Background: an optimization exercise with open tools, aiming at small area. Do not read the settings as production practice.
At most, simulation tests tie the RTL to the original design; equivalence was not proved.
Some runs may be left out. An edit can pass the tests and still lose a function that they never use.
The RTL of run 2 was laid out without a check of its function.
Power is estimated from default activity; no workload was simulated. No driver is modelled on the clock port, so clocking that relies on it looks cheaper here than on a real chip.

File: flow/run.sh
#!/bin/bash
# synth_recipe.tcl (not shown) runs the flow's synth.tcl, then flattens the netlist and writes it again
# the make line also repeats each setting of config.mk as NAME=value (left out here)
make -C /OpenROAD-flow-scripts/flow DESIGN_CONFIG=/design/flow/config.mk WORK_HOME=/design/flow/orfs CLKGATE_MAP_FILE= SYNTH_SCRIPT=/design/flow/synth_recipe.tcl finish
File: flow/config.mk
export PLATFORM = sky130hd
export DESIGN_NAME = edabk_uart_tx
export DESIGN_NICKNAME = edabk_uart_tx
export VERILOG_FILES = /design/flow/design.v
export SDC_FILE = /design/flow/constraint.sdc
export NUM_CORES = 8
export LEC_CHECK = 0
export CAP_MARGIN = 20
export CORE_MARGIN = 2
export CORE_UTILIZATION = 30
export PLACE_DENSITY = 0.5
export SLEW_MARGIN = 50
File: flow/constraint.sdc
create_clock -name core_clock -period 10.0 [get_ports {clk}]
set_input_delay 2.0000 -clock core_clock [delete_from_list [all_inputs] [get_ports {clk}]]
set_output_delay 2.0000 -clock core_clock [all_outputs]
set_load 0.01 [all_outputs]
File: flow/design.v
module baud_generator #(
  parameter CLK_FREQ   = 100000000                              ,  
  parameter CLK_DIV    = 8                               ,  
  parameter BAUDRATE   = 9600                              ,  
  parameter BAUD_WIDTH = $clog2(CLK_FREQ/(2 * CLK_DIV * 1200))         
)
(
  input        clk     ,  
  input        reset_n ,  
  input  [2:0] baudrate,  
  output reg   bclk    ,  
  output       bclk_rise  
);
  reg [BAUD_WIDTH-1:0] divisor;  
  wire                 tick   ;  
  reg [BAUD_WIDTH-1:0] count  ;  
  always @(baudrate) begin : divisor_select
    case (baudrate)
      3'b000 : begin
        divisor = 100000000/(2 * CLK_DIV * 1200) - 1;
      end
      3'b001 : begin
        divisor = 100000000/(2 * CLK_DIV * 2400) - 1;
      end
      3'b010 : begin
        divisor = 100000000/(2 * CLK_DIV * 4800) - 1;
      end
      3'b011 : begin
        divisor = 100000000/(2 * CLK_DIV * 9600) - 1;
      end
      3'b100 : begin
        divisor = 100000000/(2 * CLK_DIV * 19200) - 1;
      end
      3'b101 : begin
        divisor = 100000000/(2 * CLK_DIV * 38400) - 1;
      end
      3'b110 : begin
        divisor = 100000000/(2 * CLK_DIV * 57600) - 1;
      end
      3'b111 : begin
        divisor = 100000000/(2 * CLK_DIV * 115200) - 1;
      end
      default : begin
        divisor = 0;
      end
    endcase
  end : divisor_select
  assign tick = (divisor == count);
  assign bclk_rise = tick & ~bclk;
  always @(posedge clk, negedge reset_n) begin : count_process
    if (~reset_n) begin
      count <= 0;
    end
    else begin
      count <= (tick == 0) ? count + 1 : 0;
    end
  end : count_process
  always @(posedge clk, negedge reset_n) begin : bclk_assignment
    if (~reset_n) begin
      bclk <= 0;
    end
    else begin
      bclk <= (tick == 0) ? bclk : ~bclk;
    end
  end : bclk_assignment
endmodule
module edabk_io_fifo #(
  parameter DATA_WIDTH    = 8                            ,  
  parameter ADDRESS_WIDTH = 8                       
)
(
  input                   clk       ,   
  input                   reset_n   ,   
  input                   write     ,   
  input                   read      ,   
  input                   flush     ,   
  input  [DATA_WIDTH-1:0] write_data,   
  output [DATA_WIDTH-1:0] read_data ,   
  output reg              empty     ,   
  output reg              full          
);
  reg  [DATA_WIDTH-1:0]    fifo         [0:2**ADDRESS_WIDTH-1];  
  reg  [ADDRESS_WIDTH-1:0] write_ptr                          ;  
  reg  [ADDRESS_WIDTH-1:0] read_ptr                           ;  
  wire                     write_enable                       ;  
  wire                     read_enable                        ;  
  assign write_enable = (write & (~full));  
  assign read_enable  = (read & (~empty));  
  always @(posedge clk, negedge reset_n) begin : full_assignment
    if(~reset_n) begin
      full <= 0;
    end else begin
      if (flush) begin
        full <= 0;
      end
      else if ((((read_ptr == write_ptr + 1) || ((read_ptr == 0) && (write_ptr == 2**ADDRESS_WIDTH - 1))) && write_enable && (~read_enable)) || 
                (full & (~read_enable))) begin
        full <= 1;
      end
      else begin
        full <= 0;
      end
    end
  end
  always @(posedge clk, negedge reset_n) begin : empty_assignment
    if(~reset_n) begin
      empty <= 1;
    end else begin
      if (flush) begin
        empty <= 1;
      end
      else if ((((write_ptr == read_ptr + 1) || ((write_ptr == 0) && (read_ptr == 2**ADDRESS_WIDTH - 1))) && read_enable && (~write_enable)) || 
                (empty & (~write_enable))) begin
        empty <= 1;
      end
      else begin
        empty <= 0;
      end
    end
  end
  always @(posedge clk, negedge reset_n) begin : write_pointer
    if(~reset_n) begin
      write_ptr <= {ADDRESS_WIDTH{1'b1}};
    end else begin
      if (flush) begin
        write_ptr <= {ADDRESS_WIDTH{1'b1}};
      end
      else if (write_enable) begin
        write_ptr <= write_ptr + 1;
      end
      else begin
        write_ptr <= write_ptr;
      end
    end
  end
  always @(posedge clk, negedge reset_n) begin : read_pointer
    if(~reset_n) begin
      read_ptr <= {ADDRESS_WIDTH{1'b1}};
    end else begin
      if (flush) begin
        read_ptr <= {ADDRESS_WIDTH{1'b1}};
      end
      else if (read_enable) begin
        read_ptr <= read_ptr + 1;
      end
      else begin
        read_ptr <= read_ptr;
      end
    end
  end
  always @(posedge clk, negedge reset_n) begin : update_data_fifo
    if(~reset_n) begin
      for (int i = 0; i < 2**ADDRESS_WIDTH; i++) begin
        fifo[i] <= 0;
      end
    end else begin
      if (flush) begin
        for (int i = 0; i < 2**ADDRESS_WIDTH; i++) begin
          fifo[i] <= 0;
        end
      end
      else if (write_enable) begin
        fifo[write_ptr] <= write_data;
      end
      else if (read_enable) begin
        fifo[read_ptr] <= 0;
      end
      else begin
        for (int i = 0; i < 2**ADDRESS_WIDTH; i++) begin
          fifo[i] <= fifo[i];
        end
      end
    end
  end
  assign read_data = fifo[read_ptr];
endmodule
module edabk_transmitter_controller #(
  parameter CLK_FREQ    = 100000000                              ,  
  parameter CLK_DIV     = 8                               ,  
  parameter BAUDRATE    = 9600                              ,  
  parameter DATA_WIDTH  = 8                            ,  
  parameter COUNT_WIDTH = $clog2(DATA_WIDTH + 4)                        
)
(
  input      clk    ,   
  input      bclk_en,   
  input      reset_n,   
  input      start  ,   
  input      parity ,   
  input      done   ,   
  output reg shift  ,   
  output reg load   ,   
  output reg clear  ,   
  output reg finish ,   
  output     busy       
);
  localparam IDLE     = 2'b00,
             TRANSMIT = 2'b01,
             WAIT     = 2'b10;
  reg [1:0]             current_state;  
  reg [COUNT_WIDTH-1:0] data_count   ;  
  reg [COUNT_WIDTH-1:0] count_to     ;  
  assign busy = (current_state != IDLE);
  always @(posedge clk, negedge reset_n) begin : clocked_block
    if(~reset_n) begin
      current_state <= IDLE;
      data_count    <= 0   ;
      count_to      <= 0   ;
    end else if (bclk_en) begin
      case (current_state)
        IDLE : begin
          if (start) begin
            current_state <= TRANSMIT;
            data_count    <= 0;
            count_to      <= (parity == 1) ? DATA_WIDTH + 3 : DATA_WIDTH + 2;
          end
        end
        TRANSMIT : begin
          if (data_count == count_to) begin
            current_state <= IDLE;
          end
          else begin
            current_state <= WAIT;
            data_count    <= data_count + 1;
          end
        end
        WAIT : begin
          if (done == 1) begin
            current_state <= TRANSMIT;
          end
        end
        default : begin
          current_state <= IDLE;
        end
      endcase
    end
  end
  always @(*) begin : output_block
    shift  = 1'b0;
    load   = 1'b0;
    clear  = 1'b1;
    finish = 1'b0;
    case (current_state)
      IDLE : begin
        if (start) begin
          load  = 1'b1;
          clear = 1'b0;
        end
      end
      TRANSMIT : begin
        if (data_count == count_to) begin
          finish = 1'b1;
        end
        else begin
          clear = 1'b0;
        end
      end
      WAIT : begin
        shift = done;
        clear = 1'b0;
      end
      default : begin
      end
    endcase
  end
endmodule
module edabk_transmitter_datapath #(
  parameter CLK_FREQ    = 100000000                              ,  
  parameter CLK_DIV     = 8                               ,  
  parameter BAUDRATE    = 9600                              ,  
  parameter DATA_WIDTH  = 8                            ,  
  parameter COUNT_WIDTH = $clog2(CLK_DIV)                               
)
(
  input                   clk    ,   
  input                   bclk_en,   
  input                   reset_n,   
  input  [DATA_WIDTH-1:0] tx_in  ,   
  input                   parity ,   
  input                   shift  ,   
  input                   load   ,   
  input                   clear  ,   
  output                  done   ,   
  output                  tx_out     
);
  wire [DATA_WIDTH+1:0]    data_in;  
  reg  [DATA_WIDTH+1:0]    datareg;  
  reg  [COUNT_WIDTH-1:0]   count  ;  
  always @(posedge clk, negedge reset_n) begin : data_shift_reg
    if(~reset_n) begin
      datareg <= {(DATA_WIDTH+1){1'b1}};
    end else if (bclk_en) begin
      if (clear) begin
        datareg <= {(DATA_WIDTH+1){1'b1}};
      end
      else if (load) begin
        datareg[DATA_WIDTH:0] <= {tx_in, 1'b0};
        datareg[DATA_WIDTH+1] <= (parity == 1) ? ~(^tx_in) : 1'b1;
      end
      else if (shift) begin
        datareg <= {1'b1, datareg[DATA_WIDTH+1:1]};
      end
      else begin
        datareg <= datareg;
      end
    end
  end
  assign tx_out = datareg[0];
  assign done   = (count == CLK_DIV - 1);
  always @(posedge clk, negedge reset_n) begin : counter_block
    if(~reset_n) begin
      count <= 0;
    end else if (bclk_en) begin
      count <= (load | clear | (count == CLK_DIV - 1)) ? 0 : count + 1;
    end
  end
endmodule
module edabk_transmitter #(
  parameter CLK_FREQ    = 100000000                              ,  
  parameter CLK_DIV     = 8                               ,  
  parameter BAUDRATE    = 9600                              ,  
  parameter DATA_WIDTH  = 8                               
)
(
  input                   clk    ,   
  input                   bclk_en,   
  input                   reset_n,   
  input                   start  ,   
  input                   parity ,   
  input  [DATA_WIDTH-1:0] tx_in  ,   
  output                  tx_out ,   
  output                  finish ,   
  output                  busy       
);
  wire done ,
       shift,
       load ,
       clear;
  edabk_transmitter_controller uart_transmitter_controller (
    .clk    (clk    ),
    .bclk_en(bclk_en),
    .reset_n(reset_n),
    .start  (start  ),
    .parity (parity ),
    .done   (done   ),
    .shift  (shift  ),
    .load   (load   ),
    .clear  (clear  ),
    .finish (finish ),
    .busy   (busy   ) 
  );
  edabk_transmitter_datapath uart_transmitter_datapath (
    .clk    (clk    ),
    .bclk_en(bclk_en),
    .reset_n(reset_n),
    .tx_in  (tx_in  ),
    .parity (parity ),
    .shift  (shift  ),
    .load   (load   ),
    .clear  (clear  ),
    .done   (done   ),
    .tx_out (tx_out ) 
  );
endmodule
module edabk_uart_tx #(
  parameter DATA_WIDTH    = 8        ,  
  parameter ADDRESS_WIDTH = 8   
)
(
  input                   clk       ,   
  input                   reset_n   ,   
  input  [2:0]            baudrate  ,   
  input                   parity    ,   
  input                   write     ,   
  input  [DATA_WIDTH-1:0] write_data,   
  input                   flush     ,   
  output                  tx_out    ,   
  output                  tx_busy   ,   
  output                  fifo_empty,   
  output                  fifo_full     
);
  wire                  bclk     ;  
  wire                  bclk_en  ;  
  wire                  pop      ;  
  wire [DATA_WIDTH-1:0] fifo_head;  
  wire                  finish   ;  
  assign pop = bclk_en & (~tx_busy) & (~fifo_empty);
  baud_generator baud_generator (
    .clk      (clk      ),
    .reset_n  (reset_n  ),
    .baudrate (baudrate ),
    .bclk     (bclk     ),
    .bclk_rise(bclk_en  )
  );
  edabk_io_fifo #(
    .DATA_WIDTH   (DATA_WIDTH   ),
    .ADDRESS_WIDTH(ADDRESS_WIDTH)
  ) uart_io_fifo (
    .clk       (clk       ),
    .reset_n   (reset_n   ),
    .write     (write     ),
    .read      (pop       ),
    .flush     (flush     ),
    .write_data(write_data),
    .read_data (fifo_head ),
    .empty     (fifo_empty),
    .full      (fifo_full )
  );
  edabk_transmitter #(
    .DATA_WIDTH(DATA_WIDTH)
  ) uart_transmitter (
    .clk    (clk        ),
    .bclk_en(bclk_en    ),
    .reset_n(reset_n    ),
    .start  (~fifo_empty),
    .parity (parity     ),
    .tx_in  (fifo_head  ),
    .tx_out (tx_out     ),
    .finish (finish     ),
    .busy   (tx_busy    )
  );
endmodule
run_1/layer_met1.png
Bar = 200 µm.
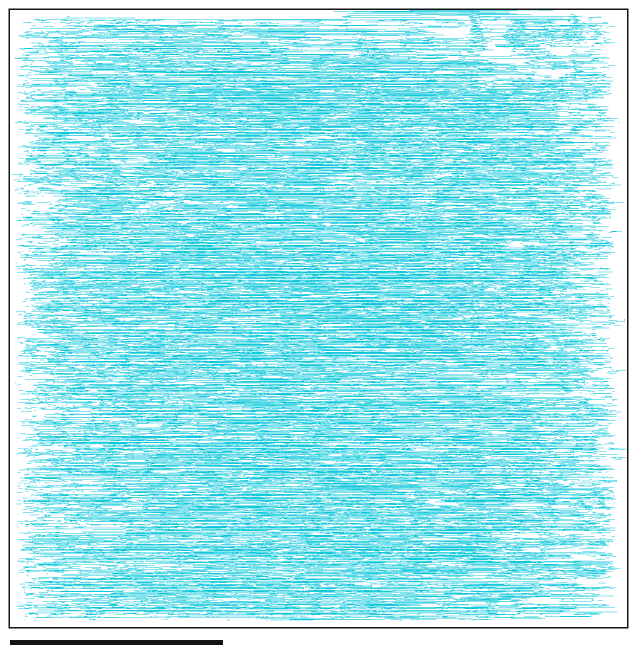
wire length on this layer: 339 mm
longest straight run: 264 µm
share of all routed wire: 37%
GRT met1 Usage: 61.7%
Post-Route WL: 927 mm

run_1/layer_met2.png
Bar = 200 µm.
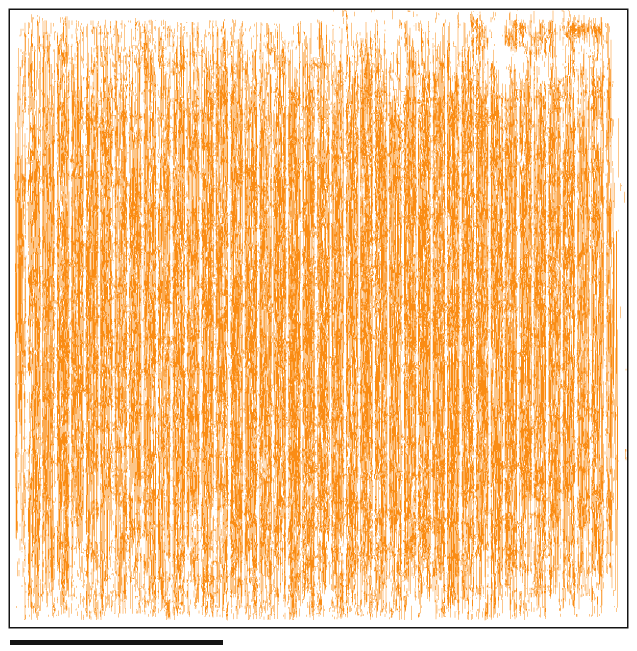
share of all routed wire: 38%
nets with wire on the layer: 7892
routed vias: 96800
met2 GRT Util: 69.7%

==> flow_metrics.tcl, run 1 <==
set metrics [dict create \
    status "timing/DRC/antenna clean" \
    core_region_area_um2 330000 \
    reg2regPathDepth 18 \
    hold_depth 2 \
    postCtsSetupRepairBufs 0 \
    syn_inst 7904 \
    drt_iter0_markers 17000 \
    syn_to_final_growth_pct 25.7 \
    setup_viol 0 \
    drc 0 \
    critPathMostFrequentCell "buf_4" \
    ctsHoldBuffers 0 \
    root_buffer "clkbuf_16" \
    cts.path.max_buffers 4 \
    grt.total_usage_pct 54.2 \
    fin_worst_skew_ns 0.0551 \
    synth-seq-area-share_pct 53.0 \
    startpoint_type "input pin" \
    grt_start_max_net_pins 94 \
    min_period_ns 8.05 \
    cts_tree "built" \
    crit_path_end_kind "flip-flop" \
    portBuffers 19 \
    syn-cell-area_um2 99300 \
    viasPerCell 7.26 \
    slowest_stage "clkdlybuf4s50_1" \
    postCtsResizedCells 0 \
    drive_above_1_share_pct 47.8 \
    grt-ovfl-total 0 \
    pre_cts_ws_ns 1.37 \
]
run_1/layer_met3.png
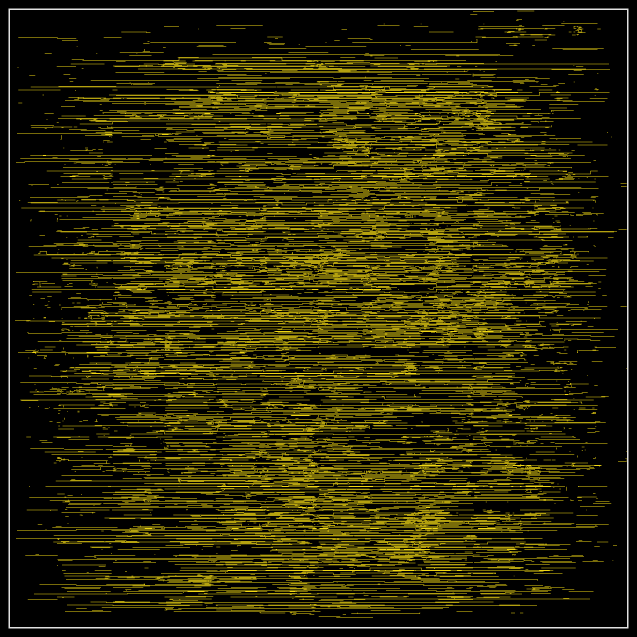
nets with wire on the layer: 2204
main direction: horizontal
share of all routed wire: 14%
met3 Use GR: 31.4%

==> run 1: critical path, delay by kind of cell <==
kind,cells,cell delay (ns)
AOI/OAI and AO/OA,2,0.84
xor gates and xnor gates,1,0.29
buffers and inverters,7,2.65
adders and majority gates,1,0.34
muxes,1,0.39
and+or+nand+nor,7,2.30
==> run 1: routing by layer <==
metal,part of all wire [%],GRT usage [%]
met4,11,50.7
met5,0.11,0.922
met3,14,31.4
met2,38,69.7
met1,37,61.7
==> run 1: where the power goes <==
part           total [µW]  internal (µW)  switching [µW]
Sequential           9570           9050             524
Combinational        2510            839            1670
Clock               10400           6000            4450
==> run 1: stage by stage <==
| stage | utilization (%) | std cells | hold slack (ns) | power [µW] |
|---|---|---|---|---|
| 3_5_place_dp | 34.8 | 12600 | 0.475 | 12000 |
| 4_1_cts | 37.5 | 13100 | 0.483 | 22300 |
| 5_1_grt | 37.7 | 13200 | 0.513 | 22800 |
| 6_report | 37.8 | 13300 | 0.477 | 22500 |
| 3_3_place_gp | 33.5 | 12400 | 0.483 | 11900 |
| 2_1_floorplan | - | 7904 | 0.452 | 10500 |
==> run 1: cell type report <==
| cell class | count | area [µm²] |
|---|---|---|
| fillers | 31600 | 205000 |
| flip-flops and latches | 2101 | 52600 |
| multi-input cells | 5107 | 46700 |
| repair buffers | 1040 | 10400 |
| clock buffers | 405 | 8030 |
| well taps | 4366 | 5460 |
| clock inverters | 85 | 1040 |
| diodes | 203 | 508 |
| inverters | 17 | 66.3 |
==> run 1: registers in the layout, summed over array words and instances (netlist names) <==
name / count
baud_generator.count: 13
uart_io_fifo.write_ptr: 8
uart_transmitter.uart_transmitter_controller.current_state: 2
uart_transmitter.uart_transmitter_controller.count_to: 2
uart_io_fifo.full: 1
uart_io_fifo.empty: 1
uart_io_fifo.read_ptr: 8
uart_transmitter.uart_transmitter_datapath.count: 3
uart_transmitter.uart_transmitter_datapath.datareg: 10
uart_transmitter.uart_transmitter_controller.data_count: 4
uart_io_fifo.fifo: 2048
baud_generator.bclk: 1
==> run 1: Yosys cell counts (all sizes together) (19+ instances only) <==
master  number  share of area (%)
a31oi       27               0.17
a22oi      553                4.2
o22ai      101               0.64
a32o        20               0.20
ha          19               0.24
nand2      189               0.75
nand3       94               0.48
o21ai      294                2.2
xnor2       30               0.26
nor2b       24               0.15
nor2       317                1.2
nor4        77               0.51
a222oi      29               0.29
a21oi      340                1.7
o32ai       22               0.19
dfstp       26               0.69
a221o       38               0.38
mux2i       46               0.46
nor3       106               0.53
and2        27               0.17
a22o       104               0.92
buf        232                1.3
nand2b      31               0.20
mux2      2074                 24
a221oi      52               0.46
xor2        20               0.18
a32oi      176                1.6
nand4      100               0.64
clkbuf     447                1.7
dfrtp     2075                 52
==> run 1: cells by family (layout without fill, tap and decap cells) <==
group	Yosys count	after routing	share of synthesized area, %
flip-flops	2101	2101	53.0
adder cells (fa/ha/maj)	19	19	0.239
AND/OR/NAND/NOR	1063	1063	5.49
AO/OA/AOI/OAI	1853	1853	13.8
multiplexers	2120	2120	24.0
buffers and inverters	696	1547	3.01
other	0	203	0
XOR/XNOR	52	52	0.486
==> run 1: worst paths after layout <==
path	startpoint	to	slack (ns)
max in group asynchronous	reset_n	uart_io_fifo.fifo[138][7]	6.14
worst min-delay path	flip-flop	flip-flop	0.48
worst max register to register	uart_io_fifo.read_ptr[6]	flip-flop	2.17
worst min register to register	flip-flop	flip-flop	0.48
worst max-delay path	baudrate[0]	uart_io_fifo.fifo[27][7]	1.95
min in group asynchronous	reset_n	asynchronous set/reset pin	0.92
--- run 2 (changed files replaced; the others as in run 1) ---
==> flow/design.v <==
module baud_generator #(
  parameter CLK_FREQ   = 100000000                              ,  
  parameter CLK_DIV    = 8                               ,  
  parameter BAUDRATE   = 9600                              ,  
  parameter BAUD_WIDTH = $clog2(CLK_FREQ/(2 * CLK_DIV * 1200))         
)
(
  input        clk     ,  
  input        reset_n ,  
  input  [2:0] baudrate,  
  output reg   bclk    ,  
  output       bclk_rise  
);
  reg [BAUD_WIDTH-1:0] divisor;  
  wire                 tick   ;  
  reg [BAUD_WIDTH-1:0] count  ;  
  always @(baudrate) begin : divisor_select
    case (baudrate)
      3'b000 : begin
        divisor = 100000000/(2 * CLK_DIV * 1200) - 1;
      end
      3'b001 : begin
        divisor = 100000000/(2 * CLK_DIV * 2400) - 1;
      end
      3'b010 : begin
        divisor = 100000000/(2 * CLK_DIV * 4800) - 1;
      end
      3'b011 : begin
        divisor = 100000000/(2 * CLK_DIV * 9600) - 1;
      end
      3'b100 : begin
        divisor = 100000000/(2 * CLK_DIV * 19200) - 1;
      end
      3'b101 : begin
        divisor = 100000000/(2 * CLK_DIV * 38400) - 1;
      end
      3'b110 : begin
        divisor = 100000000/(2 * CLK_DIV * 57600) - 1;
      end
      3'b111 : begin
        divisor = 100000000/(2 * CLK_DIV * 115200) - 1;
      end
      default : begin
        divisor = 0;
      end
    endcase
  end : divisor_select
  assign tick = (divisor == count);
  assign bclk_rise = tick & ~bclk;
  always @(posedge clk, negedge reset_n) begin : count_process
    if (~reset_n) begin
      count <= 0;
    end
    else begin
      count <= (tick == 0) ? count + 1 : 0;
    end
  end : count_process
  always @(posedge clk, negedge reset_n) begin : bclk_assignment
    if (~reset_n) begin
      bclk <= 0;
    end
    else begin
      bclk <= (tick == 0) ? bclk : ~bclk;
    end
  end : bclk_assignment
endmodule
module edabk_uart_tx #(
  parameter DATA_WIDTH    = 8        ,  
  parameter ADDRESS_WIDTH = 8   
)
(
  input                   clk       ,   
  input                   reset_n   ,   
  input  [2:0]            baudrate  ,   
  input                   parity    ,   
  input                   write     ,   
  input  [DATA_WIDTH-1:0] write_data,   
  input                   flush     ,   
  output                  tx_out    ,   
  output                  tx_busy   ,   
  output                  fifo_empty,   
  output                  fifo_full     
);
  localparam PH = 4;              
  localparam NS = 1 << PH;        
  localparam NR = 1 << (ADDRESS_WIDTH - PH);  
  localparam DL = NS - 1;         
  wire bclk   ;  
  wire bclk_en;  
  baud_generator baud_generator (
    .clk      (clk      ),
    .reset_n  (reset_n  ),
    .baudrate (baudrate ),
    .bclk     (bclk     ),
    .bclk_rise(bclk_en  )
  );
  reg  [ADDRESS_WIDTH-1:0] wp   ;  
  reg  [ADDRESS_WIDTH-1:0] rp   ;  
  reg  [ADDRESS_WIDTH-1:0] ip   ;  
  reg  [PH-1:0]            ph   ;  
  reg                      empty;
  reg                      full ;
  reg                      busy ;
  wire we  = write & ~full & ~flush;        
  wire pop = bclk_en & ~busy & ~empty;      
  assign fifo_empty = empty;
  assign fifo_full  = full;
  assign tx_busy    = busy;
  always @(posedge clk, negedge reset_n) begin : flags
    if (~reset_n) begin
      full  <= 1'b0;
      empty <= 1'b1;
    end else if (flush) begin
      full  <= 1'b0;
      empty <= 1'b1;
    end else begin
      full  <= ((rp == wp + 1'b1) & we & ~pop) | (full & ~pop);
      empty <= ((wp == rp + 1'b1) & pop & ~we) | (empty & ~we);
    end
  end
  reg  [DATA_WIDTH-1:0] dly [0:DL-1];  
  reg  [DL-1:0]         dv          ;  
  reg  [PH-1:0]         osel        ;  
  integer               k           ;
  always @(*) begin : oldest
    osel = 0;
    for (k = 0; k < DL; k = k + 1)
      if (dv[k]) osel = k;
  end
  wire                  pend = (ip != wp);              
  wire                  ins  = (ph == ip[PH-1:0]) & (pend | we);
  wire [DATA_WIDTH-1:0] din  = pend ? dly[osel] : write_data;
  always @(posedge clk) begin : delay_line
    dly[0] <= write_data;
    for (k = 1; k < DL; k = k + 1)
      dly[k] <= dly[k-1];
  end
  always @(posedge clk, negedge reset_n) begin : delay_valid
    if (~reset_n) begin
      dv <= 0;
    end else begin
      dv[0] <= we & ~(ins & ~pend);
      for (k = 1; k < DL; k = k + 1)
        dv[k] <= dv[k-1] & ~(ins & pend & (osel == k - 1)) & ~flush;
    end
  end
  always @(posedge clk, negedge reset_n) begin : pointers
    if (~reset_n) begin
      wp <= 0;
      rp <= 0;
      ip <= 0;
      ph <= 0;
    end else begin
      ph <= ph + 1'b1;
      if (flush) begin
        wp <= 0;
        rp <= 0;
        ip <= 0;
      end else begin
        wp <= wp + we;
        rp <= rp + pop;
        ip <= ip + ins;
      end
    end
  end
  wire [DATA_WIDTH-1:0] rin [0:NR-1];  
  genvar r;
  generate
    for (r = 0; r < NR; r = r + 1) begin : ring
      reg [NS*DATA_WIDTH-1:0] q;
      assign rin[r] = (ins && ip[ADDRESS_WIDTH-1:PH] == r) ? din : q[NS*DATA_WIDTH-1 -: DATA_WIDTH];
      always @(posedge clk) begin
        q <= {q[(NS-1)*DATA_WIDTH-1:0], rin[r]};
      end
    end
  endgenerate
  reg [DATA_WIDTH-1:0] head;  
  reg [6:0]            step;  
  reg                  pf  ;  
  always @(posedge clk) begin : head_register
    if (~busy & empty & we)
      head <= write_data;
    else if (~busy & ~empty & (ph == rp[PH-1:0]))
      head <= rin[rp[ADDRESS_WIDTH-1:PH]];
  end
  always @(posedge clk, negedge reset_n) begin : busy_flag
    if (~reset_n) begin
      busy <= 1'b0;
    end else if (bclk_en) begin
      if (~busy)
        busy <= ~empty;
      else if (step == (pf ? 7'd88 : 7'd80))
        busy <= 1'b0;
    end
  end
  always @(posedge clk) begin : frame_counter
    if (bclk_en) begin
      if (~busy) begin
        step <= 0;
        pf   <= parity;
      end else begin
        step <= step + 1'b1;
      end
    end
  end
  reg tx;
  always @(*) begin : serial_out
    case (step[6:3])
      4'd0    : tx = 1'b0;
      4'd1    : tx = head[0];
      4'd2    : tx = head[1];
      4'd3    : tx = head[2];
      4'd4    : tx = head[3];
      4'd5    : tx = head[4];
      4'd6    : tx = head[5];
      4'd7    : tx = head[6];
      4'd8    : tx = head[7];
      4'd9    : tx = ~pf | ~(^head);
      default : tx = 1'b1;
    endcase
  end
  assign tx_out = ~busy | tx;
endmodule
==> run 2 against run 1 <==
  * Still clean
  * Routed wire length fell by 89%
  * Core utilization shrank 2.1 points
  * Cell count is 54% lower
  * Hold slack got worse by 0.20 ns
  * Power fell by 24%
  * Synthesized cell count shrank 56%
  * Clock power decreased by 27%
  * Count of clock-buffer cells in the layout down 123
  * Sequential cell count is 143 higher
  * Fmax grew 45%
  * Critical endpoint is now rp[4]
==> flow_metrics.tcl, run 2 <==
set metrics [dict create \
    status "timing/DRC/antenna clean" \
    clock_power_share_pct 44.3 \
    top_regs "ring.q (2048), dly (120), dv (15)" \
    largest_register "ring.q" \
    drive_above_1_share_pct 11.6 \
    core_region_area_um2 176000 \
    syn_to_final_growth_pct 18.6 \
    fin_total_pwr_uw 17000 \
    netSwitchingFraction_pct 20.4 \
    drc 0 \
    reg2reg_from "dv[8]" \
    p_seq_share_pct 53.5 \
    ys_top_cells_by_count "dfxtp_1 (2168), nand2_1 (164), nor2_1 (114), o21ai_0 (107), nand3_1 (84)" \
    synth-seq-area-share_pct 85.7 \
    postCtsResizedCells 0 \
    syn-cell-area_um2 52900 \
    path_delay_family "buffers and inverters" \
    portBuffers 19 \
    p_comb_share_pct 2.2 \
    p_int_uw 13500 \
    cts_tree "built" \
    setup_viol 0 \
    ctsHoldBuffers 0 \
    rrSetupSlack_ns 5.37 \
    slowest_stage "clkdlybuf4s50_1" \
    postCtsSetupRepairBufs 0 \
    startpoint "baudrate[0]" \
    grt_start_max_net_pins 61 \
    crit_cells 15 \
    drt_iter0_markers 1529 \
    cp_num_buf_inv 3 \
    crit_path_end_kind "flip-flop" \
    reg2regPathDepth 11 \
    grt-ovfl-total 0 \
]
-- run 2: per-stage QoR --
step                hold WS (ns)  instances  setup slack (ns)  util, %
floorplan                  0.310       3501              4.71        -
global placement           0.309       5801              3.56     31.8
detailed placement         0.312       5803              3.66     31.9
CTS                        0.288       6163              4.52     35.7
global route               0.293       6163              4.14     35.7
finish                     0.281       6168              4.45     35.7
-- run 2: power by group through the flow --
stage / registers (µW) / clock network (µW) / logic (µW)
floorplan: 9260 / 0 / 215
global placement: 9300 / 0 / 367
detailed placement: 9300 / 0 / 370
CTS: 9100 / 7780 / 372
global route: 9100 / 8140 / 397
finish: 9100 / 7540 / 371
-- run 2: kinds of logic (layout without fill, tap and decap cells) --
group,after synthesis,count (layout),share of synthesized area (%)
AND/OR/NAND/NOR,579,579,5.39
XOR/XNOR,79,79,1.31
flip-flops,2244,2244,85.7
buffers and inverters,140,462,1.08
AO/OA/AOI/OAI,405,405,5.33
adder cells (fa/ha/maj),18,18,0.425
multiplexers,36,36,0.723
other,0,5,0
-- run 2: worst min path at each step --
stage | end | cells after the start | slack [ns] | from
floorplan | ring[0].q[100] | 0 | 0.31 | ring[0].q[92]
detailed placement | ring[2].q[39] | 0 | 0.31 | ring[2].q[31]
finish | ring[7].q[85] | 0 | 0.28 | ring[7].q[77]
CTS | ring[9].q[101] | 0 | 0.29 | ring[9].q[93]
global route | ring[7].q[85] | 0 | 0.29 | ring[7].q[77]
global placement | ring[15].q[58] | 0 | 0.31 | ring[15].q[50]
-- run 2: final cells by class --
type                    instances  area [µm²]
fillers                     16700      113000
flip-flops and latches       2244       45400
multi-input cells            1117        7170
clock buffers                 282        5700
well taps                    2340        2930
clock inverters                78         950
repair buffers                 53         444
inverters                      49         184
diodes                          5        12.5
-- run 2: layer usage --
layer | global-route usage [%] | up-vias | share of wire [%]
li1 | - | 12000 | -
met5 | 0 | - | 0.013
met2 | 16.9 | 525 | 42
met4 | 4.66 | 2 | 3.2
met1 | 16.2 | 11600 | 50
met3 | 2.62 | 203 | 4.6
run_2/chip.png
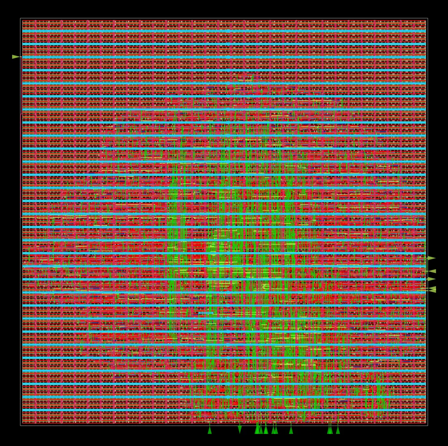
final instance area: 62800 µm²
die width: 424 µm
Util after Layout: 35.7%
Die ar.: 180000 µm²
Rows: 154

run_2/layer_met4.png
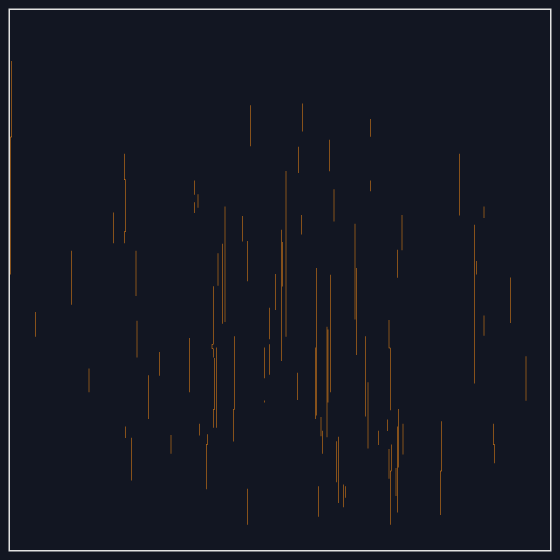
longest straight run: 130 µm
share of all routed wire: 3.2%
nets with wire on the layer: 44
routed vias: 24400
Post-Route WL: 104 mm

run_2/clock_tree.png
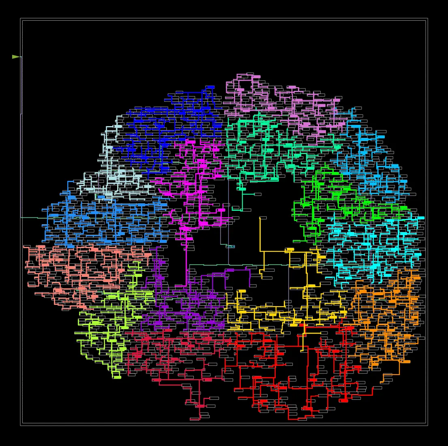
Num Clock Sinks: 2244
clock root buffer: clkbuf_16

run_2/layer_met3.png
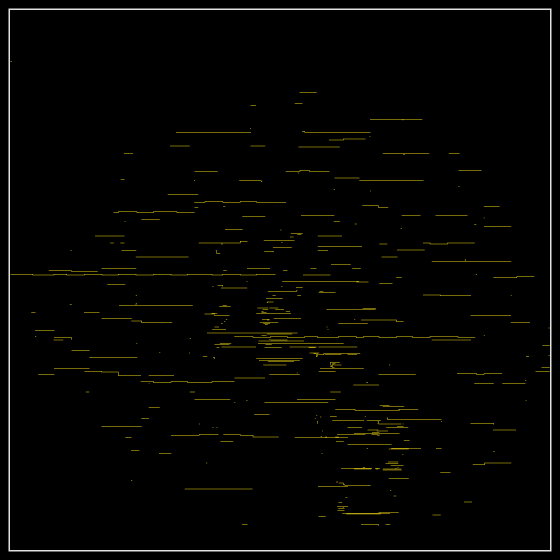
share of all routed wire: 4.6%
nets with wire on the layer: 144
wire length on this layer: 4750 µm
longest straight run: 70.8 µm
main direction: horizontal
met3 Use GR: 2.62%

--- run 3 (diff from run 2) ---
--- a/flow/design.v
+++ b/flow/design.v
@@ -83,6 +83,7 @@
 );
-  localparam PH = 4;              
-  localparam NS = 1 << PH;        
-  localparam NR = 1 << (ADDRESS_WIDTH - PH);  
-  localparam DL = NS - 1;         
+  localparam NS = 1 << ADDRESS_WIDTH;   
+  localparam PB = 3;                    
+  localparam NP = NS >> PB;             
+  localparam TB = 6;                    
+  localparam DL = (1 << PB) - 1;        
   wire bclk   ;  
@@ -96,6 +97,5 @@
   );
-  reg  [ADDRESS_WIDTH-1:0] wp   ;  
-  reg  [ADDRESS_WIDTH-1:0] rp   ;  
-  reg  [ADDRESS_WIDTH-1:0] ip   ;  
-  reg  [PH-1:0]            ph   ;  
+  reg  [ADDRESS_WIDTH-1:0] wd   ;  
+  reg  [ADDRESS_WIDTH-1:0] rd   ;  
+  reg  [ADDRESS_WIDTH-1:0] id   ;  
   reg                      empty;
@@ -116,4 +116,4 @@
     end else begin
-      full  <= ((rp == wp + 1'b1) & we & ~pop) | (full & ~pop);
-      empty <= ((wp == rp + 1'b1) & pop & ~we) | (empty & ~we);
+      full  <= ((wd == rd + 1'b1) & we & ~pop) | (full & ~pop);
+      empty <= ((rd == wd + 1'b1) & pop & ~we) | (empty & ~we);
     end
@@ -122,3 +122,3 @@
   reg  [DL-1:0]         dv          ;  
-  reg  [PH-1:0]         osel        ;  
+  reg  [PB-1:0]         osel        ;  
   integer               k           ;
@@ -129,4 +129,4 @@
   end
-  wire                  pend = (ip != wp);              
-  wire                  ins  = (ph == ip[PH-1:0]) & (pend | we);
+  wire                  pend = (id != wd);                      
+  wire                  ins  = (id[PB-1:0] == 0) & (pend | we);  
   wire [DATA_WIDTH-1:0] din  = pend ? dly[osel] : write_data;
@@ -148,30 +148,33 @@
     if (~reset_n) begin
-      wp <= 0;
-      rp <= 0;
-      ip <= 0;
-      ph <= 0;
+      wd <= 0;
+      rd <= 0;
+      id <= 0;
+    end else if (flush) begin
+      wd <= 0;
+      rd <= 0;
+      id <= 0;
     end else begin
-      ph <= ph + 1'b1;
-      if (flush) begin
-        wp <= 0;
-        rp <= 0;
-        ip <= 0;
-      end else begin
-        wp <= wp + we;
-        rp <= rp + pop;
-        ip <= ip + ins;
-      end
-    end
-  end
-  wire [DATA_WIDTH-1:0] rin [0:NR-1];  
-  genvar r;
+      wd <= we  ? wd : wd + 1'b1;
+      rd <= pop ? rd : rd + 1'b1;
+      id <= ins ? id : id + 1'b1;
+    end
+  end
+  reg  [NS*DATA_WIDTH-1:0] ring;            
+  wire [NS*DATA_WIDTH-1:0] ring_in;         
+  wire [DATA_WIDTH-1:0]    pin  [0:NP-1];   
+  genvar p;
   generate
-    for (r = 0; r < NR; r = r + 1) begin : ring
-      reg [NS*DATA_WIDTH-1:0] q;
-      assign rin[r] = (ins && ip[ADDRESS_WIDTH-1:PH] == r) ? din : q[NS*DATA_WIDTH-1 -: DATA_WIDTH];
-      always @(posedge clk) begin
-        q <= {q[(NS-1)*DATA_WIDTH-1:0], rin[r]};
-      end
+    for (p = 0; p < NP; p = p + 1) begin : port
+      wire [DATA_WIDTH-1:0] prev = ring[((p << PB) + NS - 1) % NS * DATA_WIDTH +: DATA_WIDTH];
+      assign pin[p] = (ins && id[ADDRESS_WIDTH-1:PB] == p) ? din : prev;
+      assign ring_in[(p << PB) * DATA_WIDTH +: DATA_WIDTH] = pin[p];
+      assign ring_in[((p << PB) + 1) * DATA_WIDTH +: ((1 << PB) - 1) * DATA_WIDTH] =
+             ring[(p << PB) * DATA_WIDTH +: ((1 << PB) - 1) * DATA_WIDTH];
     end
   endgenerate
+  always @(posedge clk) begin : ring_shift
+    ring <= ring_in;
+  end
+  wire [DATA_WIDTH-1:0] tap = pin[{rd[ADDRESS_WIDTH-1:TB], {(TB-PB){1'b0}}}];
+  wire                  at_tap = (rd[TB-1:0] == 0);
   reg [DATA_WIDTH-1:0] head;  
@@ -182,4 +185,4 @@
       head <= write_data;
-    else if (~busy & ~empty & (ph == rp[PH-1:0]))
-      head <= rin[rp[ADDRESS_WIDTH-1:PH]];
+    else if (~busy & ~empty & at_tap)
+      head <= tap;
   end
==> flow/flow/run.sh (new file) <==
#!/bin/bash
export CTS_ARGS="-sink_clustering_enable -repair_clock_nets -sink_clustering_size 35 -sink_clustering_max_diameter 70 -buf_list sky130_fd_sc_hd__clkbuf_16 -dont_use_dummy_load"
bash standard.sh > standard.log 2>&1
==> flow/standard.sh (new file) <==
#!/bin/bash
# synth_recipe.tcl (not shown) runs the flow's synth.tcl, then flattens the netlist and writes it again
# the make line also repeats each setting of config.mk as NAME=value (left out here)
make -C /OpenROAD-flow-scripts/flow DESIGN_CONFIG=/design/flow/config.mk WORK_HOME=/design/flow/orfs CLKGATE_MAP_FILE= SYNTH_SCRIPT=/design/flow/synth_recipe.tcl "${@:-finish}"
--- a/flow/config.mk
+++ b/flow/config.mk
@@ -9,4 +9,4 @@
 export CORE_MARGIN = 2
-export CORE_UTILIZATION = 30
-export PLACE_DENSITY = 0.5
+export CORE_UTILIZATION = 50
+export PLACE_DENSITY = 0.6
 export SLEW_MARGIN = 50
removed: flow/run.sh
==> run 3 against run 2 <==
  * Still clean
  * Power fell by 16%
  * Combinational power grew to 2.7 times the previous value
  * First-iteration DRC count fell by 10%
  * Critical path type unchanged
  * Largest power group unchanged
  * Routed wire length decreased by 23%
==> flow_metrics.tcl, run 3 <==
set metrics [dict create \
    drv_cap 0 \
    worst_pin_slew_ns 0.691 \
    nets 3224 \
    cts_tree "built" \
    path_clk_slew_ns 0.11 \
    ys_top_cells_by_count "dfxtp_1 (2104), nand2_1 (211), o21ai_0 (150), mux2_2 (92), clkbuf_1 (60)" \
    seqCellArea_um2 43800 \
    finalCritPeriodShare_pct 48.4 \
    crit_path_end_kind "flip-flop" \
    die-area_um2 103000 \
    multi_input_area_um2 6100 \
    drc 0 \
    slew_headroom_pct 53.8 \
    die_y_um 321 \
    largest_register "ring" \
    top_regs "ring (2048), dly (56), baud_generator.count (13)" \
    synth_cell_types 72 \
    syn_to_final_growth_pct 7.61 \
    min_path_type "flip-flop to flip-flop" \
    root_buffer "clkbuf_16" \
    core_region_area_um2 99700 \
    drt_iter0_markers 1370 \
    grt.total_usage_pct 15.6 \
    peakVddDrop_mv 0.149 \
    die_w_um 321 \
    setup_viol 0 \
    postCtsResizedCells 0 \
    portBuffers 19 \
    fin_total_pwr_uw 14300 \
    synth.most_common_cell "dfxtp_1" \
    synth-seq-area-share_pct 87.3 \
    grt_start_max_net_pins 49 \
    path_max_fanout 15 \
    syn-cell-area_um2 50200 \
    synth_seq_cells 2168 \
    p_leak_uw 0.0214 \
    rows 116 \
    ctsHoldBuffers 0 \
    syn_inst 3156 \
    drive_above_1_share_pct 7.90 \
    firstDrtPassIters 5 \
    hold_viol_final 0 \
    viasPerCell 4.52 \
    grt-ovfl-total 0 \
    fillerInstances 7885 \
    postCtsSetupRepairBufs 0 \
    drv_slew 0 \
    status "timing/DRC/antenna clean" \
    yosys-top-cells-area "dfxtp_1 (84%), dfrtp_1 (2.3%), mux2_2 (2.1%), nand2_1 (1.6%), o21ai_0 (1.5%)" \
    min_period_ns 4.84 \
    place_congestion 0.807 \
]
-- run 3: worst paths after layout --
path / cells after the start / slack [ns] / to / start
setup / recovery: 10 / 5.16 / busy / baudrate[0]
hold / removal: 0 / 0.27 / ring[671] / ring[663]
setup reg to reg: 8 / 6.61 / head[1] / id[6]
hold reg to reg: 0 / 0.27 / ring[671] / ring[663]
max in group asynchronous: 2 / 8.23 / baud_generator.count[9] / reset_n
min in group asynchronous: 2 / 1.39 / wd[7] / reset_n
-- run 3: final cells by class --
| type | count | area share [%] |
|---|---|---|
| multi-input combinational | 881 | 11.3 |
| clock buffer | 81 | 3.76 |
| inverter | 25 | 0.174 |
| tap | 1298 | 3.01 |
| sequential | 2168 | 81.2 |
| timing repair buffer | 36 | 0.582 |
| antenna | 2 | 0.00927 |
-- run 3: cell families (layout without fill, tap and decap cells) --
logic type	Yosys count	after routing	synth area share [%]
flops	2168	2168	87.3
other cells	0	2	0
buf+inv	107	142	0.928
fa+ha+maj	15	15	0.374
simple gates	422	422	4.07
mux	135	135	3.05
compound gates	237	237	2.86
xor+xnor	72	72	1.38
-- run 3: worst max-delay path, cell delays in order --
cell and delay [ns]:
clkdlybuf4s50_1 0.67, inv_1 0.17, ha_1 0.21, or2_2 0.29, nand3_1 0.09, nor4bb_1 0.42
and4_1 0.62, nand2_1 0.18, or4_1 0.52, a21o_1 0.18
-- run 3: power by group --
| group | leakage, µW | switching [µW] | internal (µW) |
|---|---|---|---|
| Clock | 0.000998 | 2310 | 1470 |
| Sequential | 0.0178 | 212 | 9240 |
| Combinational | 0.00257 | 726 | 294 |
| Total | 0.0214 | 3250 | 11000 |
-- run 3: metal layers --
metal  up-vias  share of wire [%]  track usage (%)
met5         -              0.016                0
li1      10100                  -                -
met3       114                4.2             2.32
met1      9770                 50             23.1
met2       319                 43             23.9
met4         2                2.3             4.80
-- run 3: metrics by stage --
step	hold slack, ns	utilization, %	cells	worst slack [ns]	area, µm²
after floorplan	0.310	-	3156	5.88	50200
after global placement	0.310	51.9	4402	4.51	51800
after detailed placement	0.312	52.1	4407	4.50	51900
after CTS	0.268	54.1	4488	5.17	53900
after global routing	0.260	54.1	4489	4.88	54000
final	0.272	54.1	4491	5.16	54000
run_3/layer_met1.png
Bar = 100 µm.
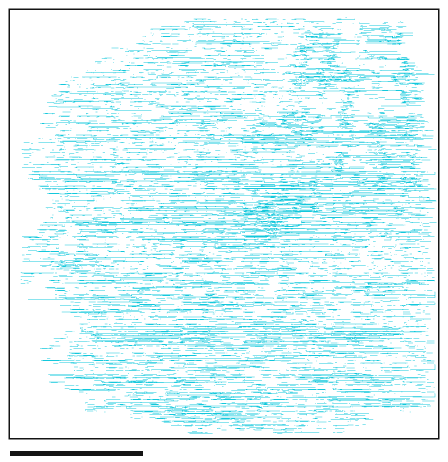
share of all routed wire: 50%
longest straight run: 162 µm
main direction: horizontal
nets with wire on the layer: 3157
wire length on this layer: 39.9 mm
routed vias: 20300
GRT met1 Usage: 23.1%
Post-Route WL: 79.3 mm

run_3/layer_met2.png
Bar = 100 µm.
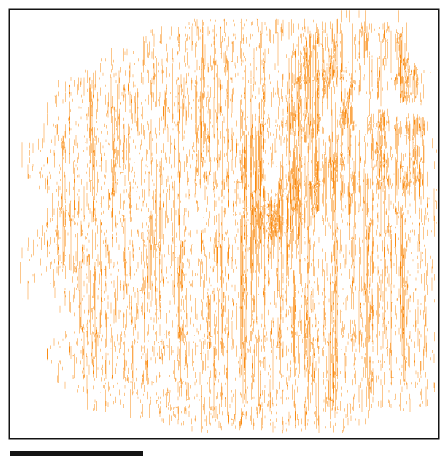
wire length on this layer: 34.2 mm
share of all routed wire: 43%
main direction: vertical
longest straight run: 165 µm
nets with wire on the layer: 2772
met2 GRT Util: 23.9%

run_3/clock_tree.png
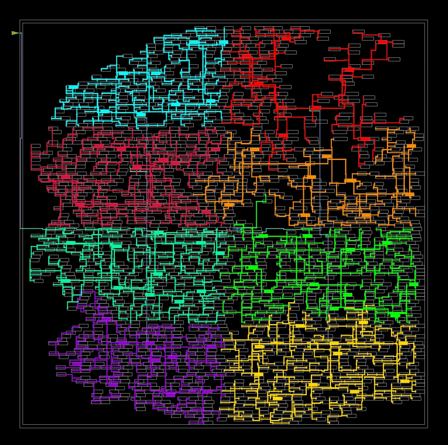
cts bufs inserted: 81
CTS H-tree depth: 3
number of sequential cells: 2168
Num Clock Sinks: 2168

run_3/layer_met3.png
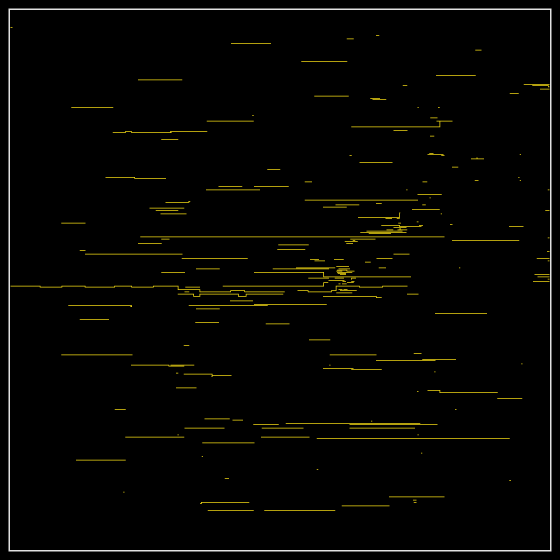
main direction: horizontal
nets with wire on the layer: 90
met3 Use GR: 2.32%

--- run 4 (diff from run 3) ---
==> flow/flow/run.sh (replaced) <==
#!/bin/bash
# Layout flow: the standard flow (standard.sh) with three changes.
#  1. Synthesis runs the standard flow's own synthesis script (synth_recipe.tcl, which sources ORFS's
#     synth.tcl), but ABC maps the logic with an area-oriented script (flow/abc_area.script)
#     instead of ORFS's delay-oriented one. Flip-flops are mapped by dfflibmap before ABC runs,
#     so the registers (names, count, cell types) are those of the standard synthesis.
#  2. Clock tree synthesis clusters up to 35 sinks within 70 um on clkbuf_16 and inserts no
#     dummy loads.
#  3. Ports are buffered with buf_1.
# Each tool's output goes to a log of its own: synth.log (synthesis), standard.log (the rest);
# ORFS's per-step logs are under orfs/logs.
set -euo pipefail
here=$(pwd)

# abc wrapper: swap the mapping script, drop the delay target
cat > synth_area.tcl <<EOT
proc abc {args} {
  set i [lsearch -exact \$args -script]
  if { \$i >= 0 } { set args [lreplace \$args [expr {\$i + 1}] [expr {\$i + 1}] $here/flow/abc_area.script] }
  set j [lsearch -exact \$args -D]
  if { \$j >= 0 } { set args [lreplace \$args \$j [expr {\$j + 1}]] }
  yosys abc {*}\$args
}
EOT
cat synth_recipe.tcl >> synth_area.tcl

make -C "$FLOW_HOME" DESIGN_CONFIG="$here/config.mk" WORK_HOME="$here/orfs" CLKGATE_MAP_FILE= \
  SYNTH_SCRIPT="$here/synth_area.tcl" synth > synth.log 2>&1

export CTS_ARGS="-sink_clustering_enable -repair_clock_nets -sink_clustering_size 35 -sink_clustering_max_diameter 70 -buf_list sky130_fd_sc_hd__clkbuf_16 -dont_use_dummy_load"
export BUFFER_PORTS_ARGS="-buffer_cell sky130_fd_sc_hd__buf_1"
bash standard.sh > standard.log 2>&1
==> flow/flow/abc_area.script (new file) <==
strash
dc2
dch -f
amap -m
topo
==> run 4 against run 3 <==
  * Still clean
  * Sequential cell count is the same
  * Core utilization grew 0.56 points
  * Hold slack gained 0.0070 ns
  * Synthesized cell count grew 0.92%
  * Combinational power shrank 9%
  * Power grew 0.54%
  * Global-route usage is essentially flat
  * First-iteration DRC count shrank 8.1%
  * Cell count grew 2.4%
  * Die area shrank 2.7%
  * Critical path depth grew 4
  * Critical endpoint is now head[0]
  * Highest routed layer is now met4
==> flow_metrics.tcl, run 4 <==
set metrics [dict create \
    viasPerCell 4.61 \
    finalCritPeriodShare_pct 53.6 \
    path_max_fanout 16 \
    crit_path_end_kind "flip-flop" \
    portBuffers 19 \
    die_w_um 316 \
    die-area_um2 100000 \
    synth-seq-area-share_pct 89.8 \
    grt.total_usage_pct 15.7 \
    grt-ovfl-total 0 \
    min_path_type "flip-flop to flip-flop" \
    die_y_um 316 \
    synth_cell_types 39 \
    startpoint "id[3]" \
    core_region_area_um2 96700 \
    cts_tree "built" \
    p_leak_uw 0.0208 \
    fmax_ghz 0.186 \
    r2r_end "head[0]" \
    place_congestion 0.871 \
    rrSetupSlack_ns 4.64 \
    drt_iter0_markers 1259 \
    root_buffer "clkbuf_16" \
    clk_latency_ns 0.69 \
    setup_viol 0 \
    postCtsResizedCells 0 \
    clock-sinks 2168 \
    dr_wl_met2_mm 34.6 \
    reg2regPathDepth 14 \
    firstDrtPassIters 5 \
    peakVddDrop_mv 0.197 \
    top_regs "ring (2048), dly (56), baud_generator.count (13)" \
    cts.htree.levels 3 \
    drv_cap 0 \
    syn_to_final_growth_pct 8.39 \
    status "timing/DRC/antenna clean" \
    ctsHoldBuffers 0 \
    yosys-top-cells-area "dfxtp_1 (86%), a21oi_1 (2.9%), nor2_1 (2.8%), dfrtp_1 (2.4%), edfxtp_1 (0.98%)" \
    worstSetupEndpoint "head[0]" \
    grt_start_max_net_pins 49 \
    drv_slew 0 \
    synth.most_common_cell "dfxtp_1" \
    postCtsSetupRepairBufs 0 \
    synth_seq_cells 2168 \
    ys_top_cells_by_count "dfxtp_1 (2104), nor2_1 (359), a21oi_1 (285), clkinv_1 (88), dfrtp_1 (47)" \
    wl_met1_mm 38.0 \
    whs_ns 0.279 \
    reg2reg_from "id[3]" \
    largest_register "ring" \
    syn_inst 3185 \
    hp-start "ring[1034]" \
    cts.path.max_buffers 3 \
    worst_pin_slew_ns 0.735 \
    min_period_ns 5.36 \
    hold_viol_final 0 \
    nets 3355 \
]
run 4: layer usage:
metal / vias to the layer above / global-route usage (%)
met5: - / 0
met4: 0 / 5.16
met3: 140 / 2.67
met2: 304 / 24.9
met1: 10200 / 22.0
li1: 10600 / -
run 4: kinds of logic (layout without fill, tap and decap cells):
| kind of cell | after synthesis | in the layout | synth area share [%] |
|---|---|---|---|
| flip-flops | 2168 | 2168 | 89.8 |
| AND/OR/NAND/NOR | 478 | 478 | 3.98 |
| buffers and inverters | 88 | 225 | 0.677 |
| AO/OA/AOI/OAI | 436 | 436 | 5.18 |
| adder cells (fa/ha/maj) | 15 | 15 | 0.385 |
run 4: layout make-up:
type                            instances  area, µm²
Sequential cell                      2168      43800
Tap cell                             1276       1600
Clock buffer                           81       2030
Multi-Input combinational cell        929       4750
Timing Repair Buffer                   56        378
Inverter                               88        330
Fill cell                            7913      43800
run 4: worst min path at each step:
stage | end | slack [ns] | cells after the start
final | ring[1042] | 0.28 | 0
after global placement | ring[1715] | 0.31 | 0
after CTS | ring[1042] | 0.26 | 0
after floorplan | ring[1000] | 0.31 | 0
after detailed placement | ring[114] | 0.31 | 0
after global routing | ring[1042] | 0.28 | 0
run 4: critical path, cell delays in order, from the launching register on:
cell and delay [ns]:
dfrtp_1 0.59, clkinv_1 0.41, a221o_1 0.44, nor4_1 0.23
buf_4 0.21, clkinv_1 0.48, o211ai_1 0.46, clkinv_1 0.26
nand2_1 0.56, nor2_2 0.29, nor2_1 0.16, a21oi_1 0.06
and3_1 0.23, a2111oi_0 0.59, o31ai_1 0.11
run 4: report_power, final:
| group | leakage (µW) | total, µW | switching, µW | internal (µW) |
|---|---|---|---|---|
| sequential | 0.0179 | 9620 | 213 | 9410 |
| clock | 0.000998 | 3780 | 2310 | 1470 |
| combinational | 0.00197 | 933 | 725 | 208 |
| total | 0.0208 | 14300 | 3250 | 11100 |
run 4: through the flow:
stage,instance area (µm²),worst slack (ns),instances,util (%),total power (µW)
floorplan,48800,4.33,3185,-,10100
global placement,50800,4.00,4516,52.5,10700
detailed placement,50800,3.96,4517,52.6,10800
CTS,52900,4.62,4598,54.7,14500
global route,52900,4.12,4598,54.7,14900
finish,52900,4.64,4598,54.7,14300
run_4/layer_met2.png
Bar = 100 µm.
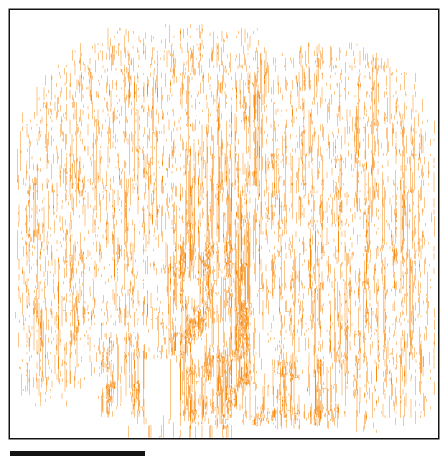
longest straight run: 110 µm
main direction: vertical
nets with wire on the layer: 2946
wire length on this layer: 34.6 mm
share of all routed wire: 44%
Post-Route WL: 77.9 mm
met2 GRT Util: 24.9%
routed vias: 21200

run_4/layer_met1.png
Bar = 100 µm.
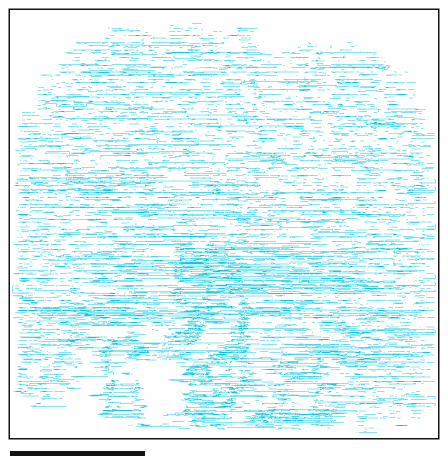
share of all routed wire: 49%
nets with wire on the layer: 3287
main direction: horizontal
longest straight run: 121 µm
GRT met1 Usage: 22.0%

run_4/layer_met4.png
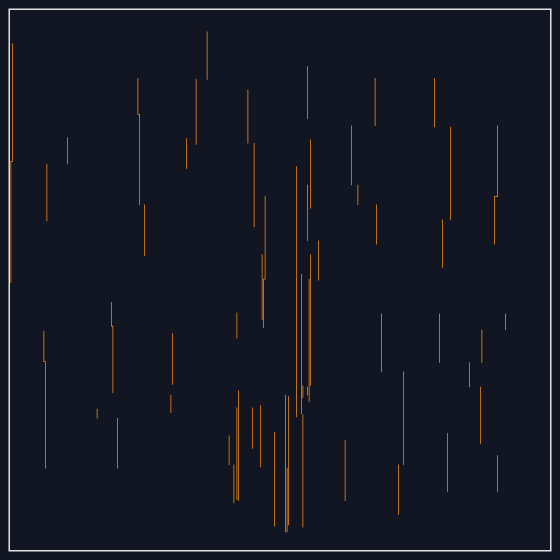
main direction: vertical
wire length on this layer: 2440 µm

run_4/clock_tree.png
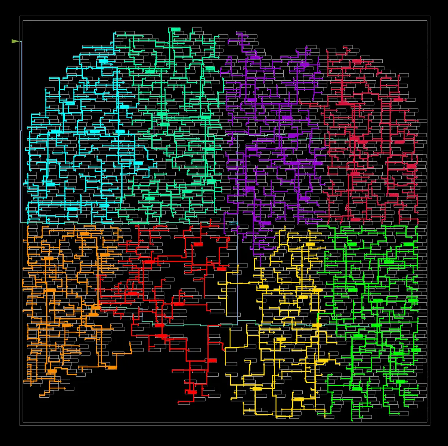

--- run 5 (diff from run 4) ---
--- a/flow/design.v
+++ b/flow/design.v
@@ -86,3 +86,2 @@
   localparam NP = NS >> PB;             
-  localparam TB = 6;                    
   localparam DL = (1 << PB) - 1;        
@@ -129,3 +128,3 @@
   end
-  wire                  pend = (id != wd);                      
+  wire                  pend = |dv;                             
   wire                  ins  = (id[PB-1:0] == 0) & (pend | we);  
@@ -168,3 +167,3 @@
       wire [DATA_WIDTH-1:0] prev = ring[((p << PB) + NS - 1) % NS * DATA_WIDTH +: DATA_WIDTH];
-      assign pin[p] = (ins && id[ADDRESS_WIDTH-1:PB] == p) ? din : prev;
+      assign pin[p] = ~((ins && id[ADDRESS_WIDTH-1:PB] == p) ? (p % 2 ? din : ~din) : prev);
       assign ring_in[(p << PB) * DATA_WIDTH +: DATA_WIDTH] = pin[p];
@@ -177,4 +176,4 @@
   end
-  wire [DATA_WIDTH-1:0] tap = pin[{rd[ADDRESS_WIDTH-1:TB], {(TB-PB){1'b0}}}];
-  wire                  at_tap = (rd[TB-1:0] == 0);
+  wire [DATA_WIDTH-1:0] tap    = pin[0];
+  wire                  at_tap = (rd == 0);
   reg [DATA_WIDTH-1:0] head;  
@@ -182,6 +181,8 @@
   reg                  pf  ;  
+  reg                  pbit;  
+  wire hfree = ~busy | (step[6:3] >= 4'd9);
   always @(posedge clk) begin : head_register
-    if (~busy & empty & we)
+    if (hfree & empty & we)
       head <= write_data;
-    else if (~busy & ~empty & at_tap)
+    else if (hfree & ~empty & at_tap)
       head <= tap;
@@ -203,2 +204,3 @@
         pf   <= parity;
+        pbit <= ~parity | ~(^head);
       end else begin
@@ -220,3 +222,3 @@
       4'd8    : tx = head[7];
-      4'd9    : tx = ~pf | ~(^head);
+      4'd9    : tx = pbit;
       default : tx = 1'b1;
==> run 5 against run 4 <==
  * Still clean on timing, DRC and antenna
  * Critical path depth increased by 2
  * Sequential cell count increased by 1
  * Area after synthesis decreased by 1.5%
  * Cell area decreased by 1.5%
  * Count of clock-buffer cells in the layout decreased by 3
  * Routed wire length decreased by 0.33%
  * Clock power decreased by 2%
  * Worst setup slack improved by 0.55 ns
  * Power decreased by 2.6%
  * Largest cell class unchanged
  * Largest power group unchanged
==> flow_metrics.tcl, run 5 <==
set metrics [dict create \
    dpl_cell_area_um2 50100 \
    root_buffer "clkbuf_16" \
    path_max_fanout 13 \
    drt_iter0_markers 1361 \
    die_w_um 314 \
    ctsHoldBuffers 0 \
    cts_tree "built" \
    rrSetupSlack_ns 5.73 \
    crit_path_end_kind "flip-flop" \
    clock-sinks 2169 \
    drv_cap 0 \
    place_inst 4239 \
    cp_num_buf_inv 4 \
    post-route-util_pct 54.7 \
    postCtsResizedCells 0 \
    min_to "ring[1584]" \
    die-area_um2 98600 \
    critPathMostFrequentCell "nand2_1" \
    fillerInstances 7411 \
    syn_to_final_growth_pct 8.34 \
    min_path_type "flip-flop to flip-flop" \
    place_congestion 0.800 \
    syn_inst 2930 \
    reg2regPathDepth 13 \
    cts.path.max_buffers 3 \
    die_y_um 314 \
    worst_pin_slew_ns 0.683 \
    hold_depth 0 \
    grt.total_usage_pct 15.8 \
    clk_latency_ns 0.68 \
    viasPerCell 4.67 \
    startpoint "baudrate[0]" \
    setup_viol 0 \
    postCtsSetupRepairBufs 0 \
    synth.most_common_cell "dfxtp_1" \
    synth_cell_types 40 \
    core_region_area_um2 95200 \
    finalCritPeriodShare_pct 48.1 \
    design_area_um2 52100 \
    yosys-top-cells-area "dfxtp_1 (88%), o22ai_1 (3.8%), dfrtp_1 (2.4%), edfxtp_1 (1.1%), clkinv_1 (0.90%)" \
    min_period_ns 4.81 \
    synth-seq-area-share_pct 91.2 \
    nets 3085 \
    status "timing/DRC/antenna clean" \
    synth_seq_cells 2169 \
    instances_no_fill 4317 \
    cts.htree.levels 3 \
    portBuffers 19 \
    hp-start "ring[1576]" \
    path_delay_family "simple AND/OR/NAND/NOR gates" \
    cp_cell_sequence "buf_1 > clkinv_1 > ha_1 > nand2_1 > o21ai_0 > nand2_1 > o21ai_0 > a221o_1 > nor4_2 > buf_4 > clkinv_1 > nor2_2 > nand2_1 > nor2_1 > nand2_1 > o22ai_1" \
    firstDrtPassIters 6 \
]
==> run 5: changes by cell type after synthesis, moves of 7 or more <==
cell,delta
clkinv_1,+27
a2111oi_0,-7
o22ai_1,+248
nor2_1,-252
nand4_1,-9
a221oi_1,-9
a21oi_1,-258
and3_1,-9
or3_1,+8
o32ai_1,+7
a211oi_1,+11
==> run 5: routing by layer <==
metal | up-vias | part of all wire, % | wire length [µm] | track usage [%]
met2 | 335 | 44 | 33800 | 24.1
li1 | 9943 | - | - | -
met5 | - | 0 | 0 | 0
met3 | 127 | 3.4 | 2670 | 2.54
met4 | 0 | 2.5 | 1950 | 4.46
met1 | 9755 | 50 | 39200 | 23.4
==> run 5: cell type report <==
cell class                 count  area [µm²]  area share, %
tap                         1265        1580           3.04
clock buffer                  78        1950           3.75
sequential                  2169       43800           84.2
inverter                     115         433          0.831
timing repair buffer          44         269          0.517
multi-input combinational    646        4000           7.68
==> run 5: where the power goes <==
group	switching, µW	total, µW	internal (µW)	leakage, µW
Clock	2310	3720	1420	0.000961
Sequential	201	9480	9280	0.0181
Combinational	575	752	176	0.00118
==> run 5: logic make-up (layout without fill, tap and decap cells) <==
kind of cell,after synthesis,after routing,share of synthesized area [%]
AOI/OAI and AO/OA,417,417,5.60
DFF,2169,2169,91.2
adders and majority gates,15,15,0.391
buffers and inverters,115,237,0.898
and+or+nand+nor,214,214,1.91
==> run 5: how the worst max path moves through the flow <==
stage,slack [ns],depth (start not counted),to
2_1_floorplan,4.41,15,rd[2]
3_3_place_gp,4.40,17,rd[2]
3_5_place_dp,4.34,17,rd[1]
4_1_cts,4.95,13,ring[1735]
5_1_grt,4.76,16,rd[5]
6_report,5.19,16,rd[5]
==> run 5: metrics by stage <==
stage,power (µW),setup slack (ns),hold WS (ns)
after CTS,14100,4.95,0.275
after global routing,14400,4.76,0.262
after floorplan,9850,4.41,0.310
after detailed placement,10400,4.34,0.312
final,14000,5.19,0.269
after global placement,10400,4.40,0.310
run_5/layer_met3.png
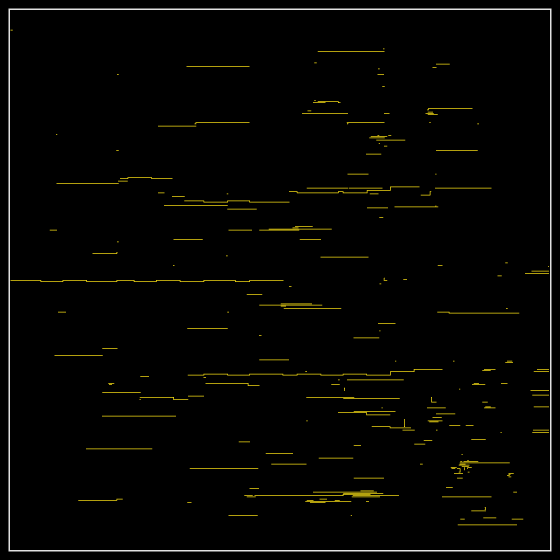
wire length on this layer: 2670 µm
share of all routed wire: 3.4%
nets with wire on the layer: 109
main direction: horizontal
longest straight run: 51.3 µm
Post-Route WL: 77.6 mm
routed vias: 20200
met3 Use GR: 2.54%

run_5/layer_met2.png
Bar = 100 µm.
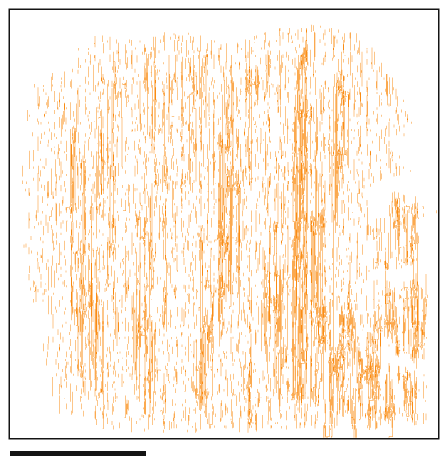
main direction: vertical
nets with wire on the layer: 2767
share of all routed wire: 44%
longest straight run: 117 µm
met2 GRT Util: 24.1%

run_5/layer_met1.png
Bar = 100 µm.
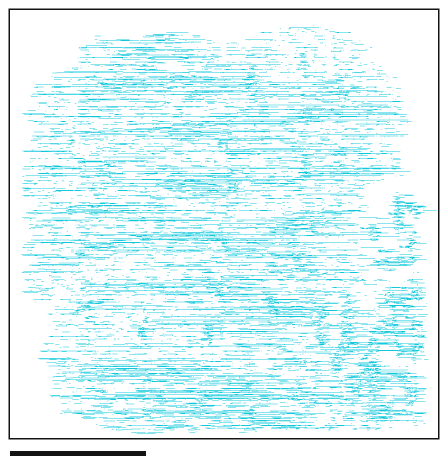
share of all routed wire: 50%
longest straight run: 154 µm
main direction: horizontal
GRT met1 Usage: 23.4%

run_5/layer_met4.png
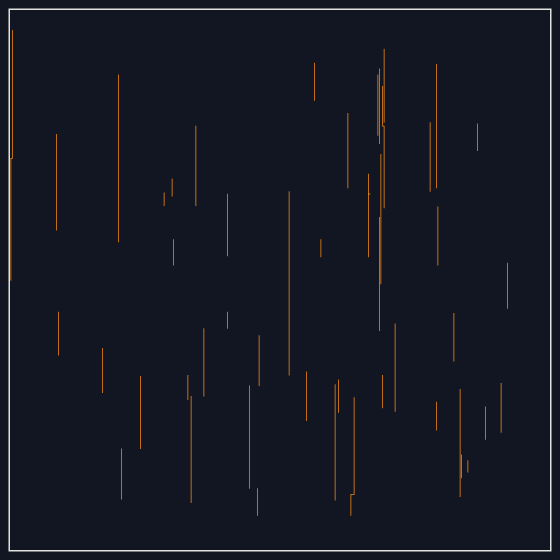
main direction: vertical
nets with wire on the layer: 25
share of all routed wire: 2.5%

--- run 6 (diff from run 5) ---
--- a/flow/config.mk
+++ b/flow/config.mk
@@ -7,3 +7,3 @@
 export LEC_CHECK = 0
-export CAP_MARGIN = 20
+export CAP_MARGIN = 0
 export CORE_MARGIN = 2
@@ -11,2 +11,2 @@
 export PLACE_DENSITY = 0.6
-export SLEW_MARGIN = 50
+export SLEW_MARGIN = 0
==> run 6 against run 5 <==
  * Global-route usage is essentially flat
  * Fmax shrank 13%
  * Area after synthesis is the same
  * Worst setup slack lost 0.74 ns
  * Hold slack gained 0.014 ns
  * Critical path depth shrank 3
  * Clock power shrank 1%
  * Sequential share of layout area grew 0.19 points
  * Die area is the same
  * Still clean
  * Largest cell class unchanged
==> flow_metrics.tcl, run 6 <==
set metrics [dict create \
    finalCritPeriodShare_pct 55.6 \
    synth_seq_cells 2169 \
    postCtsResizedCells 0 \
    setup_viol 0 \
    synth.most_common_cell "dfxtp_1" \
    reg2regPathDepth 13 \
    ctsHoldBuffers 0 \
    path_max_fanout 16 \
    place_congestion 0.800 \
    die_y_um 314 \
    worst_pin_slew_ns 1.21 \
    hp-start "ring[1163]" \
    clk_latency_ns 0.68 \
    drv_cap 0 \
    place_inst 4237 \
    status "timing/DRC/antenna clean" \
    cts.htree.levels 3 \
    syn_inst 2930 \
    postCtsSetupRepairBufs 0 \
    synth_cell_types 40 \
    drt_iter0_markers 1486 \
    viasPerCell 4.65 \
    min_period_ns 5.56 \
    core_region_area_um2 95200 \
    hold_depth 0 \
    instances_no_fill 4314 \
    nets 3082 \
]
==> run 6: cell types whose count changed in the layout (fill, tap and decap cells not counted), moves of 2 or more <==
cell       previous run  this run
clkinv_1            113       115
nor2_2               16         0
buf_6                 2         0
nor2_1               91       107
clkbuf_16            78        76
o21ai_0              27        29
==> run 6: final timing paths <==
kind                                            to  slack, ns
min in group asynchronous                    id[1]       1.45
max in group asynchronous  baud_generator.count[7]       8.03
max reg2reg                             ring[1605]       4.44
min reg2reg                             ring[1171]       0.28
max                                     ring[1605]       4.44
min                                     ring[1171]       0.28
==> run 6: through the flow <==
step	cell area [µm²]	worst slack (ns)	util (%)	hold slack, ns	total power (µW)
after floorplan	48100	4.41	-	0.310	9850
after global placement	50000	4.40	52.6	0.310	10400
after detailed placement	50000	4.34	52.6	0.312	10400
after CTS	51900	4.43	54.6	0.291	14000
after global routing	52000	3.88	54.6	0.283	14400
final	52000	4.44	54.6	0.283	13900
==> run 6: layout make-up <==
type | instances | area, µm²
fillers | 7430 | 43200
multi-input cells | 646 | 3950
repair buffers | 43 | 250
well taps | 1265 | 1580
inverters | 115 | 432
flip-flops and latches | 2169 | 43800
clock buffers | 76 | 1900
==> run 6: per-layer routing <==
metal  up-vias  track usage [%]  wire length, µm
li1       9918                -                -
met1      9750             23.3            39300
met2       282             24.2            33800
met3       124             2.02             2350
met4         0             4.94             2080
met5         -                0                0
==> run 6: cell families after synthesis <==
group / count (synthesis) / share of synthesized area (%)
flops: 2169 / 91.2
compound gates: 417 / 5.60
simple gates: 214 / 1.91
buf+inv: 115 / 0.898
fa+ha+maj: 15 / 0.391
==> run 6: critical path: stages, from the launching register on <==
cell and delay [ns]:
dfrtp_1 0.55, clkinv_1 0.14, nand3_1 0.09, nor2_1 0.58, clkinv_1 0.45, nor2_1 0.18
buf_4 0.28, clkinv_1 0.63, o21ai_0 0.61, clkinv_1 0.26, nand2_1 0.86, nor2_1 0.37
clkinv_1 0.25, o22ai_1 0.10
==> run 6: power by group <==
group / leakage, µW / switching, µW / internal (µW)
registers: 0.0181 / 199 / 9280
logic: 0.00116 / 563 / 171
clock network: 0.000937 / 2300 / 1380
total: 0.0202 / 3060 / 10800
run_6/layer_met4.png
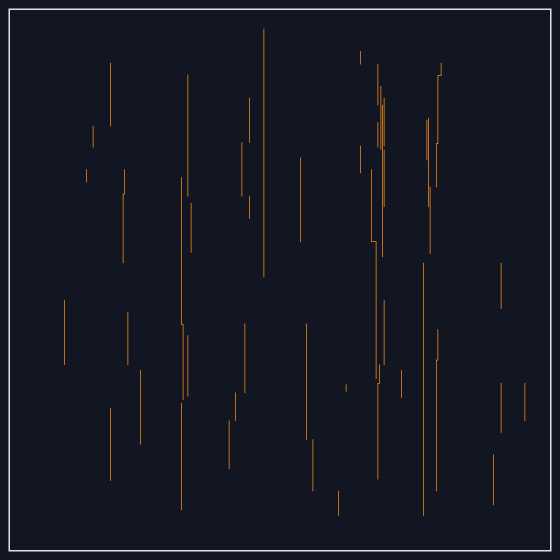
wire length on this layer: 2080 µm
nets with wire on the layer: 20
main direction: vertical
routed vias: 20100
Post-Route WL: 77.5 mm

run_6/clock_tree.png
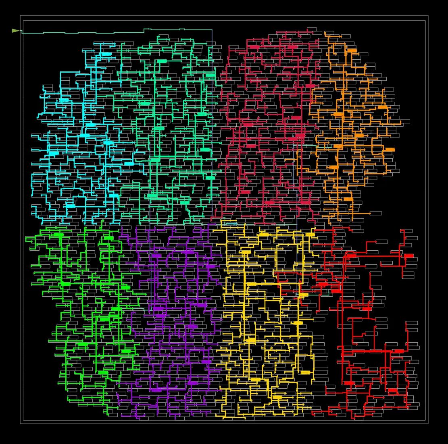
number of sequential cells: 2169
Num Clock Sinks: 2169
cts bufs inserted: 76

run_6/layer_met3.png
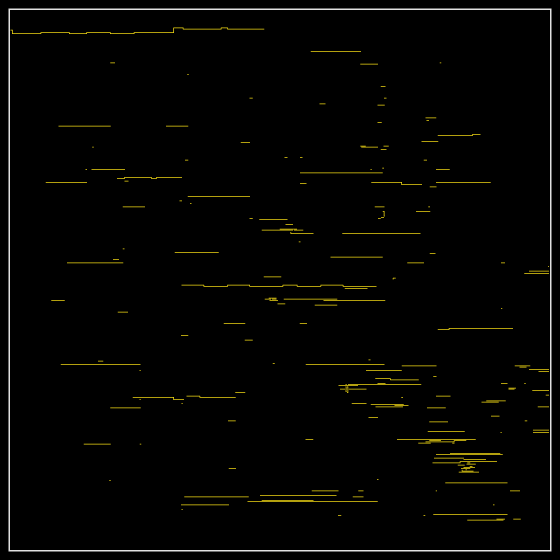
longest straight run: 75.4 µm
wire length on this layer: 2350 µm
share of all routed wire: 3.0%
main direction: horizontal
met3 Use GR: 2.02%

run_6/layer_met2.png
Bar = 100 µm.
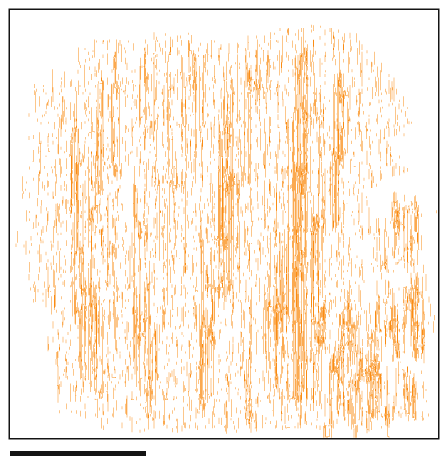
wire length on this layer: 33.8 mm
main direction: vertical
share of all routed wire: 44%
longest straight run: 126 µm
nets with wire on the layer: 2745
met2 GRT Util: 24.2%

--- run 7 (diff from run 6) ---
--- a/flow/config.mk
+++ b/flow/config.mk
@@ -7,6 +7,7 @@
 export LEC_CHECK = 0
-export CAP_MARGIN = 0
+export CAP_MARGIN = 10
 export CORE_MARGIN = 2
 export CORE_UTILIZATION = 50
+export GPL_TIMING_DRIVEN = 0
 export PLACE_DENSITY = 0.6
-export SLEW_MARGIN = 0
+export SLEW_MARGIN = 10
==> run 7 against run 6 <==
  * Still clean on timing, DRC and antenna
  * Clock skew increased by 0.0036 ns
  * Core utilization up 0.28 points
  * Hold slack worse by 0.015 ns
  * Synthesized cell count did not move
  * Global-route usage fell by 0.58 points
  * First-iteration DRC count is 8.1% lower
  * Largest cell class unchanged
==> flow_metrics.tcl, run 7 <==
set metrics [dict create \
    status "timing/DRC/antenna clean" \
    synthSimpleGateAreaFrac_pct 1.91 \
    clock-sinks 2169 \
    ctsHoldBuffers 0 \
    postCtsResizedCells 0 \
    clock_power_share_pct 26.6 \
    synth_xor_area_share_pct 0 \
    synth_top_family_by_area "compound AO/OA/AOI/OAI gates" \
    fillerInstances 7392 \
    p_comb_share_pct 5.9 \
    p_int_uw 10900 \
    postCtsSetupRepairBufs 0 \
    instances_no_fill 4315 \
    path_delay_family "buffers and inverters" \
    min_period_ns 6.63 \
    die_y_um 314 \
    slowest_stage "clkinv_1" \
    core_region_area_um2 95200 \
    cp_num_buf_inv 5 \
    critPathMaxStageDelay_ns 0.97 \
    synth_cell_types 40 \
    setup_viol 0 \
    drt_iter0_markers 1365 \
    critPathMostFrequentCell "clkinv_1" \
    synth_mux_area_share_pct 0 \
    place_congestion 0.788 \
    cp_cell_sequence "clkinv_1 > nand3_1 > nor2_1 > clkinv_1 > nor2_2 > clkinv_1 > o32ai_4 > buf_8 > clkinv_2 > o22ai_1 > nand2_1 > o21ai_0" \
    syn_inst 2930 \
    whs_ns 0.268 \
]
-- run 7: cell counts after synthesis --
No cell type changed its count.
-- run 7: logic make-up (layout without fill, tap and decap cells) --
| logic type | after synthesis | count (layout) |
|---|---|---|
| AOI/OAI and AO/OA | 417 | 417 |
| adders and majority gates | 15 | 15 |
| buffers and inverters | 115 | 235 |
| and+or+nand+nor | 214 | 214 |
| DFF | 2169 | 2169 |
-- run 7: power groups by stage --
stage / logic (µW) / clock network (µW) / registers [µW]
global placement: 687 / 0 / 9650
CTS: 846 / 3840 / 9470
finish: 830 / 3730 / 9460
detailed placement: 841 / 0 / 9650
global route: 863 / 4140 / 9530
floorplan: 283 / 0 / 9570
-- run 7: metrics by stage --
stage               setup WS, ns  power (µW)  TNS [ns]  area (µm²)  util [%]
CTS                         3.37       14200         0       52200      54.9
detailed placement          3.39       10500         0       50200      52.8
finish                      3.37       14000         0       52200      54.9
global route                3.09       14500         0       52200      54.9
floorplan                   4.41        9850         0       48100         -
global placement           -2.47       10300   -165.88       49700      52.2
-- run 7: worst reg2reg max path, delay by kind of cell (launching register included) --
kind,cells,cell delay (ns)
AOI/OAI and AO/OA,3,1.60
and+or+nand+nor,4,1.75
buffers and inverters,5,2.56
DFF,1,0.55
-- run 7: layout make-up --
cell class | count | share of cell area (%)
clock buffers | 79 | 3.79
flip-flops and latches | 2169 | 83.9
inverters | 115 | 0.846
multi-input cells | 646 | 7.57
well taps | 1265 | 3.03
repair buffers | 41 | 0.819
-- run 7: worst paths after layout --
check | from | to | slack, ns | depth (start not counted)
setup reg to reg | dv[6] | head[3] | 3.37 | 12
setup / recovery | dv[6] | head[3] | 3.37 | 12
hold / removal | ring[210] | ring[218] | 0.27 | 0
min in group asynchronous | reset_n | full | 1.31 | 1
hold reg to reg | ring[210] | ring[218] | 0.27 | 0
max in group asynchronous | reset_n | baud_generator.count[4] | 8.16 | 2
-- run 7: metal layers --
layer	track usage (%)	vias to the layer above
met5	0	-
met4	4.95	0
met3	2.66	136
met2	23.4	342
met1	21.9	9771
li1	-	9927
run_7/layer_met4.png
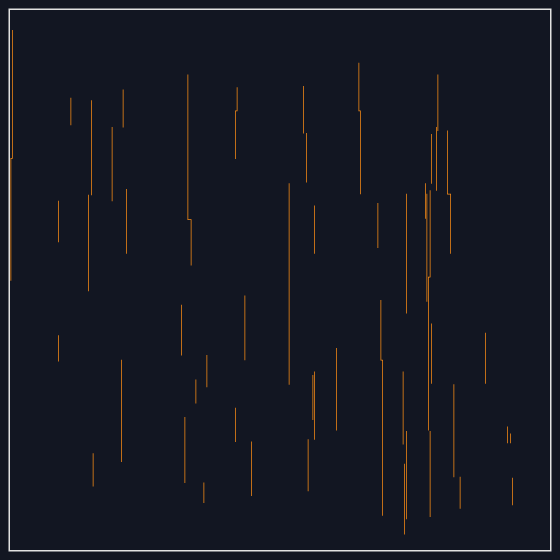
main direction: vertical
wire length on this layer: 2230 µm
share of all routed wire: 3.0%
nets with wire on the layer: 23
longest straight run: 117 µm
Post-Route WL: 74.7 mm
routed vias: 20200

run_7/layer_met2.png
Bar = 100 µm.
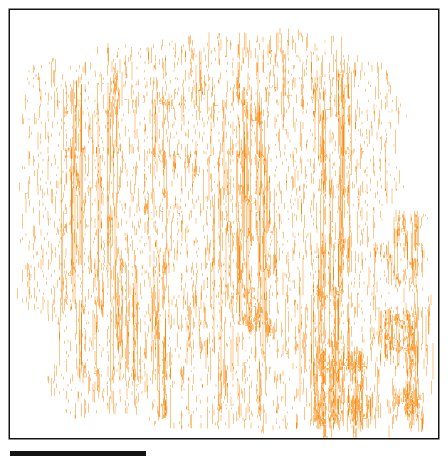
wire length on this layer: 32.9 mm
share of all routed wire: 44%
longest straight run: 133 µm
met2 GRT Util: 23.4%

run_7/clock_tree.png
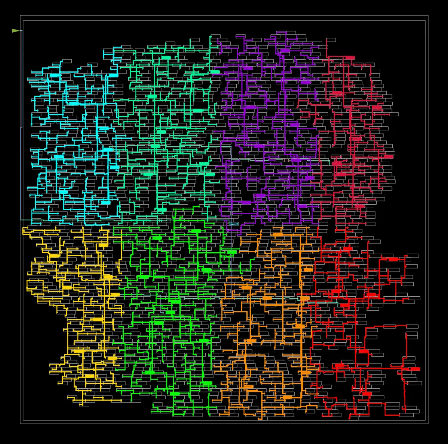
cts bufs inserted: 79

run_7/layer_met1.png
Bar = 100 µm.
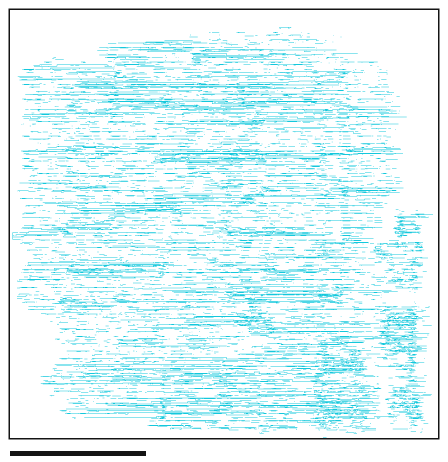
share of all routed wire: 50%
wire length on this layer: 37.0 mm
nets with wire on the layer: 3033
longest straight run: 101 µm
main direction: horizontal
GRT met1 Usage: 21.9%

--- run 8 (diff from run 7) ---
--- a/flow/config.mk
+++ b/flow/config.mk
@@ -10,2 +10,3 @@
 export CORE_UTILIZATION = 50
+export GPL_ROUTABILITY_DRIVEN = 0
 export GPL_TIMING_DRIVEN = 0
==> run 8 against run 7 <==
  * Count of clock-buffer cells in the layout shrank 1
  * Worst setup slack lost 0.44 ns
  * Critical path depth grew 1
  * Non-clock buffer count shrank 4
  * Sequential share of layout area grew 0.093 points
  * Global-route usage grew 0.079 points
  * Power shrank 0.21%
  * Sequential power is essentially flat
  * Clock power is essentially flat
==> flow_metrics.tcl, run 8 <==
set metrics [dict create \
    postCtsResizedCells 0 \
    yosys.area.top_type "dfxtp_1" \
    postCtsSetupRepairBufs 0 \
    cp_cell_sequence "clkinv_1 > nand3_1 > nor2_1 > clkinv_1 > nor2_2 > clkinv_1 > o21ai_0 > or2_0 > nor2_1 > clkinv_1 > o22ai_1 > nand2_1 > o21ai_0" \
    reg2regPathDepth 13 \
    critPathMostFrequentCell "clkinv_1" \
    syn_inst 2930 \
    synth_top_area_share_pct 87.6 \
    async_flop_share_pct 2.21 \
    drive_above_1_share_pct 3.84 \
    clock-sinks 2169 \
    drt_iter0_markers 1485 \
    clock_power_share_pct 26.5 \
    critPathMaxStageDelay_ns 0.99 \
    synth-seq-area-share_pct 91.2 \
    reg2reg_from "dv[6]" \
    core_region_area_um2 95200 \
    min_path_type "flip-flop to flip-flop" \
    hold_viol_final 0 \
    p_int_uw 10900 \
    synth_cell_types 40 \
    hp-start "ring[1701]" \
    ctsHoldBuffers 0 \
    die_w_um 314 \
    fin_total_pwr_uw 14000 \
    min_to "ring[1709]" \
    min_period_ns 7.07 \
    multi_input_area_um2 3960 \
    startpoint_type "flip-flop" \
    p_comb_share_pct 5.8 \
    dpl_cell_area_um2 50200 \
    path_delay_family "simple AND/OR/NAND/NOR gates" \
    cp_data_required_time_ns 10.34 \
    status "timing/DRC/antenna clean" \
    slowest_stage "clkinv_1" \
    fillerInstances 7384 \
    rrSetupSlack_ns 2.93 \
    cp_num_buf_inv 4 \
    cts.htree.levels 3 \
    hold_depth 0 \
    setup_viol 0 \
]
run 8: cell types whose count changed in the layout (fill, tap and decap cells not counted):
cell       before  now
buf_2           2    1
nor3_1         19   18
or2_0           1    2
buf_16          3    4
nor3_2          0    1
clkbuf_16      79   78
buf_8          16   12
or2_1           1    0
run 8: how the worst max path moves through the flow:
stage | from | end | depth (start not counted)
2_1_floorplan | baudrate[0] | rd[2] | 15
3_3_place_gp | dv[5] | head[0] | 11
3_5_place_dp | dv[6] | head[0] | 13
4_1_cts | dv[6] | head[4] | 13
5_1_grt | dv[5] | head[0] | 13
6_report | dv[6] | head[1] | 13
run 8: metrics by stage:
step	worst slack, ns	TNS, ns	hold slack (ns)	util, %
after floorplan	4.41	0	0.310	-
after global placement	-2.45	-156.52	0.310	52.2
after detailed placement	3.06	0	0.312	52.8
after CTS	3.03	0	0.259	54.8
after global routing	2.55	0	0.264	54.8
final	2.93	0	0.250	54.8
run 8: logic make-up (layout without fill, tap and decap cells):
family	count (synthesis)	in the layout	synth area share, %
buffers and inverters	115	230	0.898
AO/OA/AOI/OAI	417	417	5.60
flip-flops	2169	2169	91.2
AND/OR/NAND/NOR	214	214	1.91
adder cells (fa/ha/maj)	15	15	0.391
run 8: area by class of cell:
cell class / instances / share of cell area, %
sequential: 2169 / 84.0
timing repair buffer: 37 / 0.748
inverter: 115 / 0.847
tap: 1265 / 3.03
multi-input combinational: 646 / 7.59
clock buffer: 78 / 3.74
run 8: routing by layer:
| metal | up-vias | track usage, % | part of all wire [%] |
|---|---|---|---|
| li1 | 9926 | - | - |
| met1 | 9962 | 22.4 | 50 |
| met2 | 371 | 23.6 | 44 |
| met3 | 161 | 1.95 | 3.1 |
| met4 | 0 | 4.98 | 2.9 |
| met5 | - | 0 | 0 |
run 8: power by group through the flow:
| stage | logic (µW) | registers, µW | clock network (µW) |
|---|---|---|---|
| after floorplan | 283 | 9570 | 0 |
| after global placement | 682 | 9650 | 0 |
| after detailed placement | 824 | 9650 | 0 |
| after CTS | 830 | 9480 | 3810 |
| after global routing | 850 | 9530 | 4100 |
| final | 816 | 9470 | 3710 |
run_8/layer_met2.png
Bar = 100 µm.
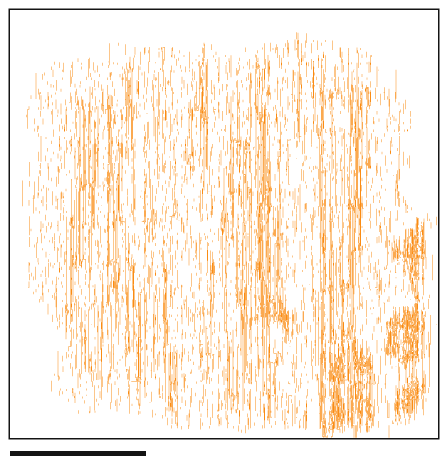
longest straight run: 110 µm
nets with wire on the layer: 2821
share of all routed wire: 44%
main direction: vertical
wire length on this layer: 32.9 mm
routed vias: 20400
met2 GRT Util: 23.6%
Post-Route WL: 75.2 mm

run_8/layer_met1.png
Bar = 100 µm.
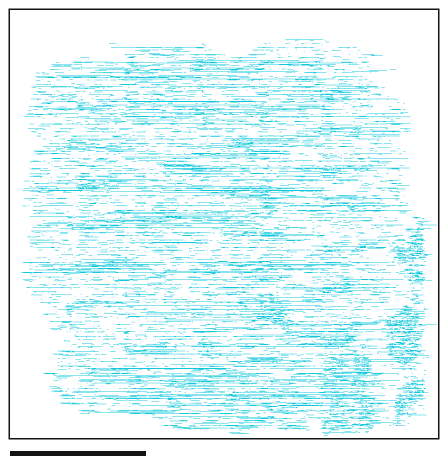
longest straight run: 156 µm
share of all routed wire: 50%
main direction: horizontal
wire length on this layer: 37.8 mm
nets with wire on the layer: 3029
GRT met1 Usage: 22.4%

run_8/clock_tree.png
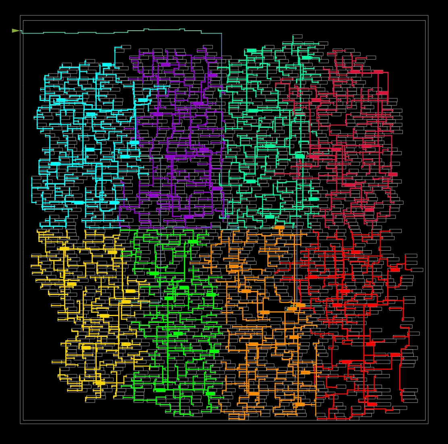
cts bufs inserted: 78

run_8/chip.png
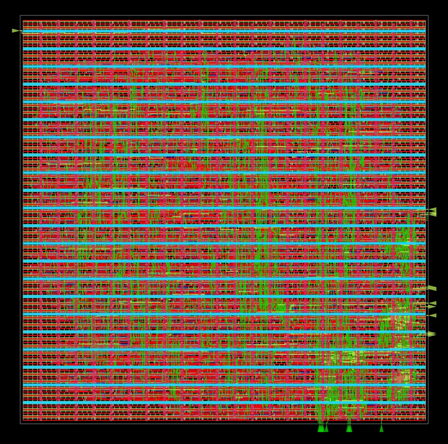
fin cells: 4310
Die ar.: 98600 µm²
final instance area: 52200 µm²
Top-Level Pins: 20
Rows: 113

--- run 9 (diff from run 8) ---
--- a/flow/config.mk
+++ b/flow/config.mk
@@ -10,4 +10,2 @@
 export CORE_UTILIZATION = 50
-export GPL_ROUTABILITY_DRIVEN = 0
-export GPL_TIMING_DRIVEN = 0
 export PLACE_DENSITY = 0.6
==> run 9 against run 8 <==
  * Die area unchanged
  * Sequential cell count unchanged
  * Combinational power down 9.8%
  * Cell count about the same
  * Clock power about the same
  * Hold slack better by 0.033 ns
  * Sequential power about the same
  * Routed wire length up 2.9%
  * Clock skew up 0.016 ns
  * Core utilization down 0.22 points
  * Via count down 1.6%
  * Critical endpoint is now ring[1732]
  * Highest routed layer unchanged
==> flow_metrics.tcl, run 9 <==
set metrics [dict create \
    status "timing/DRC/antenna clean" \
    crit_path_end_kind "flip-flop" \
    cts_buffers 76 \
    syn-cell-area_um2 48100 \
    grt-ovfl-total 0 \
    slowest_stage "nand2_1" \
    peakVddDrop_mv 0.134 \
    crit_cells 13 \
    critPathMostFrequentCell "clkinv_1" \
    async_flop_share_pct 2.21 \
    synth_cell_types 40 \
    reg2regPathDepth 13 \
    clock-sinks 2169 \
    synth_top_area_share_pct 87.6 \
    critPathMaxStageDelay_ns 0.86 \
    postCtsResizedCells 0 \
    boundaryPins 20 \
    yosys.area.top_type "dfxtp_1" \
    multi_input_area_um2 3950 \
    grt.total_usage_pct 15.8 \
    cp_data_required_time_ns 10.49 \
    postCtsSetupRepairBufs 0 \
    p_leak_uw 0.0202 \
    avgSynthCellArea_um2 16.4 \
    rows 113 \
    hold_depth 0 \
    slew_headroom_pct 20.4 \
    design_area_um2 51900 \
    die-area_um2 98600 \
    syn_inst 2930 \
    fillerInstances 7428 \
    setup_viol 0 \
    startpoint_type "flip-flop" \
    place_congestion 0.800 \
    tns_ns 0 \
    cp_cell_sequence "clkinv_1 > nand3_1 > nor2_1 > clkinv_1 > nor2_1 > buf_4 > clkinv_1 > o21ai_0 > clkinv_1 > nand2_1 > nor2_1 > clkinv_1 > o22ai_1" \
    path_class "flip-flop to flip-flop" \
    hold_viol_final 0 \
    cts.htree.levels 3 \
    fin_worst_skew_ns 0.0819 \
    path_delay_family "simple AND/OR/NAND/NOR gates" \
    min_path_type "flip-flop to flip-flop" \
    power_density_nw_per_um2 267 \
    synth-seq-area-share_pct 91.2 \
    core_region_area_um2 95200 \
    grt_pass1_vias 19900 \
    drive_above_1_share_pct 3.61 \
    synth-main-ff-cell "dfxtp_1" \
    min_period_ns 5.58 \
    ctsHoldBuffers 0 \
    cp_num_buf_inv 6 \
    dpl_cell_area_um2 50000 \
    crit_arrival_ns 6.07 \
    drt_iter0_markers 1391 \
]
## run 9: cell counts after synthesis
No cell type changed its count.
## run 9: worst register-to-register path: cells and delay by family (launching register included)
kind	cells	cell delay [ns]
flops	1	0.56
simple gates	5	2.11
compound gates	2	0.73
buf+inv	6	2.03
## run 9: area by class of cell
type / count / share of cell area (%)
repair buffers: 42 / 0.472
inverters: 115 / 0.831
well taps: 1265 / 3.05
clock buffers: 76 / 3.66
multi-input cells: 646 / 7.61
flip-flops and latches: 2169 / 84.4
## run 9: per-layer routing
layer / routed length, µm / vias up / track usage, %
met5: 0 / - / 0
met4: 2140 / 0 / 4.94
met3: 2380 / 132 / 2.02
met2: 33800 / 302 / 24.2
met1: 39100 / 9747 / 23.3
li1: - / 9921 / -
## run 9: path summary, 6_finish.rpt
check,startpoint,end,slack (ns)
worst max-delay path,dv[6],ring[1732],4.42
worst min-delay path,ring[1163],ring[1171],0.28
worst max register to register,dv[6],ring[1732],4.42
worst min register to register,ring[1163],ring[1171],0.28
max in group asynchronous,reset_n,baud_generator.count[7],8.05
min in group asynchronous,reset_n,id[1],1.45
## run 9: through the flow
step,setup WS (ns),std cells,utilization [%],hold WS (ns),total power [µW]
6_report,4.42,4313,54.6,0.283,13900
5_1_grt,3.88,4313,54.6,0.283,14400
4_1_cts,4.43,4313,54.6,0.291,14000
3_5_place_dp,4.34,4237,52.6,0.312,10400
3_3_place_gp,4.40,4237,52.6,0.310,10400
2_1_floorplan,4.41,2930,-,0.310,9850
## run 9: where the power goes
part	internal, µW	switching (µW)
registers	9280	199
logic	170	565
clock network	1380	2300
total	10800	3060
## run 9: cell families (layout without fill, tap and decap cells)
logic type / after synthesis / count (layout) / share of synthesized area [%]
buffers and inverters: 115 / 233 / 0.898
flip-flops: 2169 / 2169 / 91.2
adder cells (fa/ha/maj): 15 / 15 / 0.391
AND/OR/NAND/NOR: 214 / 214 / 1.91
AO/OA/AOI/OAI: 417 / 417 / 5.60
run_9/layer_met1.png
Bar = 100 µm.
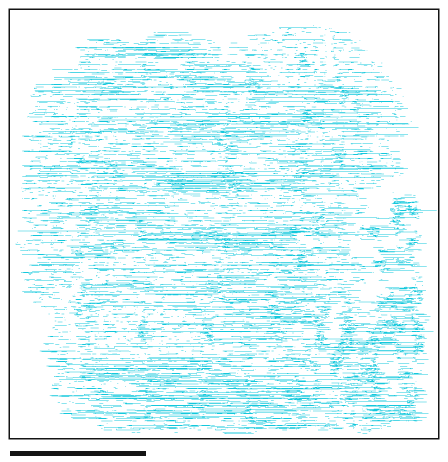
longest straight run: 120 µm
share of all routed wire: 51%
Post-Route WL: 77.4 mm
GRT met1 Usage: 23.3%

run_9/layer_met3.png
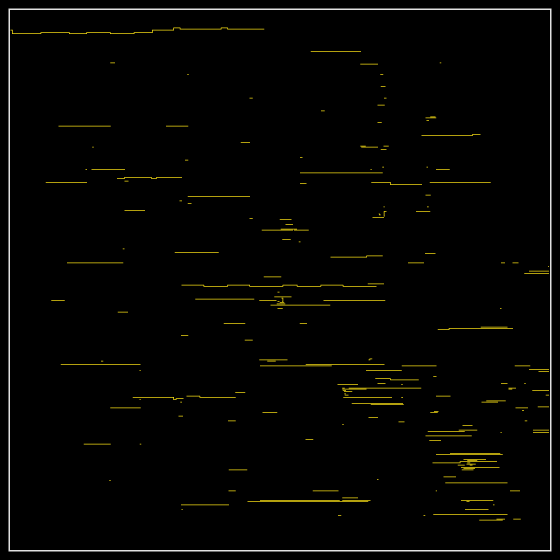
wire length on this layer: 2380 µm
nets with wire on the layer: 102
share of all routed wire: 3.1%
main direction: horizontal
routed vias: 20100

run_9/chip.png
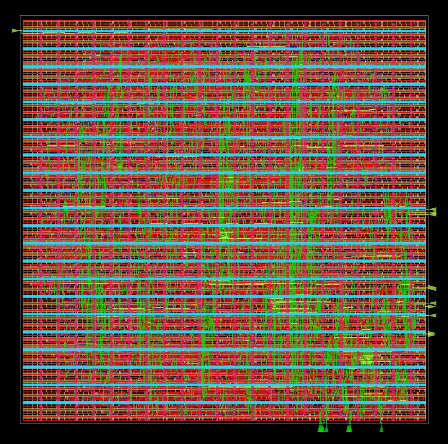
die width: 314 µm
die height: 314 µm

run_9/layer_met2.png
Bar = 100 µm.
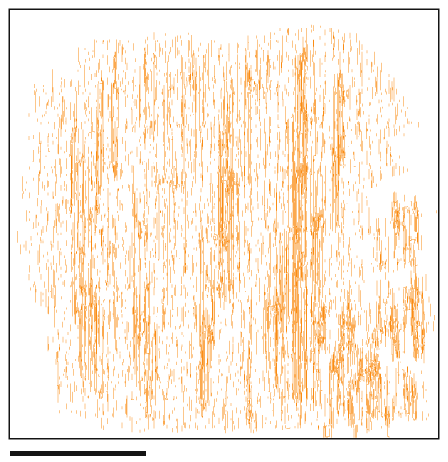
share of all routed wire: 44%
main direction: vertical
met2 GRT Util: 24.2%

--- run 10 (diff from run 9) ---
--- a/flow/config.mk
+++ b/flow/config.mk
@@ -9,4 +9,4 @@
 export CORE_MARGIN = 2
-export CORE_UTILIZATION = 50
-export PLACE_DENSITY = 0.6
+export CORE_UTILIZATION = 40
+export PLACE_DENSITY = 0.55
 export SLEW_MARGIN = 10
==> run 10 against run 9 <==
  * Cell count rose by 8.2%
  * Count of clock-buffer cells in the layout up 3
  * Fmax is 2.6% higher
  * Clock power up 2%
  * Via count down 1.2%
  * Area after synthesis stayed put
  * Critical path type unchanged
  * Largest cell class unchanged
==> flow_metrics.tcl, run 10 <==
set metrics [dict create \
    grt_busiest_layer "met1" \
    grt-ovfl-total 0 \
    tns_ns 0 \
    clock_power_share_pct 26.9 \
    postCtsSetupRepairBufs 0 \
    reg2reg_from "dv[5]" \
    slowest_stage "nand2_1" \
    place_inst 4585 \
    hp-start "ring[277]" \
    rrSetupSlack_ns 4.56 \
    drive_above_1_share_pct 3.74 \
    syn_inst 2930 \
    synth-seq-area-share_pct 91.2 \
    synth_top_area_share_pct 87.6 \
    cts.htree.levels 3 \
    crit_arrival_ns 5.91 \
    p_seq_share_pct 67.8 \
    avgSynthCellArea_um2 16.4 \
    grt.total_usage_pct 12.5 \
    reg2regPathDepth 13 \
    ctsHoldBuffers 0 \
    netSwitchingFraction_pct 22.1 \
    status "timing/DRC/antenna clean" \
    rows 127 \
    hold_depth 0 \
    place_congestion 0.769 \
    fin_total_pwr_uw 14000 \
    design_area_um2 52500 \
    startpoint_type "flip-flop" \
    cp_cell_sequence "nor2_1 > nand3_1 > nor2_1 > clkinv_1 > nor2_1 > buf_4 > clkinv_1 > o21ai_0 > clkinv_1 > nand2_1 > nor2_1 > clkinv_1 > o22ai_1" \
    cp_data_required_time_ns 10.48 \
    instances_no_fill 4665 \
]
## run 10: per-stage QoR
step           utilization [%]  hold slack, ns
2_1_floorplan                -           0.310
3_3_place_gp              42.2           0.310
3_5_place_dp              42.2           0.312
4_1_cts                   43.9           0.289
5_1_grt                   43.9           0.284
6_report                  43.9           0.287
## run 10: power by group through the flow
stage,combinational [µW],clock (µW),sequential (µW)
after global routing,788,4190,9530
after CTS,767,3890,9480
after detailed placement,764,0,9650
after floorplan,283,0,9570
final,751,3750,9470
after global placement,759,0,9660
## run 10: cells by family after synthesis
kind of cell | synth area share (%)
compound gates | 5.60
buf+inv | 0.898
flops | 91.2
simple gates | 1.91
fa+ha+maj | 0.391
## run 10: layout make-up
cell class | instances | area, µm²
clock buffers | 79 | 1980
multi-input cells | 646 | 3950
inverters | 115 | 432
diodes | 1 | 2.50
well taps | 1612 | 2020
repair buffers | 43 | 253
flip-flops and latches | 2169 | 43800
fillers | 10600 | 67000
## run 10: critical path: cells and delay by family (launching register included)
kind | cells | cell delay (ns)
buffers and inverters | 5 | 1.89
DFF | 1 | 0.40
AOI/OAI and AO/OA | 2 | 0.70
and+or+nand+nor | 6 | 2.26
## run 10: layer usage
metal,up-vias,part of all wire [%]
met5,-,0
met1,9571,52
met3,123,3.8
met4,0,2.9
li1,9932,-
met2,243,41
## run 10: how the worst max path moves through the flow
stage                      from          to  slack, ns
floorplan           baudrate[0]       rd[2]       4.41
global placement          flush     head[7]       4.46
detailed placement        flush     head[0]       4.33
CTS                       dv[6]  ring[1735]       4.58
global route              dv[5]  ring[1735]       4.05
finish                    dv[5]  ring[1735]       4.56
run_10/chip.png
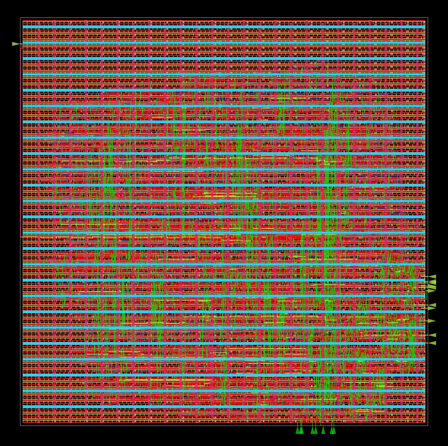
Util after Layout: 43.9%
die height: 351 µm

run_10/layer_met1.png
Bar = 100 µm.
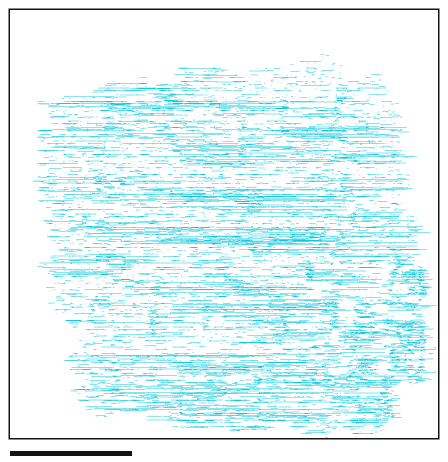
main direction: horizontal
wire length on this layer: 39.8 mm
nets with wire on the layer: 3018
longest straight run: 160 µm
routed vias: 19900
Post-Route WL: 76.8 mm
GRT met1 Usage: 18.6%

run_10/clock_tree.png
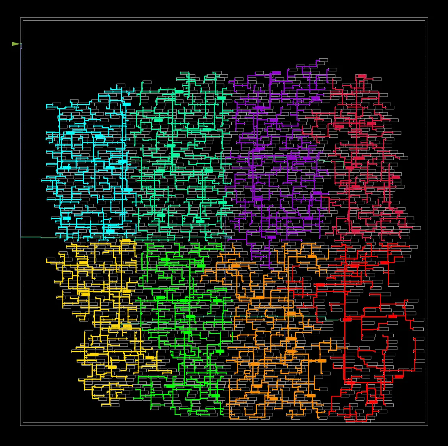
cts bufs inserted: 79

run_10/layer_met2.png
Bar = 100 µm.
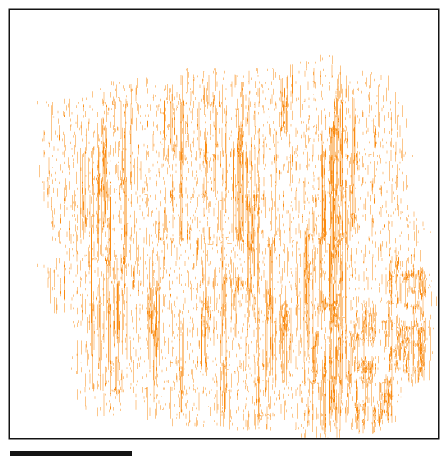
main direction: vertical
longest straight run: 107 µm
nets with wire on the layer: 2667
wire length on this layer: 31.8 mm
share of all routed wire: 41%
met2 GRT Util: 18.2%

--- run 11 (diff from run 10) ---
--- a/flow/config.mk
+++ b/flow/config.mk
@@ -9,4 +9,4 @@
 export CORE_MARGIN = 2
-export CORE_UTILIZATION = 40
-export PLACE_DENSITY = 0.55
+export CORE_UTILIZATION = 60
+export PLACE_DENSITY = 0.65
 export SLEW_MARGIN = 10
==> run 11 against run 10 <==
  * Worst setup slack got worse by 0.17 ns
  * Critical path depth fell by 1
  * Fmax fell by 3.1%
  * Critical endpoint is now ring[1799]
  * Clock power fell by 4%
==> flow_metrics.tcl, run 11 <==
set metrics [dict create \
    fin_total_pwr_uw 13800 \
    tns_ns 0 \
    synth_top_area_share_pct 87.6 \
    startpoint_type "flip-flop" \
    fillerInstances 5606 \
    synth-compound-area-share_pct 5.60 \
    place_inst 4024 \
    synth_top_family_by_area "compound AO/OA/AOI/OAI gates" \
    ctsHoldBuffers 0 \
    post-route-util_pct 65.2 \
    status "timing/DRC/antenna clean" \
    place_congestion 0.801 \
    instances_no_fill 4097 \
    rows 103 \
    crit_arrival_ns 6.10 \
    synthSimpleGateAreaFrac_pct 1.91 \
    synth_xor_area_share_pct 0 \
    grt-ovfl-total 0 \
    syn_inst 2930 \
    synth-seq-area-share_pct 91.2 \
    grt.total_usage_pct 19.0 \
    whs_ns 0.315 \
    yosys.area_share.adder_pct 0.391 \
    antenna_cells 0 \
    postCtsSetupRepairBufs 0 \
    cts.htree.levels 3 \
    synth_mux_area_share_pct 0 \
]
## run 11: cell count changes in the layout (fill, tap and decap cells not counted)
cell,previous run,this run
clkbuf_16,79,73
buf_4,24,25
diode_2,1,0
o21ai_0,28,29
o21ai_1,1,0
## run 11: cell type report
cell class | instances | area, µm² | area share, %
multi-input cells | 646 | 3950 | 7.66
well taps | 1050 | 1310 | 2.55
inverters | 115 | 432 | 0.836
clock buffers | 73 | 1830 | 3.54
flip-flops and latches | 2169 | 43800 | 84.9
repair buffers | 44 | 260 | 0.504
## run 11: per-layer routing
metal / vias to the layer above / GRT usage, % / wire length (µm)
met5: - / 0 / 13
met4: 2 / 5.44 / 1760
li1: 9923 / - / -
met3: 113 / 2.55 / 2510
met2: 282 / 29.3 / 34000
met1: 9818 / 28.5 / 39300
## run 11: worst max-delay path, stage by stage (launching register included)
cell and delay, ns:
dfrtp_1 0.42, nor2_1 0.24, nand3_1 0.16, nor2_1 0.61, clkinv_1 0.53, nor2_1 0.26, clkinv_1 0.67, o21ai_0 0.66
clkinv_1 0.26, nand2_1 0.80, nor2_1 0.42, clkinv_1 0.29, o22ai_1 0.14
## run 11: power by group
group / switching (µW) / leakage, µW / total (µW) / internal (µW)
combinational: 564 / 0.00117 / 733 / 169
sequential: 205 / 0.0181 / 9480 / 9280
clock: 2270 / 0.000900 / 3610 / 1330
## run 11: cell families after synthesis
family	count (synthesis)
buffers and inverters	115
flip-flops	2169
AND/OR/NAND/NOR	214
AO/OA/AOI/OAI	417
adder cells (fa/ha/maj)	15
## run 11: path summary, 6_finish.rpt
kind                                            to      start  slack, ns  depth (start not counted)
setup / recovery                        ring[1799]      dv[5]       4.39                         12
hold / removal                           ring[509]  ring[501]       0.32                          0
setup reg to reg                        ring[1799]      dv[5]       4.39                         12
hold reg to reg                          ring[509]  ring[501]       0.32                          0
max in group asynchronous  baud_generator.count[5]    reset_n       8.01                          2
min in group asynchronous                    dv[0]    reset_n       1.48                          2
## run 11: per-stage QoR
stage | setup WS (ns) | cell area, µm²
4_1_cts | 4.48 | 51600
5_1_grt | 4.06 | 51600
3_3_place_gp | 4.36 | 49800
6_report | 4.39 | 51600
3_5_place_dp | 4.33 | 49800
2_1_floorplan | 4.41 | 48100
run_11/layer_met4.png
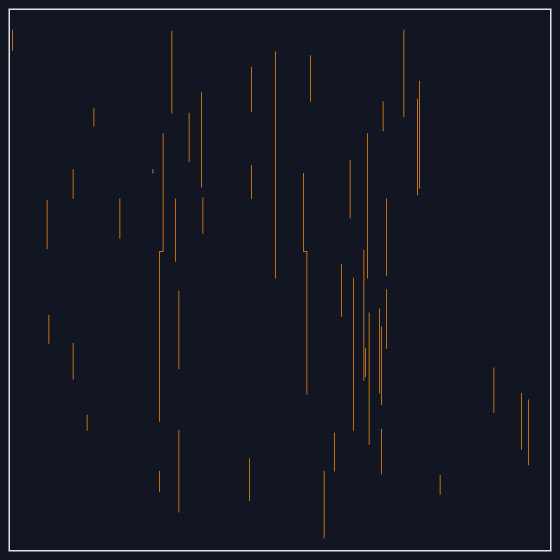
share of all routed wire: 2.3%
nets with wire on the layer: 23
main direction: vertical
wire length on this layer: 1760 µm
longest straight run: 120 µm
routed vias: 20100
Post-Route WL: 77.6 mm

run_11/clock_tree.png
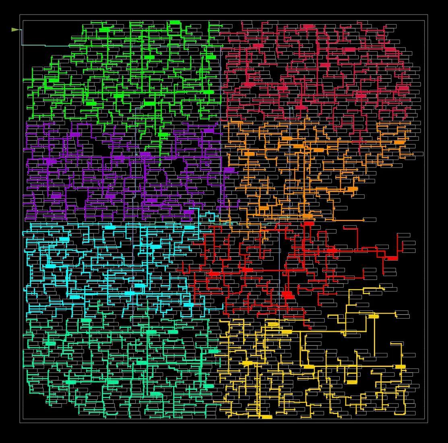
cts bufs inserted: 73

run_11/layer_met2.png
Bar = 100 µm.
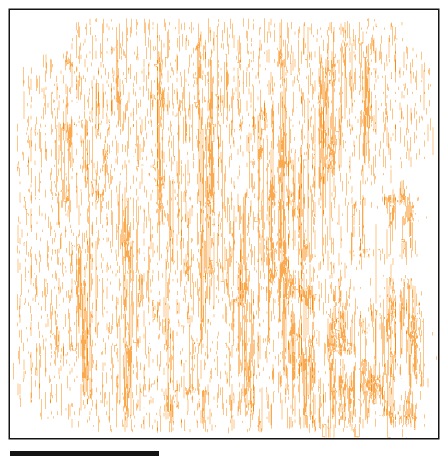
share of all routed wire: 44%
wire length on this layer: 34.0 mm
nets with wire on the layer: 2752
main direction: vertical
met2 GRT Util: 29.3%

run_11/layer_met3.png
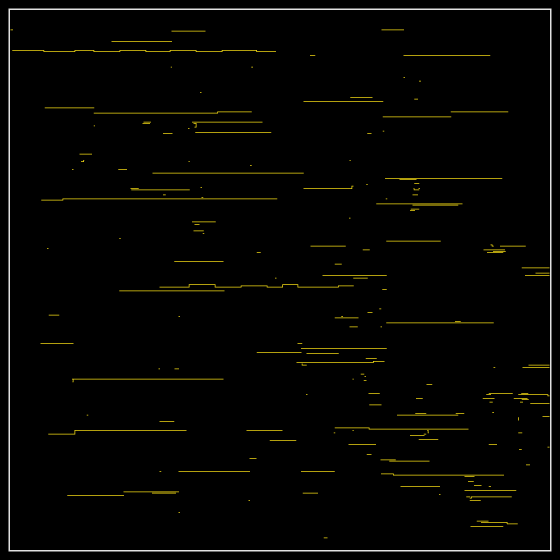
nets with wire on the layer: 95
wire length on this layer: 2510 µm
met3 Use GR: 2.55%

--- run 12 (diff from run 11) ---
--- a/flow/flow/run.sh
+++ b/flow/flow/run.sh
@@ -29,3 +29,3 @@
 
-export CTS_ARGS="-sink_clustering_enable -repair_clock_nets -sink_clustering_size 35 -sink_clustering_max_diameter 70 -buf_list sky130_fd_sc_hd__clkbuf_16 -dont_use_dummy_load"
+export CTS_ARGS="-sink_clustering_enable -repair_clock_nets -sink_clustering_size 35 -sink_clustering_max_diameter 70 -buf_list {sky130_fd_sc_hd__clkbuf_8 sky130_fd_sc_hd__clkbuf_16} -sink_clustering_buffer sky130_fd_sc_hd__clkbuf_16 -dont_use_dummy_load"
 export BUFFER_PORTS_ARGS="-buffer_cell sky130_fd_sc_hd__buf_1"
--- a/flow/config.mk
+++ b/flow/config.mk
@@ -9,4 +9,4 @@
 export CORE_MARGIN = 2
-export CORE_UTILIZATION = 60
-export PLACE_DENSITY = 0.65
+export CORE_UTILIZATION = 50
+export PLACE_DENSITY = 0.6
 export SLEW_MARGIN = 10
==> run 12 against run 11 <==
  * Clock power grew 2%
  * Sequential share of layout area shrank 0.54 points
  * Sequential power hardly changed
  * Hold slack worse by 0.032 ns
  * Synthesized cell count did not move
  * Fmax grew 0.52%
  * Count of clock-buffer cells in the layout rose by 3
  * Cell area is 0.64% higher
  * Critical path type unchanged
==> flow_metrics.tcl, run 12 <==
set metrics [dict create \
    tns_ns 0 \
    post-route-util_pct 54.6 \
    reg2regPathDepth 13 \
    min_to "ring[1171]" \
    r2r_end "ring[1732]" \
    grt.total_usage_pct 15.8 \
    clk_latency_ns 0.68 \
    status "timing/DRC/antenna clean" \
    reg2reg_from "dv[6]" \
    dpl_cell_area_um2 50000 \
    design_area_um2 51900 \
    hold_depth 0 \
    ctsHoldBuffers 0 \
    cts.htree.levels 3 \
    seqCellArea_um2 43800 \
    fin_total_pwr_uw 13900 \
    fillerInstances 7428 \
    pre_cts_ws_ns 4.34 \
    hp-start "ring[1163]" \
    synth_top_area_share_pct 87.6 \
    antenna_cells 0 \
    multi_input_area_um2 3950 \
    place_congestion 0.800 \
    syn-cell-area_um2 48100 \
    rrSetupSlack_ns 4.42 \
    crit_arrival_ns 6.07 \
    syn_inst 2930 \
    rows 113 \
    synth-seq-area-share_pct 91.2 \
    postCtsSetupRepairBufs 0 \
    startpoint_type "flip-flop" \
]
run 12: cell types whose count changed in the layout (fill, tap and decap cells not counted):
cell / change
clkbuf_16: +3
o21ai_1: +1
buf_4: -2
o21ai_0: -1
run 12: kinds of logic (layout without fill, tap and decap cells):
family	count (synthesis)	after routing	synth area share, %
flops	2169	2169	91.2
compound gates	417	417	5.60
simple gates	214	214	1.91
buf+inv	115	233	0.898
fa+ha+maj	15	15	0.391
run 12: cell type report:
| type | instances | area share (%) |
|---|---|---|
| multi-input combinational | 646 | 7.61 |
| clock buffer | 76 | 3.66 |
| timing repair buffer | 42 | 0.472 |
| inverter | 115 | 0.831 |
| sequential | 2169 | 84.4 |
| tap | 1265 | 3.05 |
run 12: power by group:
group	leakage, µW	switching [µW]	internal (µW)
logic	0.00116	565	170
clock network	0.000937	2300	1380
registers	0.0181	199	9280
total	0.0202	3060	10800
run 12: worst max-delay path by stage:
stage / end / cells past startpoint / start
2_1_floorplan: rd[2] / 15 / baudrate[0]
6_report: ring[1732] / 13 / dv[6]
5_1_grt: ring[1607] / 13 / dv[6]
4_1_cts: ring[1607] / 13 / dv[6]
3_3_place_gp: rd[2] / 17 / baudrate[0]
3_5_place_dp: rd[1] / 17 / baudrate[0]
run 12: worst max-delay path: stages, from the launching register on:
cell	delay (ns)
dfrtp_1	0.56
clkinv_1	0.14
nand3_1	0.09
nor2_1	0.58
clkinv_1	0.45
nor2_1	0.18
buf_4	0.28
clkinv_1	0.63
o21ai_0	0.62
clkinv_1	0.27
nand2_1	0.86
nor2_1	0.39
clkinv_1	0.26
o22ai_1	0.11
run 12: per-stage QoR:
step | std cells | hold slack [ns]
after global placement | 4237 | 0.310
after detailed placement | 4237 | 0.312
after CTS | 4313 | 0.291
final | 4313 | 0.283
after global routing | 4313 | 0.283
after floorplan | 2930 | 0.310
run 12: layer usage:
layer	part of all wire [%]	vias up	wire length (µm)	track usage, %
met5	0	-	0	0
met4	2.8	0	2140	4.94
met3	3.1	132	2380	2.02
met2	44	302	33800	24.2
met1	51	9747	39100	23.3
li1	-	9921	-	-
run_12/clock_tree.png
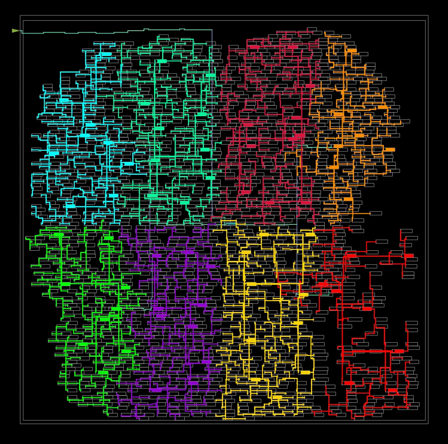
cts bufs inserted: 76

run_12/layer_met4.png
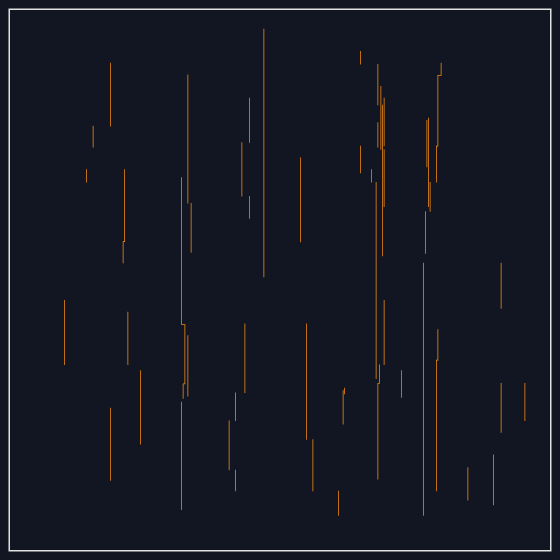
main direction: vertical
wire length on this layer: 2140 µm
routed vias: 20100
Post-Route WL: 77.4 mm

--- run 13 (diff from run 12) ---
--- a/flow/flow/run.sh
+++ b/flow/flow/run.sh
@@ -29,3 +29,3 @@
 
-export CTS_ARGS="-sink_clustering_enable -repair_clock_nets -sink_clustering_size 35 -sink_clustering_max_diameter 70 -buf_list {sky130_fd_sc_hd__clkbuf_8 sky130_fd_sc_hd__clkbuf_16} -sink_clustering_buffer sky130_fd_sc_hd__clkbuf_16 -dont_use_dummy_load"
+export CTS_ARGS="-sink_clustering_enable -repair_clock_nets -sink_clustering_size 38 -sink_clustering_max_diameter 70 -buf_list sky130_fd_sc_hd__clkbuf_16 -dont_use_dummy_load"
 export BUFFER_PORTS_ARGS="-buffer_cell sky130_fd_sc_hd__buf_1"
--- a/flow/config.mk
+++ b/flow/config.mk
@@ -10,3 +10,3 @@
 export CORE_UTILIZATION = 50
-export PLACE_DENSITY = 0.6
+export PLACE_DENSITY = 0.5
 export SLEW_MARGIN = 10
==> run 13 against run 12 <==
  * Critical endpoint is now ring[1024]
  * Fmax up 5.5%
  * Die area did not move
  * Hold slack got worse by 0.040 ns
==> flow_metrics.tcl, run 13 <==
set metrics [dict create \
    min_path_type "flip-flop to flip-flop" \
    hold_depth 0 \
    reg2regPathDepth 14 \
    rows 113 \
    rsz0062_at_grt "no" \
    synth_top_area_share_pct 87.6 \
    postCtsSetupRepairBufs 0 \
    grt.total_usage_pct 16.7 \
    min_period_ns 5.29 \
    largest_register "ring" \
    ant_nets 0 \
    mostFrequentLayoutCells "dfxtp_1 (2104), o22ai_1 (289), clkinv_1 (115)" \
    syn_inst 2930 \
    whs_ns 0.244 \
    syn-cell-area_um2 48100 \
    setup_viol 0 \
    path_max_fanout 16 \
    ctsHoldBuffers 0 \
    cts.htree.levels 3 \
    crit_arrival_ns 5.79 \
    startpoint_type "flip-flop" \
    place_congestion 0.812 \
    status "timing/DRC/antenna clean" \
    synth-seq-area-share_pct 91.2 \
    tns_ns 0 \
    cts_buffers 79 \
    fin_total_pwr_uw 14000 \
]
## run 13: cell counts after synthesis
No cell type changed its count.
## run 13: logic make-up after synthesis
logic type | Yosys count | share of synthesized area [%]
AND/OR/NAND/NOR | 214 | 1.91
buffers and inverters | 115 | 0.898
adder cells (fa/ha/maj) | 15 | 0.391
AO/OA/AOI/OAI | 417 | 5.60
flip-flops | 2169 | 91.2
## run 13: power by group
group	switching [µW]	leakage [µW]	internal, µW
Sequential	222	0.0181	9280
Clock	2330	0.000974	1430
Combinational	549	0.00117	170
Total	3100	0.0203	10900
## run 13: critical path: stages, from the launching register on
cell,delay (ns)
dfrtp_1,0.42
nor2_1,0.27
nand3_1,0.15
nor2_1,0.51
clkinv_1,0.42
nor2_1,0.19
buf_4,0.29
clkinv_1,0.65
o21ai_0,0.70
clkinv_1,0.27
nand2_1,0.12
buf_4,0.28
nor2_1,0.30
clkinv_1,0.32
o22ai_1,0.20
## run 13: final timing paths
check	slack, ns	end	startpoint
setup / recovery	4.71	ring[1024]	dv[5]
hold / removal	0.24	ring[1909]	ring[1901]
setup reg to reg	4.71	ring[1024]	dv[5]
hold reg to reg	0.24	ring[1909]	ring[1901]
max in group asynchronous	8.01	rd[2]	reset_n
min in group asynchronous	1.46	dv[5]	reset_n
## run 13: per-layer routing
layer	global-route usage, %	vias up	share of wire [%]
li1	-	9928	-
met1	24.8	9567	51
met2	24.9	279	43
met3	2.78	131	3.2
met4	5.52	2	3.0
met5	0	-	0.015
## run 13: per-stage QoR
stage | instances | worst slack (ns) | util, % | cell area, µm²
2_1_floorplan | 2930 | 4.41 | - | 48100
3_3_place_gp | 4240 | 3.73 | 52.6 | 50100
3_5_place_dp | 4240 | 4.25 | 52.6 | 50100
4_1_cts | 4319 | 4.75 | 54.7 | 52000
5_1_grt | 4319 | 4.35 | 54.7 | 52000
6_report | 4320 | 4.71 | 54.7 | 52000
## run 13: cell type report
| type | count | area [µm²] |
|---|---|---|
| inverters | 115 | 432 |
| clock buffers | 79 | 1980 |
| flip-flops and latches | 2169 | 43800 |
| repair buffers | 45 | 268 |
| diodes | 1 | 2.50 |
| fillers | 7706 | 43100 |
| multi-input cells | 646 | 3950 |
| well taps | 1265 | 1580 |
run_13/chip.png
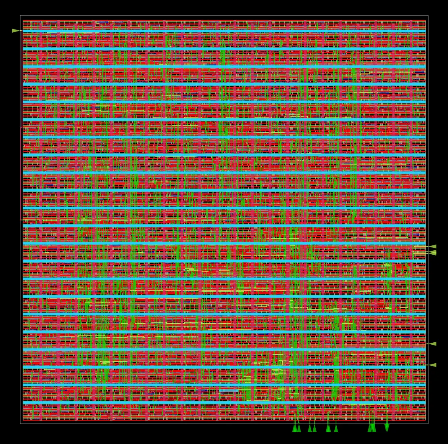
Util after Layout: 54.7%
die height: 314 µm
final instance area: 52000 µm²
Post-Route WL: 82.1 mm

run_13/layer_met4.png
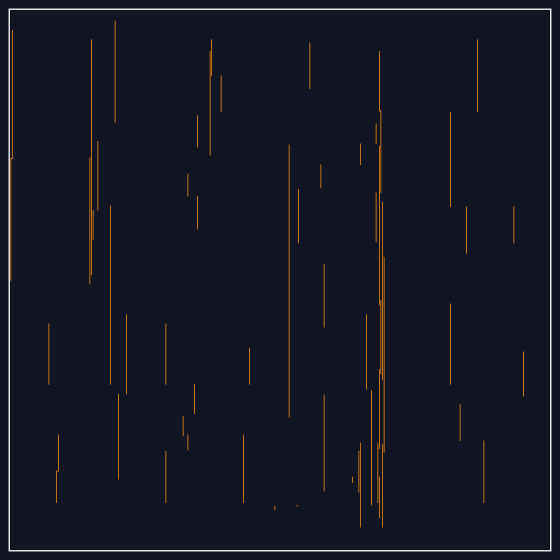
nets with wire on the layer: 24
wire length on this layer: 2490 µm
share of all routed wire: 3.0%
main direction: vertical
longest straight run: 158 µm
routed vias: 19900

run_13/layer_met2.png
Bar = 100 µm.
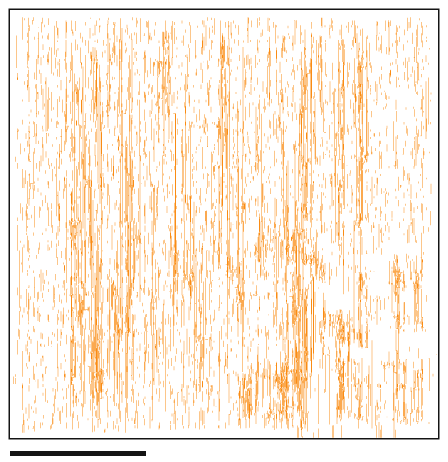
longest straight run: 157 µm
nets with wire on the layer: 2699
main direction: vertical
met2 GRT Util: 24.9%

run_13/layer_met3.png
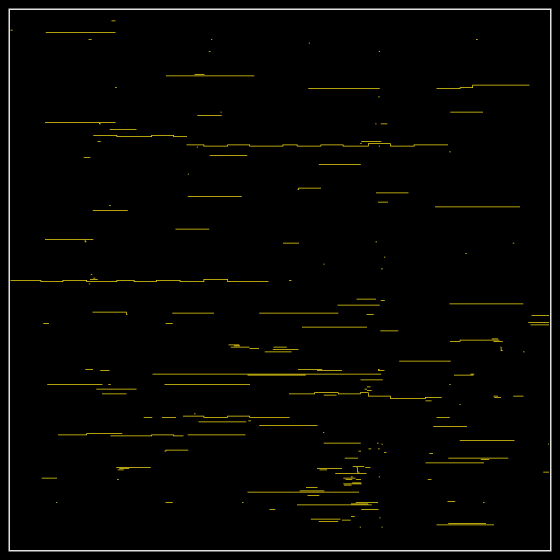
main direction: horizontal
nets with wire on the layer: 89
met3 Use GR: 2.78%

--- run 14 (diff from run 13) ---
--- a/flow/config.mk
+++ b/flow/config.mk
@@ -9,4 +9,4 @@
 export CORE_MARGIN = 2
-export CORE_UTILIZATION = 50
-export PLACE_DENSITY = 0.5
+export CORE_UTILIZATION = 40
+export PLACE_DENSITY = 0.45
 export SLEW_MARGIN = 10
==> run 14 against run 13 <==
  * Core utilization fell by 10 points
  * Worst setup slack worse by 0.079 ns
  * Clock power is 13% higher
  * Critical path type is now input pin to flip-flop
  * Critical path depth down 6
  * Still clean
  * Clock skew up 0.028 ns
  * Global-route usage shrank 2.9 points
==> flow_metrics.tcl, run 14 <==
set metrics [dict create \
    startpoint_type "input pin" \
    synth_top_area_share_pct 87.6 \
    worst_pin_slew_ns 1.26 \
    hold_depth 0 \
    r2r_end "ring[771]" \
    min_period_ns 5.37 \
    largest_register "ring" \
    fin_total_pwr_uw 14500 \
    crit_arrival_ns 5.96 \
    firstDrtPassIters 5 \
    setup_viol 0 \
    ctsHoldBuffers 0 \
    viasPerCell 4.33 \
    place_inst 4588 \
    rows 127 \
    synth_cell_types 40 \
    slew_headroom_pct 15.6 \
    cts_tree "built" \
    path_class "input pin to flip-flop" \
    ant_nets 0 \
    clock-sinks 2169 \
    grt_pass1_vias 20600 \
    dpl_cell_area_um2 50500 \
    design_area_um2 53000 \
    cts.htree.levels 3 \
    reg2reg_from "dv[6]" \
    tns_ns 0 \
    core_region_area_um2 119000 \
    syn_inst 2930 \
    synth-seq-area-share_pct 91.2 \
    status "timing/DRC/antenna clean" \
    rrSetupSlack_ns 5.03 \
    postCtsSetupRepairBufs 0 \
    async_flop_share_pct 2.21 \
    avgSynthCellArea_um2 16.4 \
    hp-start "ring[689]" \
    path_max_fanout 16 \
    nets 3110 \
    grt.total_usage_pct 13.8 \
    min_path_type "flip-flop to flip-flop" \
    reg2regPathDepth 12 \
    place_congestion 0.768 \
    top_regs "ring (2048), dly (56), baud_generator.count (13)" \
    mostFrequentLayoutCells "dfxtp_1 (2104), o22ai_1 (289), clkinv_1 (115)" \
    syn-cell-area_um2 48100 \
    die_y_um 351 \
    die_w_um 351 \
    whs_ns 0.271 \
    rsz0062_at_grt "no" \
    power_density_nw_per_um2 273 \
    p_leak_uw 0.0205 \
    min_to "ring[697]" \
    instances_no_fill 4691 \
]
==> run 14: critical path: stages <==
cell	delay [ns]
buf_1	0.30
nor3_1	0.56
o21ai_0	0.36
or2_1	0.32
buf_4	0.21
nor2_1	0.98
clkinv_1	0.76
o22ai_1	0.44
==> run 14: worst max path at each step <==
stage	start	to	slack (ns)
after floorplan	baudrate[0]	rd[2]	4.41
after global placement	flush	ring[771]	3.82
after detailed placement	flush	ring[771]	3.76
after CTS	flush	ring[771]	4.51
after global routing	flush	ring[774]	4.36
final	flush	ring[771]	4.63
==> run 14: logic make-up (layout without fill, tap and decap cells) <==
kind of cell    after synthesis  count (layout)  synth area share (%)
fa+ha+maj                    15              15                 0.391
flops                      2169            2169                  91.2
buf+inv                     115             262                 0.898
other cells                   0               2                     0
compound gates              417             417                  5.60
simple gates                214             214                  1.91
==> run 14: per-layer routing <==
layer	track usage [%]	wire length [µm]	vias up
met2	21.3	37000	320
met3	2.54	3250	144
li1	-	-	9994
met5	0	0	-
met4	4.21	2140	0
met1	19.7	41700	9858
==> run 14: final cells by class <==
| cell class | count | area (µm²) |
|---|---|---|
| fillers | 10600 | 66500 |
| flip-flops and latches | 2169 | 43800 |
| multi-input cells | 646 | 3950 |
| clock buffers | 101 | 2530 |
| well taps | 1612 | 2020 |
| inverters | 115 | 432 |
| repair buffers | 46 | 275 |
| diodes | 2 | 5.00 |
==> run 14: report_power, final <==
group / internal (µW) / switching (µW)
Sequential: 9280 / 202
Combinational: 170 / 602
Clock: 1800 / 2420
Total: 11200 / 3230
==> run 14: per-stage QoR <==
stage | worst slack [ns] | util [%]
global placement | 3.82 | 42.3
global route | 4.36 | 44.4
CTS | 4.51 | 44.4
floorplan | 4.41 | -
finish | 4.63 | 44.4
detailed placement | 3.76 | 42.3
run_14/layer_met4.png
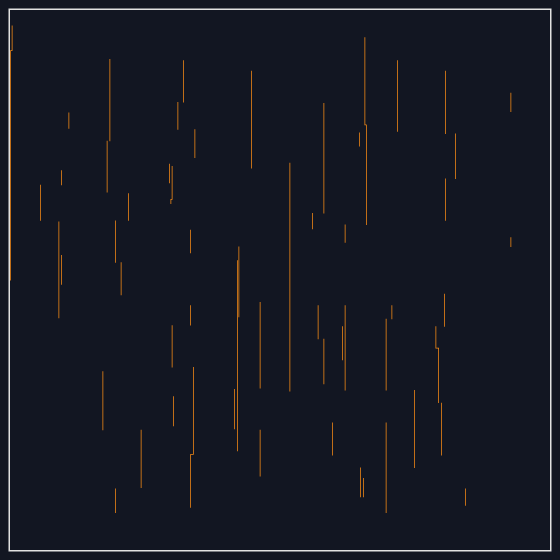
longest straight run: 149 µm
wire length on this layer: 2140 µm
nets with wire on the layer: 19
main direction: vertical
share of all routed wire: 2.6%
routed vias: 20300
Post-Route WL: 84.1 mm

run_14/layer_met2.png
Bar = 100 µm.
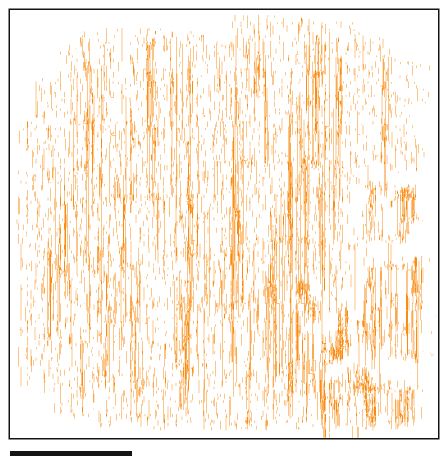
main direction: vertical
wire length on this layer: 37.0 mm
share of all routed wire: 44%
met2 GRT Util: 21.3%

run_14/clock_tree.png
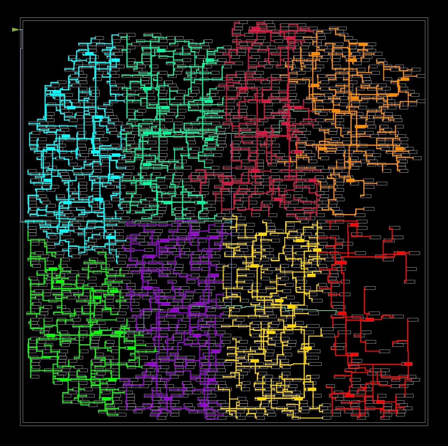
cts bufs inserted: 101

run_14/layer_met3.png
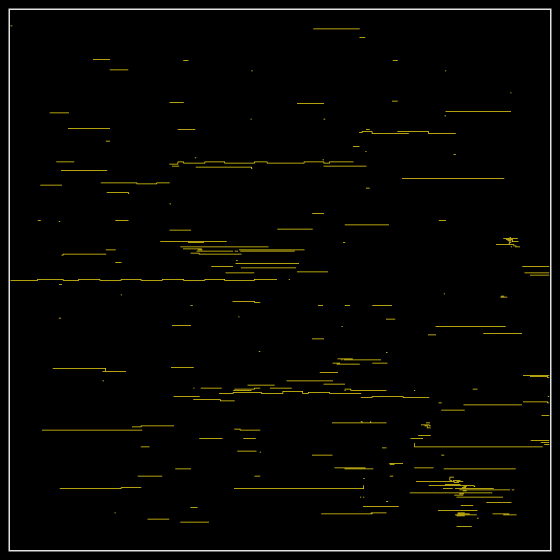
main direction: horizontal
share of all routed wire: 3.9%
wire length on this layer: 3250 µm
met3 Use GR: 2.54%

-- afterwards: timing with drivers on the ports --
Ports are ideal in the flow. The routed layouts listed here were re-timed in OpenROAD. Step 1, drivers: a clkbuf_16 drives clk and a buf_2 each remaining input, both assumed. Step 2, shift: input delay + t, output delay - t, t = (earliest + latest rising clock arrival at the registers) / 2. This alone moves slack from input paths to output paths. a / b / c = ideal / step 1 / step 2; a / b = the first two.
| run | shift t [ns] | setup WS [ns] | worst setup path after step 2 |
|---|---|---|---|
| run 1 | 1.093 | 1.947 / 1.980 / 0.887 | input to register |
| run 2 | 0.865 | 4.454 / 4.506 / 3.640 | input to register |
| run 3 | 0.698 | 5.156 / 5.186 / 4.488 | input to register |
| run 4 | 0.701 | 4.637 / 4.637 / 3.981 | input to register |
| run 5 | 0.691 | 5.188 / 5.221 / 4.530 | input to register |
| run 6 | 0.700 | 4.443 / 4.443 / 4.332 | input to register |
| run 7 | 0.691 | 3.370 / 3.370 / 3.370 | register to register |
| run 8 | 0.688 | 2.933 / 2.933 / 2.933 | register to register |
| run 9 | 0.700 | 4.421 / 4.421 / 4.346 | input to register |
| run 10 | 0.713 | 4.565 / 4.565 / 4.286 | input to register |
| run 11 | 0.673 | 4.392 / 4.392 / 4.300 | input to register |
| run 12 | 0.700 | 4.421 / 4.421 / 4.346 | input to register |
| run 13 | 0.706 | 4.711 / 4.711 / 4.241 | input to register |
| run 14 | 0.733 | 4.632 / 4.655 / 3.922 | input to register |
After both steps every run listed still meets setup and hold. For run 1, which loses most, drivers alone change the setup slack by +0.033 ns; drivers and shift together by -1.060 ns.
